This design comes from an exercise in tuning for small area on the open sky130 flow, not from production work. Where RTL was checked, it was by simulation tests only, not by an equivalence proof against the original. The series may have gaps, and a smaller design here may also do less where the tests do not look. The RTL of runs 3 to 6 and 10 was laid out without a check of its function. The clock cells of runs 1 and 2 come from the design's own scripts or RTL, not from TritonCTS. The flow treats the clock pin as an ideal source. Dropping or thinning the clock tree relies on that and would not hold on a real chip.

==> flow/design.v <==
`timescale 1ns / 1ps
module clock_div(
    input clk,
    input rst,
    output tick,
    output m_tick
    );
    reg p;
    reg [8:0] s;
    reg [12:0] r;
    wire s_low0 = (s[7:0] == 8'd0);
    assign m_tick = s_low0 & ~s[8] & ~p;
    wire r_end = ((r & 13'h0bfd) == 13'h00cd);
    assign tick = r_end & ~p;
    always @(posedge clk, posedge rst)
        if (rst) begin
            p <= 1'b0;
            s <= 9'd0;
            r <= 13'd414;
        end else begin
            p <= ~p;
            s <= {s[7:0], s[8] ^ s[3] ^ (s_low0 & p)};
            r <= {r[11:0], ~(r[12] ^ r[0]) ^ r_end};
        end
endmodule
`timescale 1ns / 1ps
module debounceplz(
    input wire clk,
    input wire reset,
    input wire sw,
    input wire m_tick,
    output reg tog
    );
    reg db;
    reg [1:0] c;
    reg db_q;    
    wire x = sw ^ db;                        
    wire flip = x & m_tick & (c == 2'b10);   
    always @(posedge clk, posedge reset)
        if (reset) begin
            db <= 1'b0;
            c <= 2'b00;
            tog <= 1'b0;
        end else begin
            db <= db ^ flip;
            c[0] <= x & (~c[1] | (c[0] & ~m_tick));
            c[1] <= x & (c[0] ? (c[1] | m_tick) : (c[1] & ~m_tick));
            tog <= tog ^ (db & ~db_q);
        end
    always @(posedge clk)
        db_q <= db;
endmodule
`timescale 1ns / 1ps
module pmod_step_driver(
    input clk,
    input rst,
    input limit,
    input tick,
    input dirT,
    input enT,
    output [3:0] signal
    );
    reg v;
    reg a;
    reg [1:0] ph;
    reg d;
    assign signal = {v & ph[1] & ph[0], v & ph[1] & ~ph[0], v & ~ph[1] & ph[0], v & ~ph[1] & ~ph[0]};
    always @(posedge clk, posedge rst)
        if (rst) begin
            v <= 1'b0;
            a <= 1'b0;
        end else begin
            a <= ~limit & (tick ? enT : a);
            if (tick)
                v <= a;
        end
    always @(posedge clk)
        if (tick) begin
            ph <= v ? (d ? ph + 2'd1 : ph - 2'd1) : 2'd0;
            d <= dirT;
        end
endmodule
`timescale 1ns / 1ps
`timescale 1ns / 1ps
module pmod_step_interface(
    input clk,
    input rst,
    input [3:0] rf_input,
    input [1:0] limit_switches,
    output [3:0] signal_out,
    output [3:0] second_signal,
    output [5:0] LED
    );
    wire step_tick;
    wire db_tick;
    wire [3:0] tog;    
    clock_div clock_Div(
        .clk(clk),
        .rst(rst),
        .tick(step_tick),
        .m_tick(db_tick)
        );
    genvar i;
    generate
        for (i = 0; i < 4; i = i + 1) begin : debounce
            debounceplz db_i(
                .clk(clk),
                .reset(rst),
                .sw(rf_input[i]),
                .m_tick(db_tick),
                .tog(tog[i])
                );
        end
    endgenerate
    pmod_step_driver control(
        .clk(clk),
        .rst(rst),
        .limit(limit_switches[0]),
        .tick(step_tick),
        .dirT(tog[0]),
        .enT(tog[1]),
        .signal(signal_out)
        );
    pmod_step_driver second_control(
        .clk(clk),
        .rst(rst),
        .limit(limit_switches[1]),
        .tick(step_tick),
        .dirT(tog[2]),
        .enT(tog[3]),
        .signal(second_signal)
        );
    assign LED = {1'b0, tog[2], tog[3], 1'b0, tog[0], tog[1]};
endmodule
==> flow/flow/run.sh <==
#!/bin/bash
# Own layout flow: the standard synthesis, then the combinational logic between
# the standard synthesis's registers is re-mapped by ABC for area (registers,
# their names and cell types are kept as they are), then the standard ORFS
# layout with small port buffers and a small clock tree.
set -euo pipefail
W=$(pwd)
R=$W/orfs/results/$FLOW_PLATFORM/pmod_step_interface/base
LOGS=$W/orfs/logs/$FLOW_PLATFORM/pmod_step_interface/base
LIB=$FLOW_HOME/platforms/$FLOW_PLATFORM/lib/sky130_fd_sc_hd__tt_025C_1v80.lib

# 1. standard synthesis (netlist only)
bash standard.sh "$R/1_2_yosys.v" > $W/log_1_synth.txt 2>&1
cp "$R/1_2_yosys.v" $W/synth_standard.v

# 2. area re-mapping of the combinational logic
DU=$(grep -o -- "-dont_use [^ ]*" $LOGS/1_2_yosys.log | sort -u | tr '\n' ' ')
sed -e "s#@LIB@#$LIB#g" -e "s#@DU@#$DU#g" -e "s#@IN@#$W/synth_standard.v#g" \
    -e "s#@OUT@#$R/1_2_yosys.v#g" -e "s#@TOP@#$FLOW_TOP#g" flow/reabc.ys > $W/reabc.ys
yosys -s $W/reabc.ys > $W/log_2_reabc.txt 2>&1

# 3. the rest of the standard layout
source flow/knobs.sh
bash standard.sh "${KNOBS[@]}" finish > $W/log_3_layout.txt 2>&1
==> flow/flow/cts_pre.tcl <==
# Small clock tree for this small design, in place of clock_tree_synthesis:
# the clock pins are split into ONE_CLKBUF_GROUPS groups by position
# (k-means), and each group gets one clock buffer at its centre, driven
# straight from the clock port (which then feeds only those few buffers).
rename clock_tree_synthesis orfs_clock_tree_synthesis
proc clock_tree_synthesis {args} {
  set cell $::env(ONE_CLKBUF_CELL)
  set k $::env(ONE_CLKBUF_GROUPS)
  set block [ord::get_db_block]
  set dbu [$block getDbUnitsPerMicron]
  set net [$block findNet clk]
  set pins {}
  set xs {}
  set ys {}
  foreach it [$net getITerms] {
    set inst [$it getInst]
    set bb [$inst getBBox]
    lappend pins "[$inst getName]/[[$it getMTerm] getName]"
    lappend xs [expr {([$bb xMin] + [$bb xMax]) / 2.0 / $dbu}]
    lappend ys [expr {([$bb yMin] + [$bb yMax]) / 2.0 / $dbu}]
  }
  set n [llength $pins]
  # k-means, seeded with pins spread along the sorted x order
  set order [lsort -indices -real $xs]
  set cx {}
  set cy {}
  for {set j 0} {$j < $k} {incr j} {
    set i [lindex $order [expr {int(($j + 0.5) * $n / $k)}]]
    lappend cx [lindex $xs $i]
    lappend cy [lindex $ys $i]
  }
  for {set iter 0} {$iter < 50} {incr iter} {
    set asg {}
    for {set i 0} {$i < $n} {incr i} {
      set best 0
      set bd 1e30
      for {set j 0} {$j < $k} {incr j} {
        set d [expr {pow([lindex $xs $i] - [lindex $cx $j], 2) + pow([lindex $ys $i] - [lindex $cy $j], 2)}]
        if {$d < $bd} { set bd $d; set best $j }
      }
      lappend asg $best
    }
    for {set j 0} {$j < $k} {incr j} {
      set sx 0.0; set sy 0.0; set c 0
      for {set i 0} {$i < $n} {incr i} {
        if {[lindex $asg $i] == $j} {
          set sx [expr {$sx + [lindex $xs $i]}]
          set sy [expr {$sy + [lindex $ys $i]}]
          incr c
        }
      }
      if {$c > 0} {
        lset cx $j [expr {$sx / $c}]
        lset cy $j [expr {$sy / $c}]
      }
    }
  }
  for {set j 0} {$j < $k} {incr j} {
    set loads {}
    for {set i 0} {$i < $n} {incr i} {
      if {[lindex $asg $i] == $j} { lappend loads [get_pins [lindex $pins $i]] }
    }
    if {[llength $loads] == 0} { continue }
    puts "clock buffer $j: $cell for [llength $loads] clock pins at ([lindex $cx $j], [lindex $cy $j])"
    insert_buffer -buffer_cell $cell -net clk -load_pins $loads \
      -location [list [lindex $cx $j] [lindex $cy $j]] \
      -buffer_name clkbuf_$j -net_name clknet_$j
  }
  $net setSigType CLOCK
  foreach it [$net getITerms] {
    foreach ot [[$it getInst] getITerms] {
      if {[$ot isOutputSignal]} {
        [$ot getNet] setSigType CLOCK
        puts "clock buffer [[$it getInst] getName] drives [[$ot getNet] getName]"
      }
    }
  }
  set_propagated_clock [all_clocks]
}
==> flow/flow/knobs.sh <==
export ONE_CLKBUF_CELL=${ONE_CLKBUF_CELL:-sky130_fd_sc_hd__clkbuf_8}
export ONE_CLKBUF_GROUPS=${ONE_CLKBUF_GROUPS:-3}
KNOBS=(
  "BUFFER_PORTS_ARGS=-buffer_cell sky130_fd_sc_hd__buf_1"
  "PRE_CTS_TCL=$W/flow/cts_pre.tcl"
)
==> flow/flow/reabc.ys <==
read_liberty -ignore_miss_func @LIB@
read_verilog -defer @IN@
hierarchy -top @TOP@
setattr -mod -set keep_hierarchy 1 sky130_fd_sc_hd__df* sky130_fd_sc_hd__edf* sky130_fd_sc_hd__sdf* sky130_fd_sc_hd__conb_1
flatten
opt_clean
abc -liberty @LIB@ @DU@ -script "+strash;&get -n;&st;&deepsyn -T 20;&dch;&nf -a;&put"
opt_clean -purge
rename -enumerate
tee -o reabc_stat.txt stat -liberty @LIB@
select @TOP@
write_verilog -noattr -nohex -nodec -selected @OUT@
==> flow/standard.sh <==
#!/bin/bash
# synth_recipe.tcl (not shown) runs the flow's synth.tcl, then flattens the netlist and writes it again
# the make line also repeats each setting of config.mk as NAME=value (left out here)
make -C /OpenROAD-flow-scripts/flow DESIGN_CONFIG=/design/flow/config.mk WORK_HOME=/design/flow/orfs CLKGATE_MAP_FILE= SYNTH_SCRIPT=/design/flow/synth_recipe.tcl "${@:-finish}"
==> flow/config.mk <==
export PLATFORM = sky130hd
export DESIGN_NAME = pmod_step_interface
export DESIGN_NICKNAME = pmod_step_interface
export VERILOG_FILES = /design/flow/design.v
export SDC_FILE = /design/flow/constraint.sdc
export NUM_CORES = 4
export LEC_CHECK = 0
export CAP_MARGIN = 20
export CORE_MARGIN = 2
export CORE_UTILIZATION = 40
export SLEW_MARGIN = 20
==> flow/constraint.sdc <==
create_clock -name core_clock -period 10.0 [get_ports {clk}]
set_input_delay 2.0000 -clock core_clock [delete_from_list [all_inputs] [get_ports {clk}]]
set_output_delay 2.0000 -clock core_clock [all_outputs]
set_load 0.01 [all_outputs]
==> impl_metrics.yaml, run 1 <==
run_status:
  outcome: "finished clean"
finish:
  multi_input_area_um2: 505
  nNetsFinal: 169
  fillers: 408
  multi_input_gates: 78
  seq_area_mm2: 0.00134
  top_regs: "clock_Div.r (13), clock_Div.s (9), debounce.db_i.c (8)"
  seq-cell-share_pct: 65.4
  largest_reg_flops: 13
  largestClassByArea: "sequential cells"
placed_design:
  place.port_buffers: 19
  numPlacedInstances: 208
  dpl_worst_slack_ns: 7.07
floorplanning:
  rows: 24
  io_pins: 22
  core_area_mm2: 0.00441
  die_w_um: 72.3
routing:
  top_layer: "met4"
  wl_met3_um: 143
  met1Wirelength_mm: 1.20
  met2_wirelength_mm: 1.16
clocking:
  hold_buffers: 0
  post-cts-setup-buffers: 0
critical_path:
  critical_path_class: "reg2out"
  cpPeakStageDelay_ns: 0.43
  cp_max_fo: 4
  crit_chain: "nor2b_1, nor2b_1, buf_1"
  worst-path-buf-inv: 1
  crit_path_end: "signal_out[0]"
  cp-end-kind: "output port"
logic_synthesis:
  syn_avg_cell_area_um2: 13.8
  synth_cells: 135
global_routing:
  grt_pass1_wl_mm: 4.40
  gr-usage-met3_pct: 1.67
  busiest_layer: "met2"
sta:
  worst_slew_pin_slew_ns: 0.504
  fin_crit_sh_pct: 31.0
  relSlewSlack_pct: 66.4
  finalSetupViolations: 0
  max_freq_mhz: 323
  final.min_clock_period_ns: 3.10
worst_hold_path:
  hold_depth: 0
  hp-class: "reg2reg"
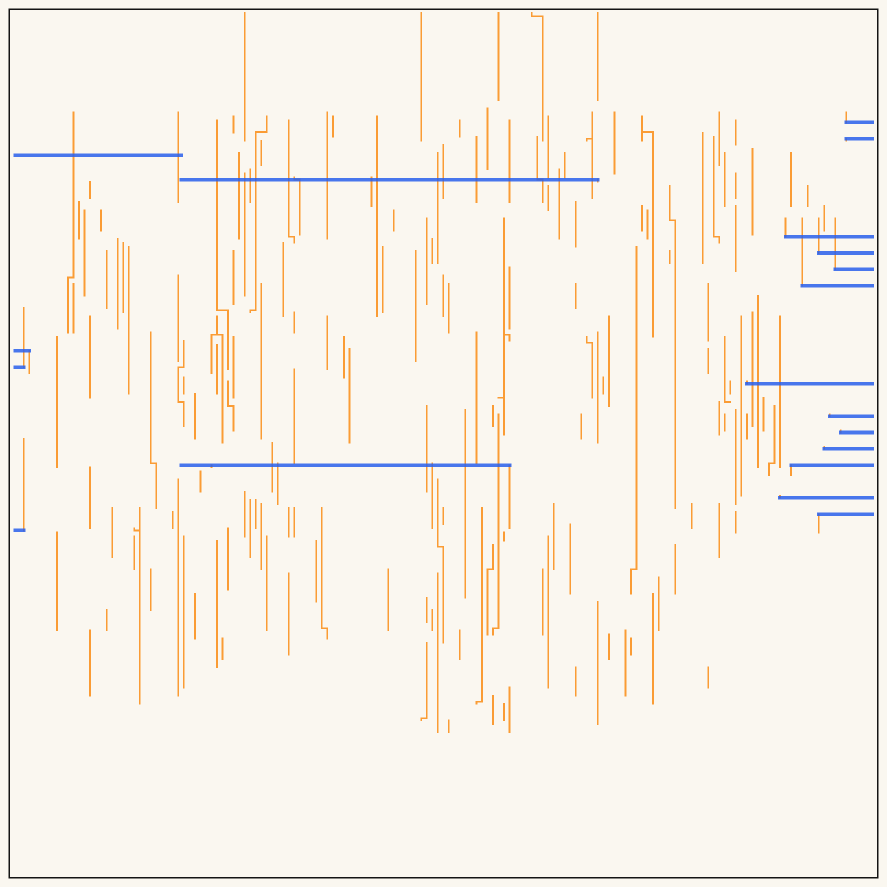
(run_1/metal_stack.png)
(12 px per um) Only two layers are drawn.
met2 -> orange  # wire length 1160 um
met3 -> blue  # wire length 143 um
gr usage total: 10.1%
DR vias: 992
DRT Wirelength: 2.53 mm
post-DR wirelength/cell: 12.0 um

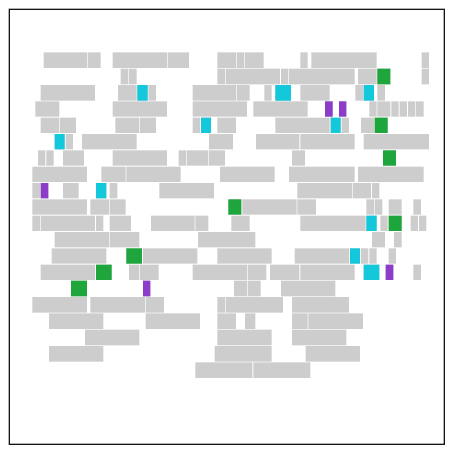
(run_1/gate_families.png)
(6 px per um)
AND and OR gates -> green  # cells 8
inverters -> purple  # cells 5, most used clkinv_1
inverting AOI/OAI gates -> cyan  # cells 10

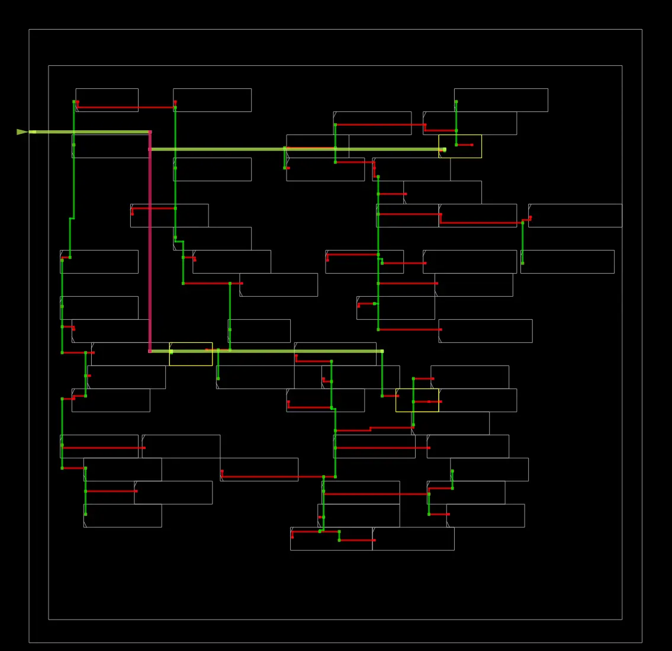
(run_1/final_clocks.png)
Worst Clk Skew: 0.0165 ns
FFs & Latches: 53

==> run 1 -> run 2 <==
==> flow/flow/run.sh (replaced) <==
#!/bin/bash
# Own layout flow: the standard synthesis; then the combinational logic
# between the standard synthesis's registers is re-mapped by ABC for area
# with a few scripts, keeping the smallest result (registers, their names and
# cell types stay as the standard synthesis made them); then the standard
# ORFS layout with small port buffers and a small clock tree (cts_pre.tcl).
set -euo pipefail
W=$(pwd)
R=$W/orfs/results/$FLOW_PLATFORM/pmod_step_interface/base
LOGS=$W/orfs/logs/$FLOW_PLATFORM/pmod_step_interface/base
LIB=$FLOW_HOME/platforms/$FLOW_PLATFORM/lib/sky130_fd_sc_hd__tt_025C_1v80.lib

# 1. standard synthesis (netlist only)
bash standard.sh "$R/1_2_yosys.v" > $W/log_1_synth.txt 2>&1
cp "$R/1_2_yosys.v" $W/synth_standard.v

# 2. area re-mapping of the combinational logic, several ABC scripts in parallel
DU=$(grep -o -- "-dont_use [^ ]*" $LOGS/1_2_yosys.log | sort -u | tr '\n' ' ')
i=0
while IFS= read -r S; do
  i=$((i+1))
  S=$(printf '%s' "$S" | sed 's/[&#\\]/\\&/g')
  sed -e "s#@LIB@#$LIB#g" -e "s#@DU@#$DU#g" -e "s#@IN@#$W/synth_standard.v#g" \
      -e "s#@OUT@#$W/reabc_$i.v#g" -e "s#@TOP@#$FLOW_TOP#g" -e "s#@STAT@#$W/reabc_stat_$i.txt#g" \
      -e "s#@SCRIPT@#$S#g" flow/reabc.ys > $W/reabc_$i.ys
  (timeout 600 yosys -s $W/reabc_$i.ys > $W/log_2_reabc_$i.txt 2>&1 || true) &
done < flow/scripts.txt
wait
best=""
bestA=""
for j in $(seq 1 $i); do
  A=$(grep "Chip area for top module" $W/reabc_stat_$j.txt 2>/dev/null | awk '{print $NF}' || true)
  [[ -n "$A" && -s $W/reabc_$j.v ]] || continue
  echo "script $j: area $A" >> $W/reabc_choice.txt
  if [[ -z "$bestA" ]] || awk -v a=$A -v b=$bestA 'BEGIN{exit !(a<b)}'; then best=$j; bestA=$A; fi
done
if [[ -n "$best" ]]; then
  echo "chosen: script $best" >> $W/reabc_choice.txt
  cp $W/reabc_$best.v "$R/1_2_yosys.v"
fi

# 3. the rest of the standard layout
source flow/knobs.sh
bash standard.sh "${KNOBS[@]}" finish > $W/log_3_layout.txt 2>&1
--- a/flow/flow/reabc.ys
+++ b/flow/flow/reabc.ys
@@ -5,8 +5,8 @@
 flatten
 opt_clean
-abc -liberty @LIB@ @DU@ -script "+strash;&get -n;&st;&deepsyn -T 20;&dch;&nf -a;&put"
+abc -liberty @LIB@ @DU@ -script "@SCRIPT@"
 opt_clean -purge
 rename -enumerate
-tee -o reabc_stat.txt stat -liberty @LIB@
+tee -o @STAT@ stat -liberty @LIB@
 select @TOP@
 write_verilog -noattr -nohex -nodec -selected @OUT@
==> flow/flow/scripts.txt (new file) <==
+strash;&get -n;&st;&deepsyn -T 20;&dch;&nf -a;&put
+strash;&get -n;&st;&deepsyn -T 20;&dch;&put;amap;strash;dch;amap
+strash;&get -n;&st;&deepsyn -T 20;&put;dch;map -a
+strash;&get -n;&st;&deepsyn -T 20;&put;dch;amap
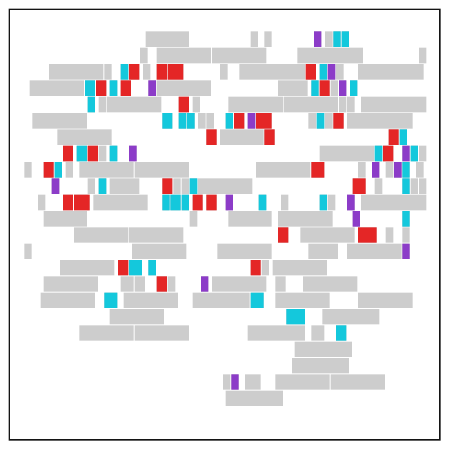
(run_2/gate_families.png)
(6 px per um)
inverters -> purple  # cells 16, most used clkinv_1
inverting AOI/OAI gates -> red  # cells 30, most used o21ai_0
NOR gates -> cyan  # cells 36, most used nor2_1
fraction of area in multi-input gates: 21.0%
commonest non-fill, non-tap cell in the layout: dfrtp_1
final cell count without fillers: 236

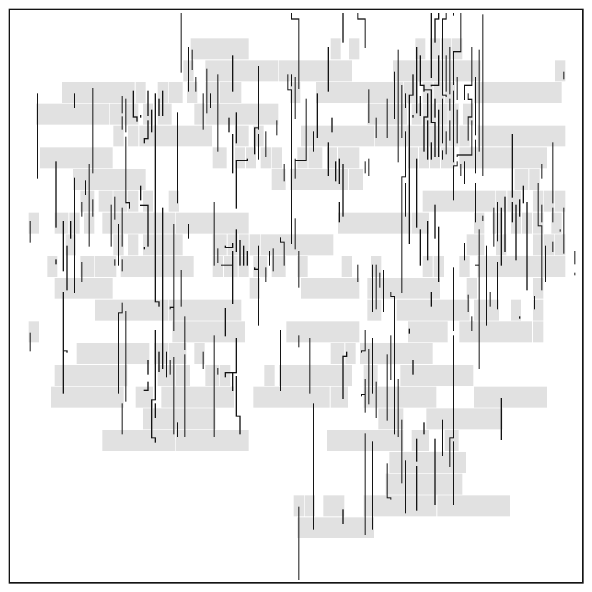
(run_2/met2.png)
(8 px per um)
wire length on this layer = 1280 um
longest straight run = 26.0 um
main direction = vertical
share of all routed wire = 45%
nets with wire on the layer = 160

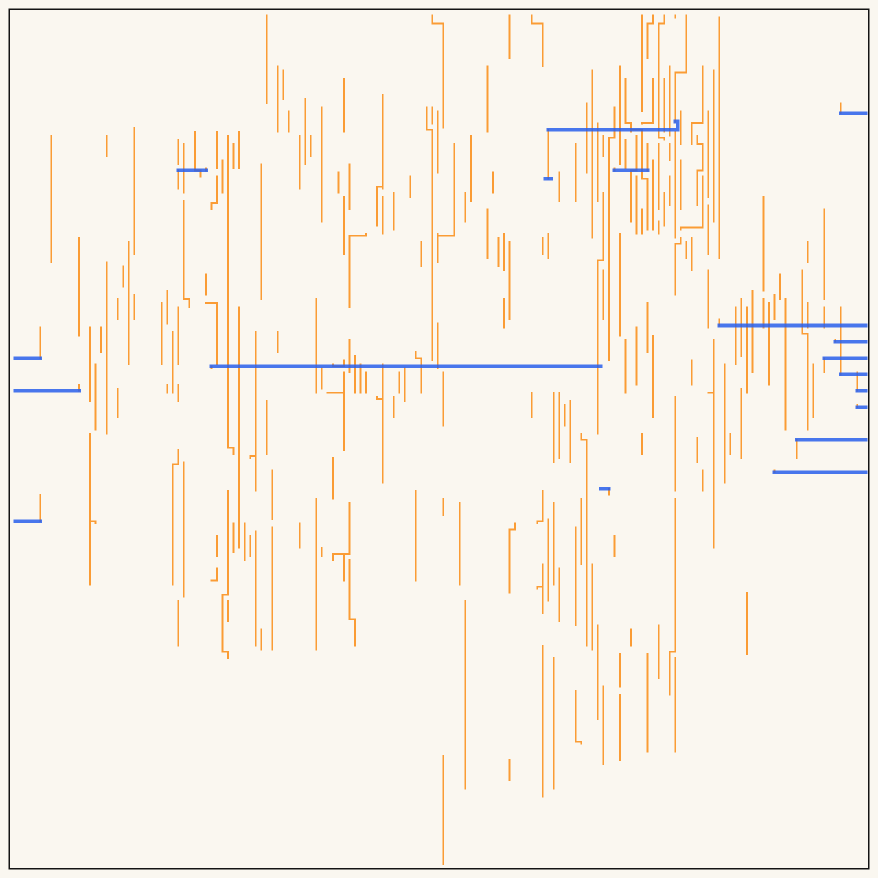
(run_2/metal_stack.png)
(12 px per um) Only two layers are drawn.
met2 -> orange  # wire length 1280 um
met3 -> blue  # wire length 96.6 um
post-DR wirelength/cell: 12.0 um
DRT Wirelength: 2.83 mm
gr usage total: 11.6%
DR vias: 1145

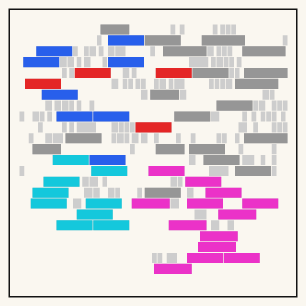
(run_2/registers.png)
(4 px per um) Other sequential cells in the stronger grey, the rest of the logic in the fainter grey.
`clock_Div.s` -> cyan  # placed flops 9
`debounce.db_i.c` -> blue  # placed flops 8
`debounce.db_i.db` -> red  # placed flops 4
`clock_Div.r` -> magenta  # placed flops 13

==> impl_metrics.yaml, run 2 <==
finish:
  antennaDiodeCount: 0
  seq_area_mm2: 0.00134
  multi_input_gates: 92
  fillers: 415
  seq-cell-share_pct: 66.8
  seq_cell_count: 53
  multi_input_area_um2: 423
  largestClassByArea: "sequential cells"
  top_regs: "clock_Div.r (13), clock_Div.s (9), debounce.db_i.c (8)"
  largest_reg_flops: 13
  nNetsFinal: 194
critical_path:
  cpPeakStageDelay_ns: 0.36
  worst-path-buf-inv: 3
  crit_path_end: "signal_out[0]"
  crit_chain: "clkinv_1, nor2_1, clkinv_1, nor2_1, buf_1"
  cp-end-kind: "output port"
  r2r_cells: 5
  critical_path_class: "reg2out"
  cp_max_fo: 3
sta:
  finalSetupViolations: 0
  relSlewSlack_pct: 65.5
  max_freq_mhz: 314
  final.min_clock_period_ns: 3.19
  worst_slew_pin_slew_ns: 0.518
  fin_skew_ns: 0.0158
  fin_crit_sh_pct: 31.9
routing:
  top_layer: "met4"
  met2_wirelength_mm: 1.28
  met1Wirelength_mm: 1.43
  wl_met3_um: 96
global_routing:
  grt_pass1_wl_mm: 4.97
  gr-usage-met3_pct: 1.13
  busiest_layer: "met2"
floorplanning:
  core_area_mm2: 0.00438
  rows: 24
  die_w_um: 71.5
  io_pins: 22
  start_util_pct: 41.6
placed_design:
  numPlacedInstances: 233
  place.port_buffers: 19
  dpl_worst_slack_ns: 7.01
worst_hold_path:
  hp-class: "reg2reg"
  hold_depth: 0
logic_synthesis:
  syn_avg_cell_area_um2: 11.4
  synth_cells: 160
  netlist_area_mm2: 0.00182
clocking:
  hold_buffers: 0
run_status:
  outcome: "finished clean"
==> run 2 -> run 3 <==
--- a/flow/design.v
+++ b/flow/design.v
@@ -6,20 +6,16 @@
     output m_tick
     );
-    reg p;
-    reg [8:0] s;
-    reg [12:0] r;
-    wire s_low0 = (s[7:0] == 8'd0);
-    assign m_tick = s_low0 & ~s[8] & ~p;
-    wire r_end = ((r & 13'h0bfd) == 13'h00cd);
-    assign tick = r_end & ~p;
+    reg [9:0] q;
+    reg [13:0] r;
+    wire q_low0 = (q[8:0] == 9'd0);
+    assign m_tick = q_low0 & ~q[9];
+    assign tick = ((r & 14'h32ff) == 14'h2298);
     always @(posedge clk, posedge rst)
         if (rst) begin
-            p <= 1'b0;
-            s <= 9'd0;
-            r <= 13'd414;
+            q <= 10'd0;
+            r <= 14'd1480;
         end else begin
-            p <= ~p;
-            s <= {s[7:0], s[8] ^ s[3] ^ (s_low0 & p)};
-            r <= {r[11:0], ~(r[12] ^ r[0]) ^ r_end};
+            q <= {q[8:0], q[9] ^ q[6] ^ q_low0};
+            r <= {r[12:0], r[13] ^ (~r[3] | r[4]) ^ tick};
         end
 endmodule
@@ -62,22 +58,23 @@
     );
     reg v;
+    reg [1:0] ph;
     reg a;
-    reg [1:0] ph;
-    reg d;
+    reg d;    
     assign signal = {v & ph[1] & ph[0], v & ph[1] & ~ph[0], v & ~ph[1] & ph[0], v & ~ph[1] & ~ph[0]};
     always @(posedge clk, posedge rst)
         if (rst) begin
             v <= 1'b0;
+            ph <= 2'b00;
             a <= 1'b0;
         end else begin
             a <= ~limit & (tick ? enT : a);
-            if (tick)
+            if (tick) begin
                 v <= a;
+                ph <= v ? (d ? ph + 2'd1 : ph - 2'd1) : 2'd0;
+            end
         end
     always @(posedge clk)
-        if (tick) begin
-            ph <= v ? (d ? ph + 2'd1 : ph - 2'd1) : 2'd0;
+        if (tick)
             d <= dirT;
-        end
 endmodule
 `timescale 1ns / 1ps
==> flow/run.sh (new file) <==
#!/bin/bash
# synth_recipe.tcl (not shown) runs the flow's synth.tcl, then flattens the netlist and writes it again
# the make line also repeats each setting of config.mk as NAME=value (left out here)
make -C /OpenROAD-flow-scripts/flow DESIGN_CONFIG=/design/flow/config.mk WORK_HOME=/design/flow/orfs CLKGATE_MAP_FILE= SYNTH_SCRIPT=/design/flow/synth_recipe.tcl finish
--- a/flow/config.mk
+++ b/flow/config.mk
@@ -6,4 +6,5 @@
 export NUM_CORES = 4
 export LEC_CHECK = 0
+export ABC_AREA = 1
 export CAP_MARGIN = 20
 export CORE_MARGIN = 2
removed: flow/flow/run.sh
removed: flow/flow/cts_pre.tcl
removed: flow/flow/knobs.sh
removed: flow/flow/reabc.ys
removed: flow/flow/scripts.txt
removed: flow/standard.sh
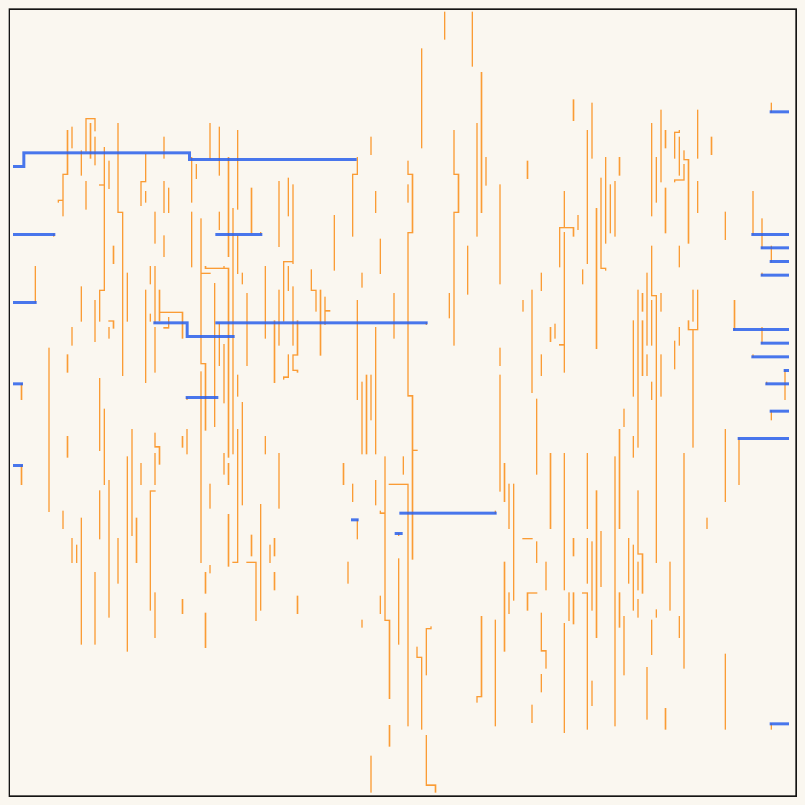
(run_3/metal_stack.png)
(10 px per um) Only two layers are drawn.
met3 -> blue  # wire length 124 um
met2 -> orange  # wire length 1530 um
gr usage total: 13.0%
DRT Wirelength: 3.44 mm
DR vias: 1426

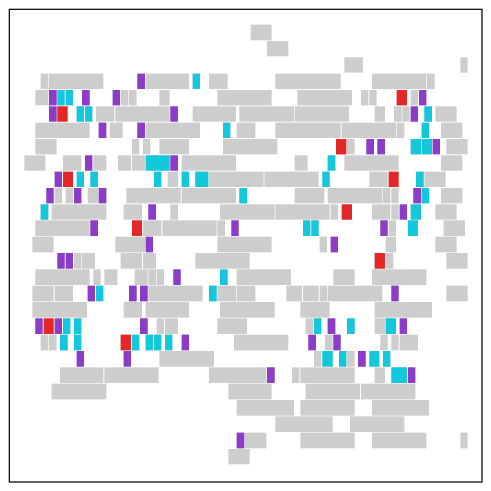
(run_3/gate_families.png)
(6 px per um)
NOR gates -> cyan  # cells 45, most used nor2_1
inverting AOI/OAI gates -> red  # cells 10
inverters -> purple  # cells 48, most used inv_1

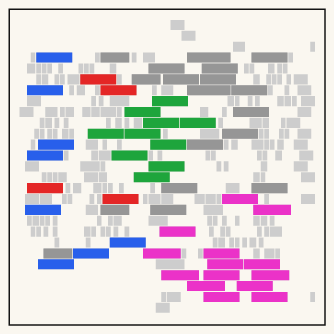
(run_3/registers.png)
(4 px per um) Other sequential cells in the stronger grey, the rest of the logic in the fainter grey.
`clock_Div.q` -> green  # placed flops 10, where centre
`debounce.db_i.c` -> blue  # placed flops 8
`clock_Div.r` -> magenta  # placed flops 14
`debounce.db_i.db` -> red  # placed flops 4

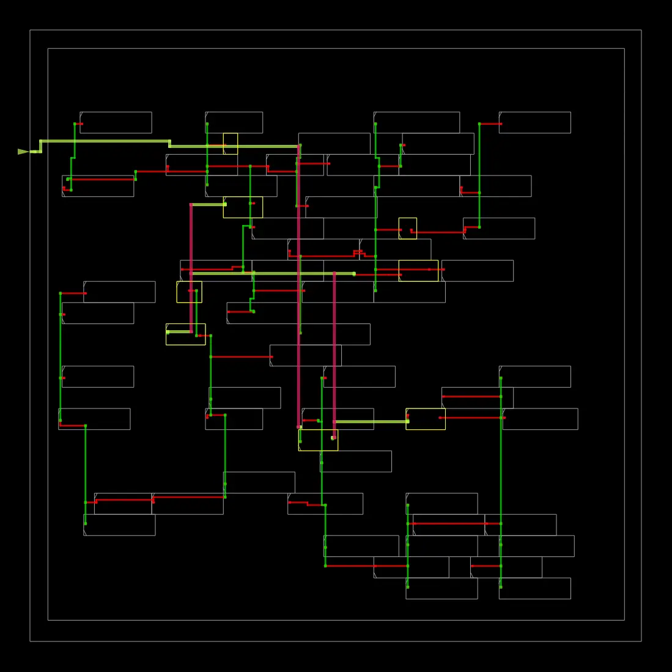
(run_3/final_clocks.png)
FFs & Latches: 54
total CTS buffers: 5
CTS Sinks: 54
worst skew pair latency: 0.30 ns

==> impl_metrics.yaml, run 3 <==
critical_path:
  cp_max_fo: 6
  crit_path_end: "second_signal[3]"
  worst-path-buf-inv: 2
  critical_path_class: "reg2out"
  cp-end-kind: "output port"
floorplanning:
  core_area_mm2: 0.00544
  start_util_pct: 40.9
  io_pins: 22
  rows: 27
run_status:
  outcome: "finished clean"
sta:
  final.min_clock_period_ns: 3.55
  fin_skew_ns: 0.00478
  fin_crit_sh_pct: 35.5
  max_freq_mhz: 282
  finalSetupViolations: 0
finish:
  top_regs: "clock_Div.r (14), clock_Div.q (10), debounce.db_i.c (8)"
  fin_cells: 331
  multi_input_area_um2: 637
  seq-cell-share_pct: 52.8
  largest_reg_flops: 14
  fillers: 541
  nNetsFinal: 266
  multi_input_gates: 129
global_routing:
  busiest_layer: "met2"
  grt_pass1_wl_mm: 6.15
  gr-usage-met3_pct: 3.79
worst_hold_path:
  hp-class: "reg2reg"
clocking:
  post-cts-setup-buffers: 0
logic_synthesis:
  syn_avg_cell_area_um2: 9.34
placed_design:
  numPlacedInstances: 322
  place.port_buffers: 19
  dpl_worst_slack_ns: 6.75
routing:
  wl_met3_um: 124
  top_layer: "met4"
  wl_per_cell_um: 10.4
==> run 3 -> run 4 <==
--- a/flow/config.mk
+++ b/flow/config.mk
@@ -6,5 +6,4 @@
 export NUM_CORES = 4
 export LEC_CHECK = 0
-export ABC_AREA = 1
 export CAP_MARGIN = 20
 export CORE_MARGIN = 2
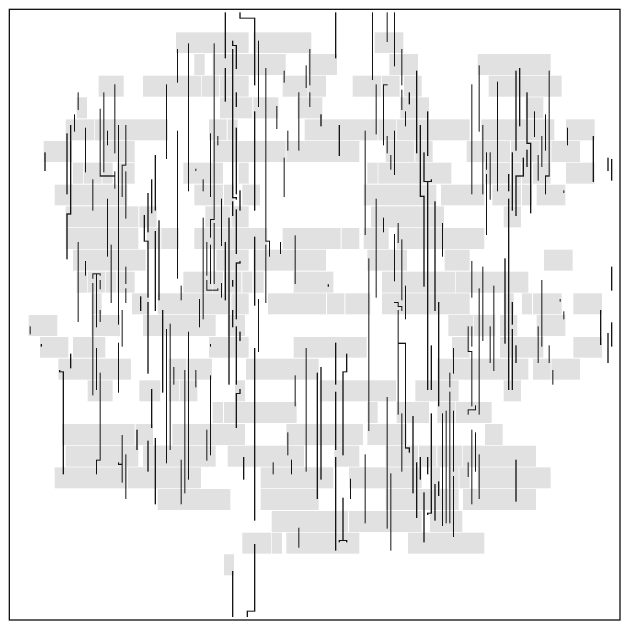
(run_4/met2.png)
(8 px per um)
share of all routed wire = 50%
main direction = vertical
wire length on this layer = 1620 um
longest straight run = 26.0 um
nets with wire on the layer = 163

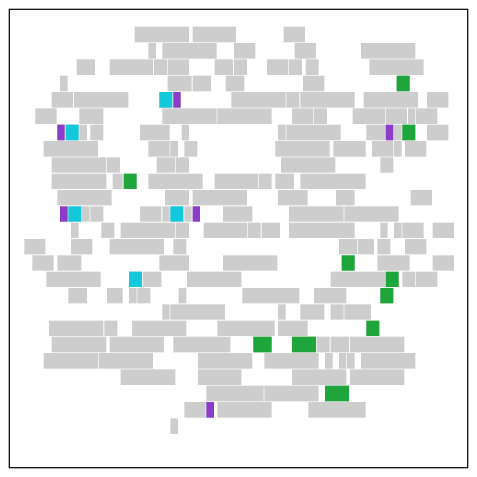
(run_4/gate_families.png)
(6 px per um)
final cell count without fillers: 250
fraction of area in multi-input gates: 27.3%

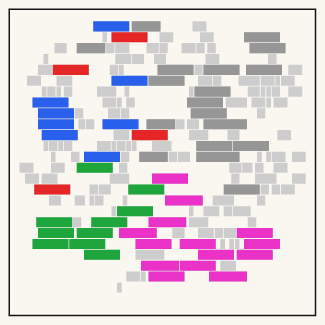
(run_4/registers.png)
(4 px per um) Other sequential cells in the stronger grey, the rest of the logic in the fainter grey.
`debounce.db_i.db` -> red  # placed flops 4
`clock_Div.r` -> magenta  # placed flops 14
`debounce.db_i.c` -> blue  # placed flops 8
`clock_Div.q` -> green  # placed flops 10
FF/Latch Area: 0.00135 mm^2
Seq/total area: 55.8%
Final Core Density: 47.6%

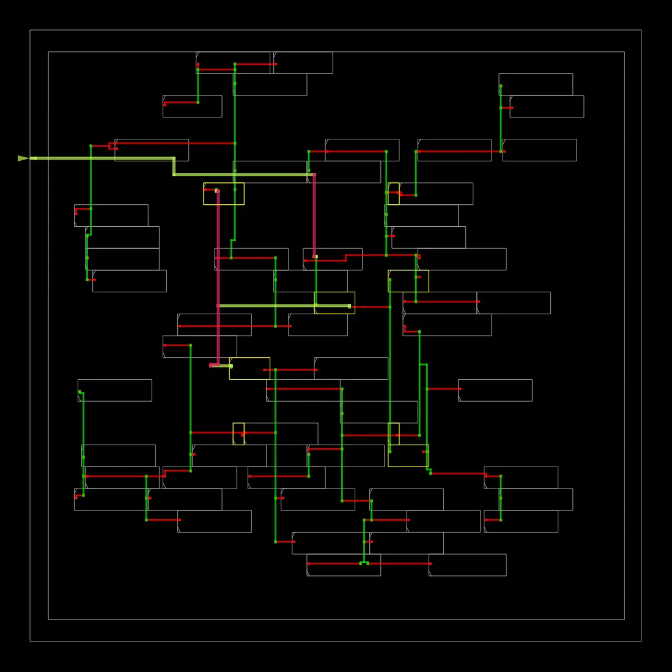
(run_4/final_clocks.png)
Worst Clk Skew: 0.0113 ns
worst skew pair latency: 0.29 ns

==> impl_metrics.yaml, run 4 <==
run_status:
  outcome: "finished clean"
finish:
  antennaDiodeCount: 0
  largest_reg_flops: 14
  seq_cell_count: 54
  top_regs: "clock_Div.r (14), clock_Div.q (10), debounce.db_i.c (8)"
  fillers: 474
  largestClassByArea: "sequential cells"
  nNetsFinal: 187
  multi_input_gates: 91
  multi_input_area_um2: 661
critical_path:
  cp-end-kind: "output port"
  worst-path-buf-inv: 1
  critical_path_class: "reg2out"
  path_depth: 3
  cp_max_fo: 6
  start_kind: "flip-flop"
  cpPeakStageDelay_ns: 0.54
  crit_chain: "nor2b_1, nor2b_1, clkdlybuf4s50_1"
logic_synthesis:
  synthArstFlopShare_pct: 88.9
  synth_cells: 157
  netlist_area_mm2: 0.00208
clocking:
  cts_num_sinks: 54
  post-cts-setup-buffers: 0
routing:
  top_layer: "met4"
  wl_per_cell_um: 12.8
  num_vias: 1153
  wl_mm: 3.20
  met1Wirelength_mm: 1.46
  met2_wirelength_mm: 1.62
sta:
  max_freq_mhz: 278
  final.min_clock_period_ns: 3.60
  relSlewSlack_pct: 39.3
  finalSetupViolations: 0
  fin_crit_sh_pct: 36.0
  worst_slew_pin_slew_ns: 0.902
global_routing:
  gr-usage-met3_pct: 4.03
  grt.total_usage_pct: 11.9
  grt.met2_usage_pct: 19.7
  busiest_layer: "met2"
floorplanning:
  rows: 26
  core_area_mm2: 0.00507
  start_util_pct: 41.1
worst_hold_path:
  hp-class: "reg2reg"
  hold_depth: 0
placed_design:
  place.port_buffers: 19
  numPlacedInstances: 241
  hpwl_mm: 2.26
==> run 4 -> run 5 <==
--- a/flow/design.v
+++ b/flow/design.v
@@ -58,23 +58,22 @@
     );
     reg v;
+    reg a;
     reg [1:0] ph;
-    reg a;
-    reg d;    
+    reg d;
     assign signal = {v & ph[1] & ph[0], v & ph[1] & ~ph[0], v & ~ph[1] & ph[0], v & ~ph[1] & ~ph[0]};
     always @(posedge clk, posedge rst)
         if (rst) begin
             v <= 1'b0;
-            ph <= 2'b00;
             a <= 1'b0;
         end else begin
             a <= ~limit & (tick ? enT : a);
-            if (tick) begin
+            if (tick)
                 v <= a;
-                ph <= v ? (d ? ph + 2'd1 : ph - 2'd1) : 2'd0;
-            end
         end
     always @(posedge clk)
-        if (tick)
+        if (tick) begin
+            ph <= v ? (d ? ph + 2'd1 : ph - 2'd1) : 2'd0;
             d <= dirT;
+        end
 endmodule
 `timescale 1ns / 1ps
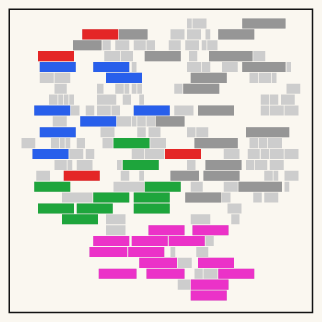
(run_5/registers.png)
(4 px per um) Other sequential cells in the stronger grey, the rest of the logic in the fainter grey.
`clock_Div.q` -> green  # placed flops 10
`debounce.db_i.db` -> red  # placed flops 4
`clock_Div.r` -> magenta  # placed flops 14, where bottom centre
`debounce.db_i.c` -> blue  # placed flops 8
not coloured = 18

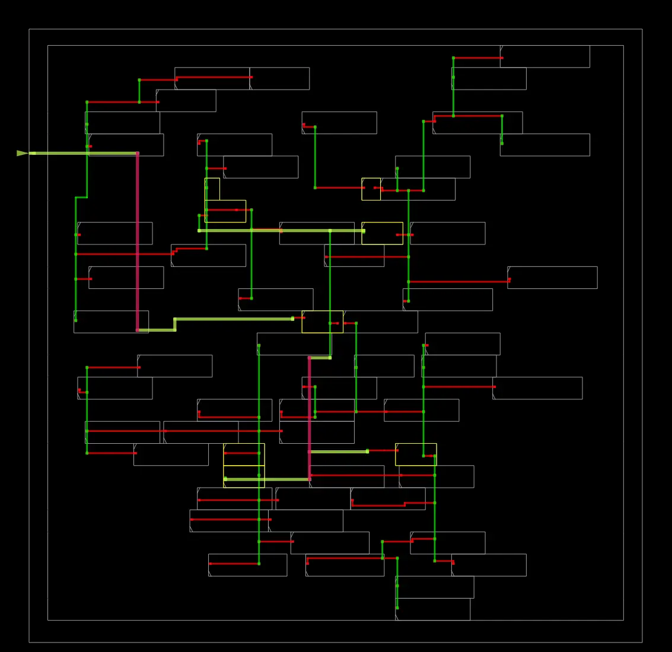
(run_5/final_clocks.png)
clock buffer count: 6
worst skew pair latency: 0.30 ns
Worst Clk Skew: 0.00729 ns

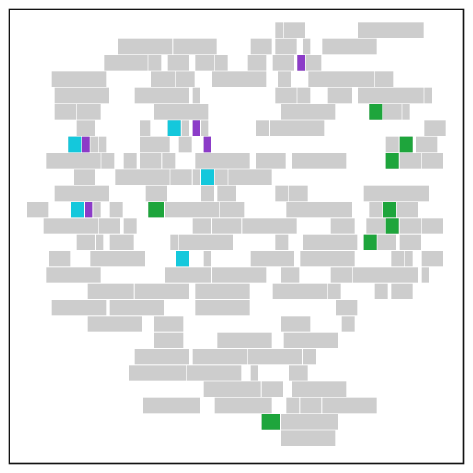
(run_5/gate_families.png)
(6 px per um)
inverters -> purple  # cells 5, most used inv_1
AND and OR gates -> green  # cells 8, most used and2_1
inverting AOI/OAI gates -> cyan  # cells 5, most used o22ai_1

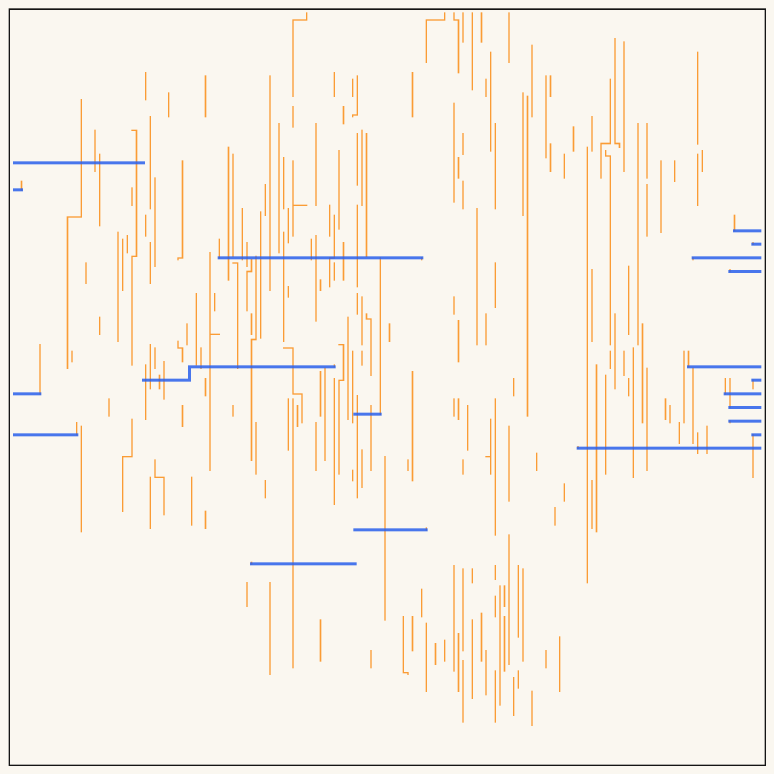
(run_5/metal_stack.png)
(10 px per um) Only two layers are drawn.
met2 -> orange  # wire length 1350 um
met3 -> blue  # wire length 132 um
post-DR wirelength/cell: 12.2 um
DR vias: 1088
gr usage total: 11.2%
DRT Wirelength: 2.93 mm

==> impl_metrics.yaml, run 5 <==
run_status:
  outcome: "finished clean"
sta:
  worst_slew_pin_slew_ns: 0.530
  final.min_clock_period_ns: 3.64
  relSlewSlack_pct: 64.7
critical_path:
  cpPeakStageDelay_ns: 0.54
  critical_path_class: "reg2out"
  start_kind: "flip-flop"
  worst-path-buf-inv: 1
  r2r_cells: 3
  cp_max_fo: 4
routing:
  met1Wirelength_mm: 1.41
  wl_met3_um: 132
  top_layer: "met4"
  met2_wirelength_mm: 1.35
finish:
  seq_cell_count: 54
  largestClassByArea: "sequential cells"
  seq_area_mm2: 0.00137
  largest_reg_flops: 14
  seq-cell-share_pct: 57.6
  fin_cells: 240
  fillers: 460
  multi_input_area_um2: 609
  fin_util_pct: 47.4
global_routing:
  busiest_layer: "met2"
  grt.met2_usage_pct: 16.0
  gr-usage-met3_pct: 3.84
clocking:
  cts_num_sinks: 54
  cts-buffers-inserted: 5
logic_synthesis:
  synthArstFlopShare_pct: 81.5
  netlist_area_mm2: 0.00204
  synth_cells: 148
floorplanning:
  io_pins: 22
  rows: 26
  die_w_um: 75.5
placed_design:
  dpl_worst_slack_ns: 6.65
  numPlacedInstances: 232
  hpwl_mm: 2.02
==> run 5 -> run 6 <==
==> flow/flow/run.sh (new file) <==
#!/bin/bash
# Own layout flow: the standard synthesis, then the combinational logic between
# the standard synthesis's registers is re-mapped by ABC for area (registers,
# their names and cell types are kept as they are), then the standard ORFS
# layout with small port buffers and a small clock tree.
set -euo pipefail
W=$(pwd)
R=$W/orfs/results/$FLOW_PLATFORM/pmod_step_interface/base
LOGS=$W/orfs/logs/$FLOW_PLATFORM/pmod_step_interface/base
LIB=$FLOW_HOME/platforms/$FLOW_PLATFORM/lib/sky130_fd_sc_hd__tt_025C_1v80.lib

# 1. standard synthesis (netlist only)
bash standard.sh "$R/1_2_yosys.v" > $W/log_1_synth.txt 2>&1
cp "$R/1_2_yosys.v" $W/synth_standard.v

# 2. area re-mapping of the combinational logic
DU=$(grep -o -- "-dont_use [^ ]*" $LOGS/1_2_yosys.log | sort -u | tr '\n' ' ')
sed -e "s#@LIB@#$LIB#g" -e "s#@DU@#$DU#g" -e "s#@IN@#$W/synth_standard.v#g" \
    -e "s#@OUT@#$R/1_2_yosys.v#g" -e "s#@TOP@#$FLOW_TOP#g" flow/reabc.ys > $W/reabc.ys
yosys -s $W/reabc.ys > $W/log_2_reabc.txt 2>&1

# 3. the rest of the standard layout
source flow/knobs.sh
bash standard.sh "${KNOBS[@]}" finish > $W/log_3_layout.txt 2>&1
==> flow/flow/knobs.sh (new file) <==
KNOBS=(
  "BUFFER_PORTS_ARGS=-buffer_cell sky130_fd_sc_hd__buf_1"
)
==> flow/flow/reabc.ys (new file) <==
read_liberty -ignore_miss_func @LIB@
read_verilog -defer @IN@
hierarchy -top @TOP@
setattr -mod -set keep_hierarchy 1 sky130_fd_sc_hd__df* sky130_fd_sc_hd__edf* sky130_fd_sc_hd__sdf* sky130_fd_sc_hd__conb_1
flatten
opt_clean
abc -liberty @LIB@ @DU@ -script "+strash;&get -n;&st;&deepsyn -T 20;&dch;&nf -a;&put"
opt_clean -purge
rename -enumerate
tee -o reabc_stat.txt stat -liberty @LIB@
select @TOP@
write_verilog -noattr -nohex -nodec -selected @OUT@
==> flow/standard.sh (new file) <==
#!/bin/bash
# synth_recipe.tcl (not shown) runs the flow's synth.tcl, then flattens the netlist and writes it again
# the make line also repeats each setting of config.mk as NAME=value (left out here)
make -C /OpenROAD-flow-scripts/flow DESIGN_CONFIG=/design/flow/config.mk WORK_HOME=/design/flow/orfs CLKGATE_MAP_FILE= SYNTH_SCRIPT=/design/flow/synth_recipe.tcl "${@:-finish}"
removed: flow/run.sh
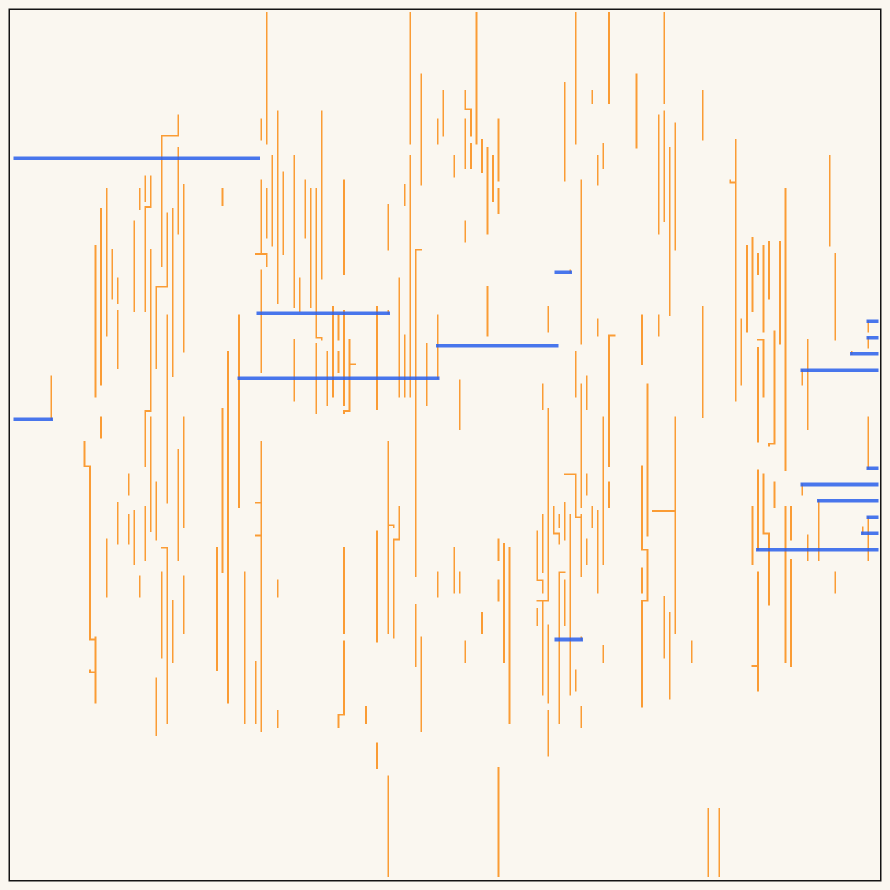
(run_6/metal_stack.png)
(12 px per um) Only two layers are drawn.
met3 -> blue  # wire length 96.8 um
met2 -> orange  # wire length 1440 um

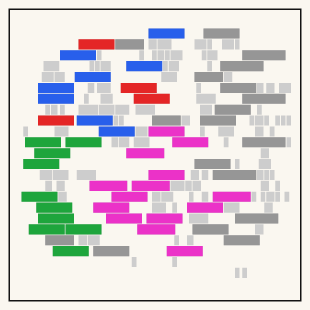
(run_6/registers.png)
(4 px per um) Other sequential cells in the stronger grey, the rest of the logic in the fainter grey.
`clock_Div.r` -> magenta  # placed flops 14
`debounce.db_i.db` -> red  # placed flops 4
`clock_Div.q` -> green  # placed flops 10
`debounce.db_i.c` -> blue  # placed flops 8
not coloured = 18

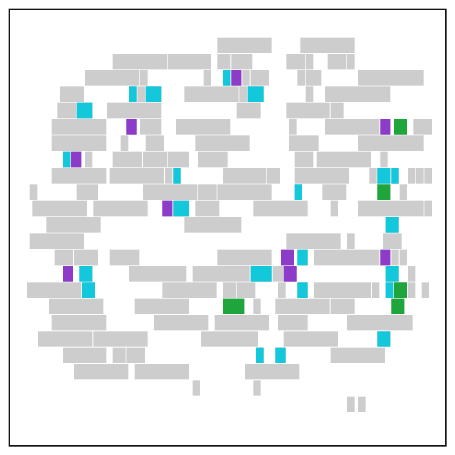
(run_6/gate_families.png)
(6 px per um)
inverting AOI/OAI gates -> purple  # cells 9, most used a21oi_1
NOR gates -> cyan  # cells 22, most used nor2_1
AND and OR gates -> green  # cells 5

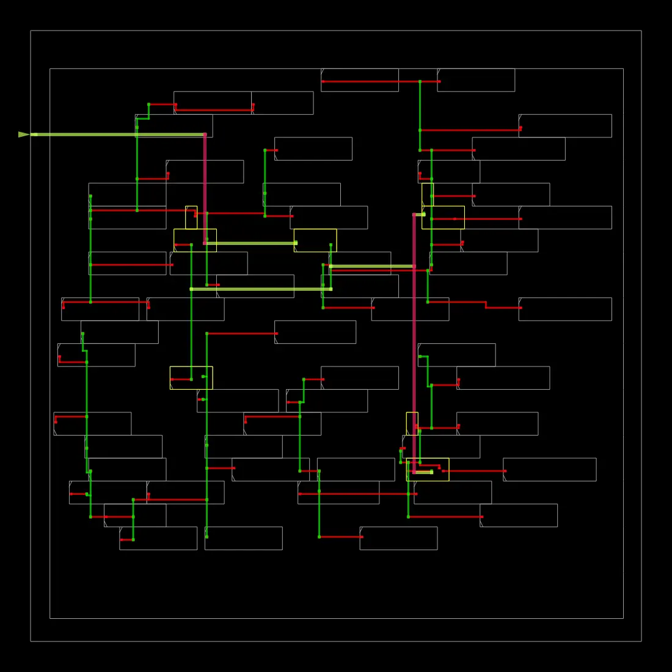
(run_6/final_clocks.png)
Worst Clk Skew: 0.00877 ns
clock buffer count: 8

==> impl_metrics.yaml, run 6 <==
clocking:
  post-cts-setup-buffers: 0
  clk_latency_ns: 0.30
  cts-buffers-inserted: 5
  hold_buffers: 0
sta:
  fin_crit_sh_pct: 32.7
  worst_slew_pin_slew_ns: 0.616
  relSlewSlack_pct: 58.7
  finalSetupViolations: 0
  max_freq_mhz: 306
  final.min_clock_period_ns: 3.27
finish:
  seq_area_mm2: 0.00137
  fillers: 413
  multi_input_area_share_pct: 24.1
  multi_input_gates: 76
  top_regs: "clock_Div.r (14), clock_Div.q (10), debounce.db_i.c (8)"
  seq_cell_count: 54
  largestClassByArea: "sequential cells"
  fin_cells: 212
  multi_input_area_um2: 507
  seq-cell-share_pct: 64.9
  antennaDiodeCount: 0
  nNetsFinal: 167
critical_path:
  worst-path-buf-inv: 1
  r2r_cells: 4
  cp-end-kind: "output port"
  critical_path_class: "reg2out"
  path_depth: 3
  start_kind: "flip-flop"
floorplanning:
  rows: 24
  io_pins: 22
  die_w_um: 72.5
global_routing:
  grt.total_usage_pct: 12.5
  busiest_layer: "met2"
  gr-usage-met3_pct: 3.33
  grt.met2_usage_pct: 20.6
placed_design:
  hpwl_mm: 2.05
  numPlacedInstances: 204
  place.port_buffers: 19
routing:
  wl_per_cell_um: 13.4
  met1Wirelength_mm: 1.26
  met2_wirelength_mm: 1.44
  wl_met3_um: 96
  num_vias: 1012
  top_layer: "met4"
logic_synthesis:
  syn_avg_cell_area_um2: 14.3
  synth_cells: 131
  netlist_area_mm2: 0.00188
run_status:
  outcome: "finished clean"
worst_hold_path:
  hold_depth: 0
  hp-class: "reg2reg"
==> run 6 -> run 7 <==
--- a/flow/design.v
+++ b/flow/design.v
@@ -6,16 +6,20 @@
     output m_tick
     );
-    reg [9:0] q;
-    reg [13:0] r;
-    wire q_low0 = (q[8:0] == 9'd0);
-    assign m_tick = q_low0 & ~q[9];
-    assign tick = ((r & 14'h32ff) == 14'h2298);
+    reg p;
+    reg [8:0] s;
+    reg [12:0] r;
+    wire s_low0 = (s[7:0] == 8'd0);
+    assign m_tick = s_low0 & ~s[8] & ~p;
+    wire r_end = ((r & 13'h0bfd) == 13'h00cd);
+    assign tick = r_end & ~p;
     always @(posedge clk, posedge rst)
         if (rst) begin
-            q <= 10'd0;
-            r <= 14'd1480;
+            p <= 1'b0;
+            s <= 9'd0;
+            r <= 13'd414;
         end else begin
-            q <= {q[8:0], q[9] ^ q[6] ^ q_low0};
-            r <= {r[12:0], r[13] ^ (~r[3] | r[4]) ^ tick};
+            p <= ~p;
+            s <= {s[7:0], s[8] ^ s[3] ^ (s_low0 & p)};
+            r <= {r[11:0], ~(r[12] ^ r[0]) ^ r_end};
         end
 endmodule
==> flow/flow/knobs.sh (replaced) <==
KNOBS=(
  "BUFFER_PORTS_ARGS=-buffer_cell sky130_fd_sc_hd__buf_1"
  "CTS_ARGS=-repair_clock_nets -dont_use_dummy_load -root_buf sky130_fd_sc_hd__clkbuf_16 -buf_list sky130_fd_sc_hd__clkbuf_16"
)
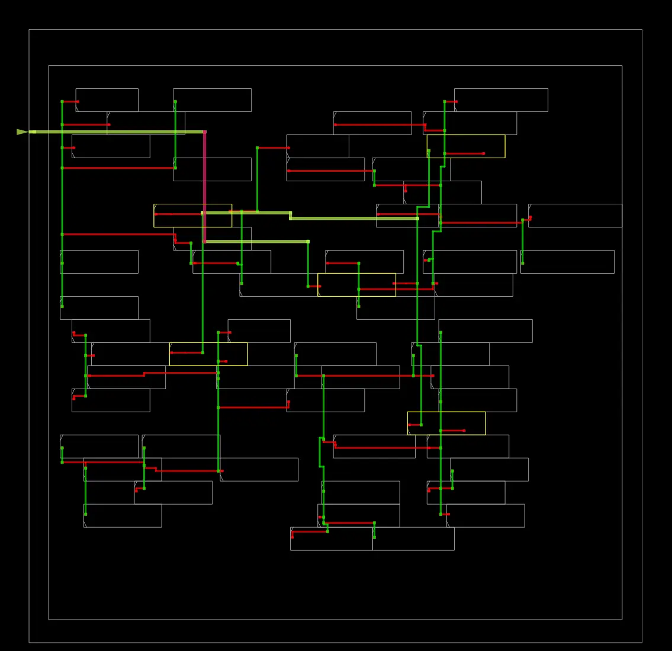
(run_7/final_clocks.png)
Worst Clk Skew: 0.00572 ns
worst skew pair latency: 0.28 ns

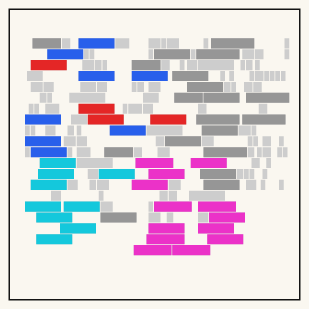
(run_7/registers.png)
(4 px per um) Other sequential cells in the stronger grey, the rest of the logic in the fainter grey.
`clock_Div.r` -> magenta  # placed flops 13
`debounce.db_i.db` -> red  # placed flops 4
`debounce.db_i.c` -> blue  # placed flops 8
`clock_Div.s` -> cyan  # placed flops 9
not coloured = 19

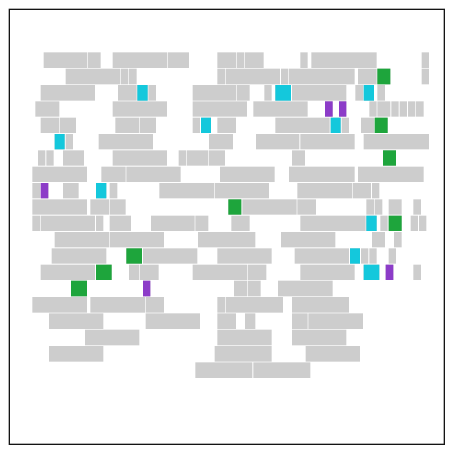
(run_7/gate_families.png)
(6 px per um)
inverters -> purple  # cells 5, most used clkinv_1
inverting AOI/OAI gates -> cyan  # cells 10
AND and OR gates -> green  # cells 8

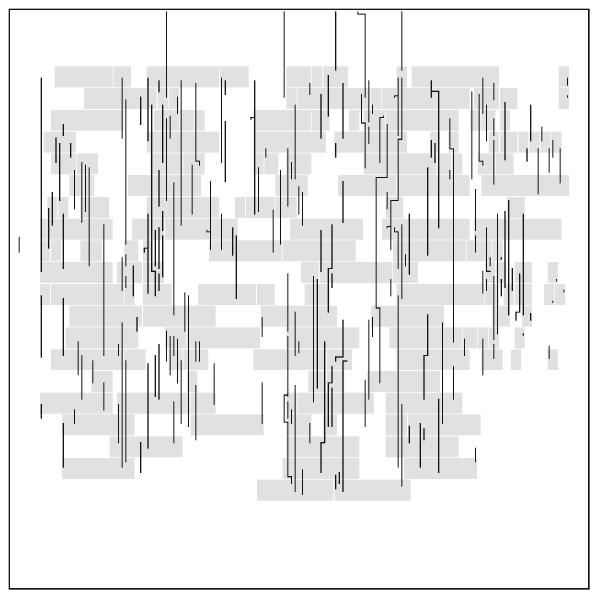
(run_7/met2.png)
(8 px per um)
nets with wire on the layer = 134
share of all routed wire = 47%

==> impl_metrics.yaml, run 7 <==
routing:
  wl_per_cell_um: 12.4
  met2_wirelength_mm: 1.25
  wl_met3_um: 131
sta:
  final.min_clock_period_ns: 3.22
  worst_slew_pin_slew_ns: 0.506
clocking:
  cts_num_sinks: 53
  cts-buffers-inserted: 5
finish:
  seq_area_mm2: 0.00134
  fillers: 401
  multi_input_area_share_pct: 23.7
  largestClassByArea: "sequential cells"
  fin_util_pct: 48.4
  seq-cell-share_pct: 62.9
  multi_input_area_um2: 505
critical_path:
  worst-path-buf-inv: 1
  crit_path_end: "signal_out[0]"
  path_depth: 3
worst_hold_path:
  hp-class: "reg2reg"
global_routing:
  gr-usage-met3_pct: 5.14
  busiest_layer: "met2"
floorplanning:
  rows: 24
run_status:
  outcome: "finished clean"
logic_synthesis:
  syn_avg_cell_area_um2: 13.8
placed_design:
  hpwl_mm: 1.86
==> run 7 -> run 8 <==
==> flow/flow/cts_pre.tcl (new file) <==
# Clock tree of a single buffer: replaces clock_tree_synthesis for this small
# design. The clock port drives one clock buffer placed at the centre of the
# registers, and that buffer drives every register's clock pin, so all
# registers see the same clock arrival.
rename clock_tree_synthesis orfs_clock_tree_synthesis
proc clock_tree_synthesis {args} {
  set cell $::env(ONE_CLKBUF_CELL)
  set block [ord::get_db_block]
  set net [$block findNet clk]
  set n 0
  set sx 0
  set sy 0
  foreach it [$net getITerms] {
    set inst [$it getInst]
    set loc [$inst getLocation]
    set sx [expr {$sx + [lindex $loc 0]}]
    set sy [expr {$sy + [lindex $loc 1]}]
    incr n
  }
  set dbu [$block getDbUnitsPerMicron]
  set x [expr {double($sx) / $n / $dbu}]
  set y [expr {double($sy) / $n / $dbu}]
  puts "one clock buffer $cell for $n clock pins at ($x, $y)"
  insert_buffer -buffer_cell $cell -net clk -location [list $x $y] \
    -buffer_name clkbuf_0_clk -net_name clknet_0_clk
  [$block findNet clknet_0_clk] setSigType CLOCK
  [$block findNet clk] setSigType CLOCK
  set_propagated_clock [all_clocks]
}
==> flow/flow/knobs.sh (replaced) <==
export ONE_CLKBUF_CELL=sky130_fd_sc_hd__clkbuf_16
KNOBS=(
  "BUFFER_PORTS_ARGS=-buffer_cell sky130_fd_sc_hd__buf_1"
  "PRE_CTS_TCL=$W/flow/cts_pre.tcl"
)
==> impl_metrics.yaml, run 8 <==
run_status:
  outcome: "aborted with a tool error"
  stop_stage: "4_1_cts"
  toolErrorMsg: "Error: cts.tcl, 36 invalid command name \"NULL\""
placed_design:
  placed_cell_area_mm2: 0.00201
  hpwl_mm: 1.86
  gp_congestion: 0.760
  dpl_worst_slack_ns: 7.07
  numPlacedInstances: 208
  place.port_buffers: 19
logic_synthesis:
  synth_cells: 135
  netlist_area_mm2: 0.00186
  syn_avg_cell_area_um2: 13.8
  synth_warnings: 3
floorplanning:
  io_pins: 22
  die_y_um: 72.3
  die_w_um: 72.3
  rows: 24
  start_util_pct: 42.2
==> run 8 -> run 9 <==
==> flow/flow/knobs.sh (replaced) <==
export ONE_CLKBUF_CELL=sky130_fd_sc_hd__clkbuf_8
KNOBS=(
  "BUFFER_PORTS_ARGS=-buffer_cell sky130_fd_sc_hd__buf_1"
  "PRE_CTS_TCL=$W/flow/cts_pre.tcl"
)
==> impl_metrics.yaml, run 9 <==
logic_synthesis:
  synth_warnings: 3
  syn_avg_cell_area_um2: 13.8
  synth_cells: 135
  netlist_area_mm2: 0.00186
placed_design:
  place.port_buffers: 19
  numPlacedInstances: 208
  gp_congestion: 0.760
  placed_cell_area_mm2: 0.00201
  dpl_worst_slack_ns: 7.07
  hpwl_mm: 1.86
floorplanning:
  start_util_pct: 42.2
  die_w_um: 72.3
  die_y_um: 72.3
  rows: 24
  io_pins: 22
run_status:
  toolErrorMsg: "Error: cts.tcl, 36 invalid command name \"NULL\""
  stop_stage: "4_1_cts"
  outcome: "aborted with a tool error"
==> run 10: a larger rewrite; changed files in full <==
removed: flow/flow/run.sh
removed: flow/flow/cts_pre.tcl
removed: flow/flow/knobs.sh
removed: flow/flow/reabc.ys
removed: flow/standard.sh
==> flow/design.v <==
`timescale 1ns / 1ps
module clock_div(
    input clk,
    input rst,
    output reg new_clk,
    output tick
    );
    localparam define_speed = 26'd5000;
    reg [25:0] count;
    assign tick = (count == define_speed) && (new_clk == 1'b0);
    always @ (posedge(clk),posedge(rst))
    begin
        if (rst == 1'b1)
        begin 
            count <= 26'b0;   
            new_clk <= 1'b0;            
        end
        else if (count == define_speed)
        begin
            count <= 26'b0;
            new_clk <= ~new_clk;
        end
        else
        begin
            count <= count + 1'b1;
            new_clk <= new_clk;
        end
    end
endmodule
`timescale 1ns / 1ps
module debounceplz(
    input wire clk,
    input wire reset,
    input wire sw,
    output reg db
    );
    localparam [2:0]
        zero = 3'b000,
        wait1_1 = 3'b001,
        wait1_2 = 3'b010,
        wait1_3 = 3'b011,
        one = 3'b100,
        wait0_1 = 3'b101,
        wait0_2 = 3'b110,
        wait0_3 = 3'b111;
        localparam N=10;  
        reg[N-1:0] q_reg;
        wire [N-1:0] q_next;
        wire m_tick;
        reg [2:0] state_reg, state_next;
        always @(posedge clk, posedge reset)
            if (reset)
                q_reg <= 0;
            else
                q_reg <= q_next;
        assign q_next = q_reg + 1;
        assign m_tick = (q_reg==0) ? 1'b1 : 1'b0;
        always @(posedge clk, posedge reset)
            if (reset)
                state_reg <= zero;
            else
                state_reg <= state_next;
        always @*
            begin
                state_next = state_reg;  
                db = 1'b0;  
                case (state_reg)
                    zero:
                        if(sw)
                            state_next = wait1_1;
                    wait1_1:
                        if(~sw)
                            state_next = zero;
                        else
                            if(m_tick)
                                state_next = wait1_2;
                        wait1_2:
                            if(~sw)
                                state_next = zero;
                            else
                                if(m_tick)
                                    state_next = wait1_3;
                        wait1_3:
                            if(~sw)
                                state_next = zero;
                            else
                                if(m_tick)
                                    state_next = one;
                        one:
                            begin
                                db = 1'b1;
                                if(~sw)
                                    state_next = wait0_1;
                            end
                        wait0_1:
                            begin
                                db = 1'b1;
                                if(sw)
                                    state_next = one;
                                else
                                    if(m_tick)
                                        state_next = wait0_2;
                            end
                        wait0_2:
                            begin
                                db = 1'b1;
                                if(sw)
                                    state_next = one;
                                else
                                    if(m_tick)
                                        state_next = wait0_3;
                            end
                        wait0_3:
                            begin
                                db = 1'b1;
                                if(sw)
                                    state_next = one;
                                else
                                    if(m_tick)
                                        state_next = zero;
                            end
                        default: state_next = zero;
                    endcase
                end
endmodule
`timescale 1ns / 1ps
module pmod_step_driver(
    input clk,
    input rst,
    input limit,
    input tick,
    input dir,
    input en,
    output reg [3:0] signal,
    output [2:0] LEDz
    );
    localparam sig4 = 3'b001;
    localparam sig3 = 3'b011;
    localparam sig2 = 3'b010;
    localparam sig1 = 3'b110;
    localparam sig0 = 3'b000;
    reg [2:0] present_state, next_state;
    reg dirT;
    reg enT;
    reg dirQ;
    reg enQ;
    reg [1:0] LEDzr;
    assign LEDz = {1'b0, LEDzr};
    always @(posedge clk, posedge rst)
    begin
        if (rst == 1'b1)
            begin
            dirQ <= 1'b0;
            enQ <= 1'b0;
            dirT <= 1'b0;
            enT <= 1'b0;
            LEDzr <= 2'b00;
            end
        else
            begin
            dirQ <= dir;
            enQ <= en;
            if(dir == 1'b1 && dirQ == 1'b0 && dirT == 1'b0)
                begin
                dirT <= 1'b1;
                LEDzr[1] <= 1'b1;
                end
            else if(dir == 1'b1 && dirQ == 1'b0 && dirT == 1'b1)
                begin
                dirT <= 1'b0;
                LEDzr[1] <= 1'b0;
                end
            if(en == 1'b1 && enQ == 1'b0 && enT == 1'b0)
                begin
                enT <= 1'b1;
                LEDzr[0] <= 1'b1;
                end
            else if(en == 1'b1 && enQ == 1'b0 && enT == 1'b1)
                begin
                enT <= 1'b0;
                LEDzr[0] <= 1'b0;
                end
            end
    end
    always @(present_state, dirT, enT)
    begin
        case(present_state)
        sig4:
        begin
            if (dirT == 1'b0 && enT == 1'b1)
                next_state = sig3;
            else if (dirT == 1'b1 && enT == 1'b1)
                next_state = sig1;
            else 
                next_state = sig0;
         end
         sig3:
         begin
            if (dirT == 1'b0 && enT == 1'b1)
                next_state = sig2;
            else if (dirT == 1'b1 && enT == 1'b1)
                next_state = sig4;
            else
                next_state = sig0;
         end
         sig2:
         begin
            if (dirT == 1'b0 && enT == 1'b1)
                 next_state = sig1;
             else if (dirT == 1'b1 && enT == 1'b1)
                 next_state = sig3;
             else
                 next_state = sig0;
        end
        sig1:
        begin
            if (dirT == 1'b0 && enT == 1'b1)
               next_state = sig4;
            else if (dirT == 1'b1 && enT == 1'b1)
               next_state = sig2;
            else
               next_state = sig0;
        end
        sig0:
        begin
            if (enT == 1'b1)
                next_state = sig1;
            else
                next_state = sig0;
        end
        default:
            next_state = sig0;
        endcase
    end
    always @(posedge clk, posedge rst)
    begin
        if (rst == 1'b1)
            present_state <= sig0;
        else if (limit == 1'b1)
            present_state <= sig0;
        else if (tick == 1'b1)
            present_state <= next_state;
    end
    always @(posedge clk, posedge rst)
    begin
        if (rst == 1'b1)
            signal <= 4'b0000;
        else if (tick == 1'b1)
        begin
        if (present_state == sig4)
            begin
            signal <= 4'b1000;
            end
        else if (present_state == sig3)
            begin
            signal <= 4'b0100;
            end
        else if (present_state == sig2)
            begin
            signal <= 4'b0010;
            end
        else if (present_state == sig1)
            begin
            signal <= 4'b0001;
            end
        else 
            begin
            signal <= 4'b0000;
            end
        end
     end
endmodule
`timescale 1ns / 1ps
module pmod_second_driver(
    input clk,
    input rst,
    input limit,
    input tick,
    input dir,
    input en,
    output reg [3:0] signal,
    output [2:0] LED2z
    );
    localparam sig4 = 3'b001;
    localparam sig3 = 3'b011;
    localparam sig2 = 3'b010;
    localparam sig1 = 3'b110;
    localparam sig0 = 3'b000;
    reg [2:0] present_state, next_state;
    reg dirT;
    reg enT;
    reg dirQ;
    reg enQ;
    reg [1:0] LED2zr;
    assign LED2z = {1'b0, LED2zr};
    always @(posedge clk, posedge rst)
    begin
        if (rst == 1'b1)
            begin
            dirQ <= 1'b0;
            enQ <= 1'b0;
            dirT <= 1'b0;
            enT <= 1'b0;
            LED2zr <= 2'b00;
            end
        else
            begin
            dirQ <= dir;
            enQ <= en;
            if(dir == 1'b1 && dirQ == 1'b0 && dirT == 1'b0)
                begin
                dirT <= 1'b1;
                LED2zr[1] <= 1'b1;
                end
            else if(dir == 1'b1 && dirQ == 1'b0 && dirT == 1'b1)
                begin
                dirT <= 1'b0;
                LED2zr[1] <= 1'b0;
                end
            if(en == 1'b1 && enQ == 1'b0 && enT == 1'b0)
                begin
                enT <= 1'b1;
                LED2zr[0] <= 1'b1;
                end
            else if(en == 1'b1 && enQ == 1'b0 && enT == 1'b1)
                begin
                enT <= 1'b0;
                LED2zr[0] <= 1'b0;
                end
            end
    end
    always @(present_state, dirT, enT)
    begin
        case(present_state)
        sig4:
        begin
            if (dirT == 1'b0 && enT == 1'b1)
                next_state = sig3;
            else if (dirT == 1'b1 && enT == 1'b1)
                next_state = sig1;
            else 
                next_state = sig0;
         end
         sig3:
         begin
            if (dirT == 1'b0 && enT == 1'b1)
                next_state = sig2;
            else if (dirT == 1'b1 && enT == 1'b1)
                next_state = sig4;
            else
                next_state = sig0;
         end
         sig2:
         begin
            if (dirT == 1'b0 && enT == 1'b1)
                 next_state = sig1;
             else if (dirT == 1'b1 && enT == 1'b1)
                 next_state = sig3;
             else
                 next_state = sig0;
        end
        sig1:
        begin
            if (dirT == 1'b0 && enT == 1'b1)
               next_state = sig4;
            else if (dirT == 1'b1 && enT == 1'b1)
               next_state = sig2;
            else
               next_state = sig0;
        end
        sig0:
        begin
            if (enT == 1'b1)
                next_state = sig1;
            else
                next_state = sig0;
        end
        default:
            next_state = sig0;
        endcase
    end
    always @(posedge clk, posedge rst)
    begin
        if (rst == 1'b1)
            present_state <= sig0;
        else if (limit == 1'b1)
            present_state <= sig0;
        else if (tick == 1'b1)
            present_state <= next_state;
    end
    always @(posedge clk, posedge rst)
    begin
        if (rst == 1'b1)
            signal <= 4'b0000;
        else if (tick == 1'b1)
        begin
        if (present_state == sig4)
            begin
            signal <= 4'b1000;
            end
        else if (present_state == sig3)
            begin
            signal <= 4'b0100;
            end
        else if (present_state == sig2)
            begin
            signal <= 4'b0010;
            end
        else if (present_state == sig1)
            begin
            signal <= 4'b0001;
            end
        else 
            begin
            signal <= 4'b0000;
            end
        end
     end
endmodule
`timescale 1ns / 1ps
module pmod_step_interface(
    input clk,
    input rst,
    input [3:0] rf_input,
    input [1:0] limit_switches,
    output [3:0] signal_out,
    output [3:0] second_signal,
    output [5:0] LED
    );
    wire new_clk_net;
    wire step_tick;
    wire [3:0] rf_bounced;
    wire [1:0] limit_bounced;
    clock_div clock_Div(
        .clk(clk),
        .rst(rst),
        .new_clk(new_clk_net),
        .tick(step_tick)
        );
    debounceplz debounce_button0(
        .clk(clk),
        .reset(rst),
        .sw(rf_input[0]),
        .db(rf_bounced[0])
        );
    debounceplz debounce_button1(
        .clk(clk),
        .reset(rst),
        .sw(rf_input[1]),
        .db(rf_bounced[1])
        );
    debounceplz debounce_button2(
            .clk(clk),
            .reset(rst),
            .sw(rf_input[2]),
            .db(rf_bounced[2])
            );
    debounceplz debounce_button3(
            .clk(clk),
            .reset(rst),
            .sw(rf_input[3]),
            .db(rf_bounced[3])
            );
    pmod_step_driver control(
        .clk(clk),
        .rst(rst),
        .limit(limit_switches[0]),
        .tick(step_tick),
        .dir(rf_bounced[0]),
        .en(rf_bounced[1]),
        .signal(signal_out),
        .LEDz(LED[2:0])
        );
    pmod_second_driver second_control(
        .clk(clk),
        .rst(rst),
        .limit(limit_switches[1]),
        .tick(step_tick),
        .dir(rf_bounced[2]),
        .en(rf_bounced[3]),
        .signal(second_signal),
        .LED2z(LED[5:3])
        );
endmodule
==> flow/run.sh <==
#!/bin/bash
# synth_recipe.tcl (not shown) runs the flow's synth.tcl, then flattens the netlist and writes it again
# the make line also repeats each setting of config.mk as NAME=value (left out here)
make -C /OpenROAD-flow-scripts/flow DESIGN_CONFIG=/design/flow/config.mk WORK_HOME=/design/flow/orfs CLKGATE_MAP_FILE= SYNTH_SCRIPT=/design/flow/synth_recipe.tcl finish
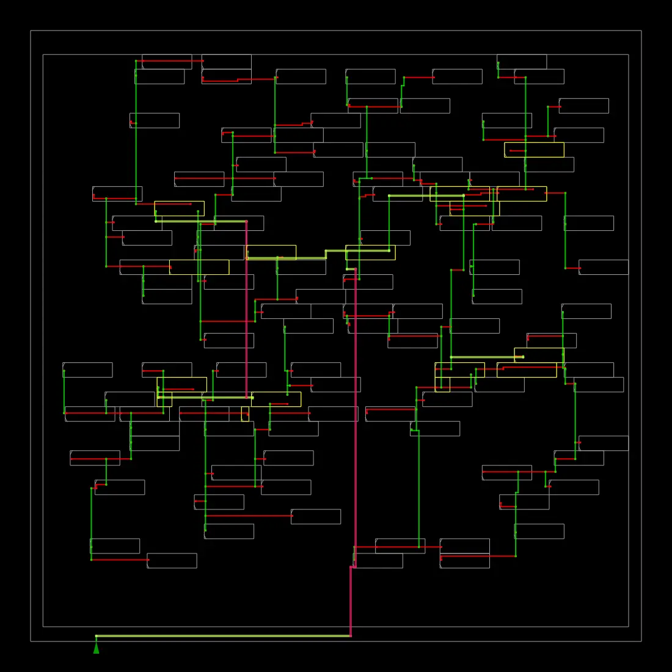
(run_10/final_clocks.png)
worst skew pair latency: 0.34 ns
FFs & Latches: 101
clock buffer count: 10
Worst Clk Skew: 0.00896 ns

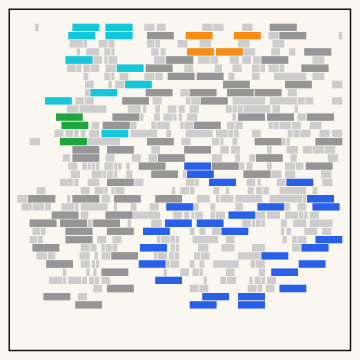
(run_10/registers.png)
(3 px per um) Other sequential cells in the stronger grey, the rest of the logic in the fainter grey.
Final Core Density: 47.3%
FF/Latch Area: 0.00253 mm^2

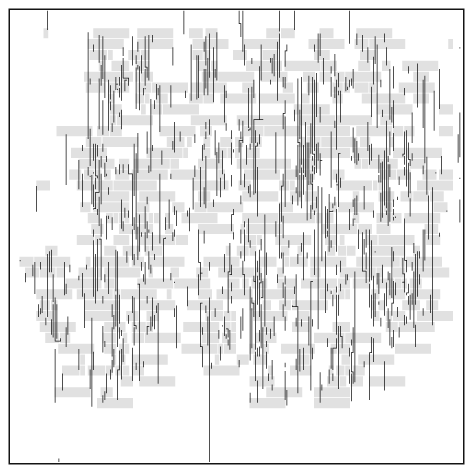
(run_10/met2.png)
(4 px per um)
GR Util met2: 21.6%
DRT Wirelength: 7.89 mm

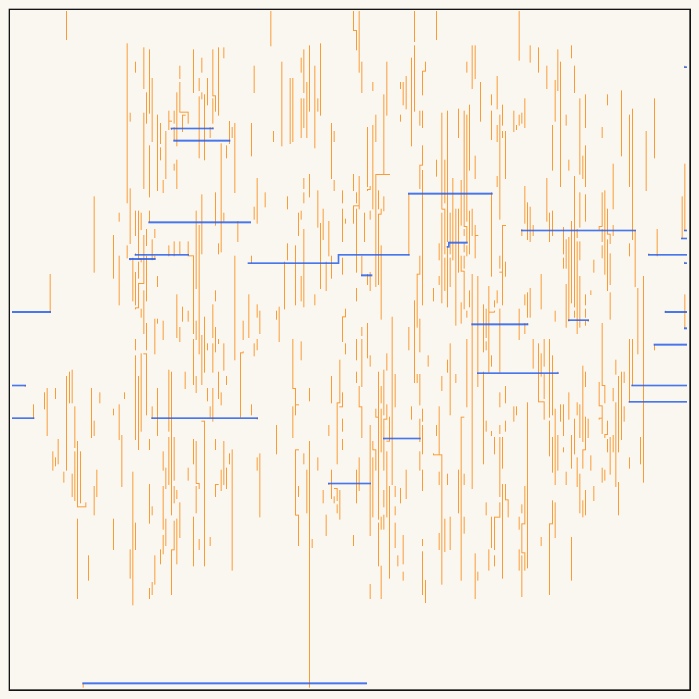
(run_10/metal_stack.png)
(6 px per um) Only two layers are drawn.
met3 -> blue  # wire length 262 um
met2 -> orange  # wire length 3610 um

==> impl_metrics.yaml, run 10 <==
floorplanning:
  die_y_um: 113
  die_w_um: 113
  io_pins: 22
  start_util_pct: 41.4
clocking:
  cts_num_sinks: 101
  hold_buffers: 0
  post-cts-setup-buffers: 0
placed_design:
  dpl_worst_slack_ns: 6.28
  placed_cell_area_mm2: 0.00507
  gp_congestion: 0.760
logic_synthesis:
  synthArstFlopShare_pct: 100
finish:
  seq-cell-share_pct: 46.4
  fillers: 1077
  largestClassByArea: "sequential cells"
  antennaDiodeCount: 0
  multi_input_area_mm2: 0.00209
routing:
  met2_wirelength_mm: 3.61
  wl_per_cell_um: 13.6
global_routing:
  busiest_layer: "met2"
sta:
  relSlewSlack_pct: 48.9
worst_hold_path:
  hold_depth: 0
critical_path:
  cp_max_fo: 6
  worst-path-buf-inv: 1
  r2r_cells: 4
run_status:
  outcome: "finished clean"

[afterwards: timing with drivers on the ports]
No port has a modelled driver above. Below, the same layouts with a new extraction and two added sets of constraints. Step 1 assumes that a clkbuf_16 drives the clock port and a buf_2 every other input. Step 2 times the ports against the registers' clock, not the clock port: input delays grow and output delays shrink by t, the midpoint of the rising clock arrivals with the driver on. a / b / c = no drivers / after step 1 / after step 2; a / b = the first two.
run | shift t [ns] | setup WS [ns] | worst register clock-pin slew, ns | worst slew at a driven data input, ns
run 1 | 0.205 | 6.900 / 6.852 / 7.057 | 0.11 / 0.11 | 0.03
run 2 | 0.196 | 6.813 / 6.771 / 6.967 | 0.11 / 0.11 | 0.04
run 3 | 0.330 | 6.453 / 6.424 / 6.754 | 0.09 / 0.09 | 0.03
run 4 | 0.314 | 6.404 / 6.379 / 6.693 | 0.09 / 0.09 | 0.03
run 5 | 0.322 | 6.355 / 6.328 / 6.650 | 0.09 / 0.09 | 0.03
run 6 | 0.320 | 6.728 / 6.704 / 7.023 | 0.09 / 0.09 | 0.04
run 7 | 0.306 | 6.783 / 6.753 / 7.059 | 0.06 / 0.06 | 0.03
run 10 | 0.374 | 6.603 / 6.563 / 6.716 | 0.07 / 0.07 | 0.04
After both steps setup and hold are still met in every run listed. The worst setup slack also covers recovery checks on asynchronous resets.
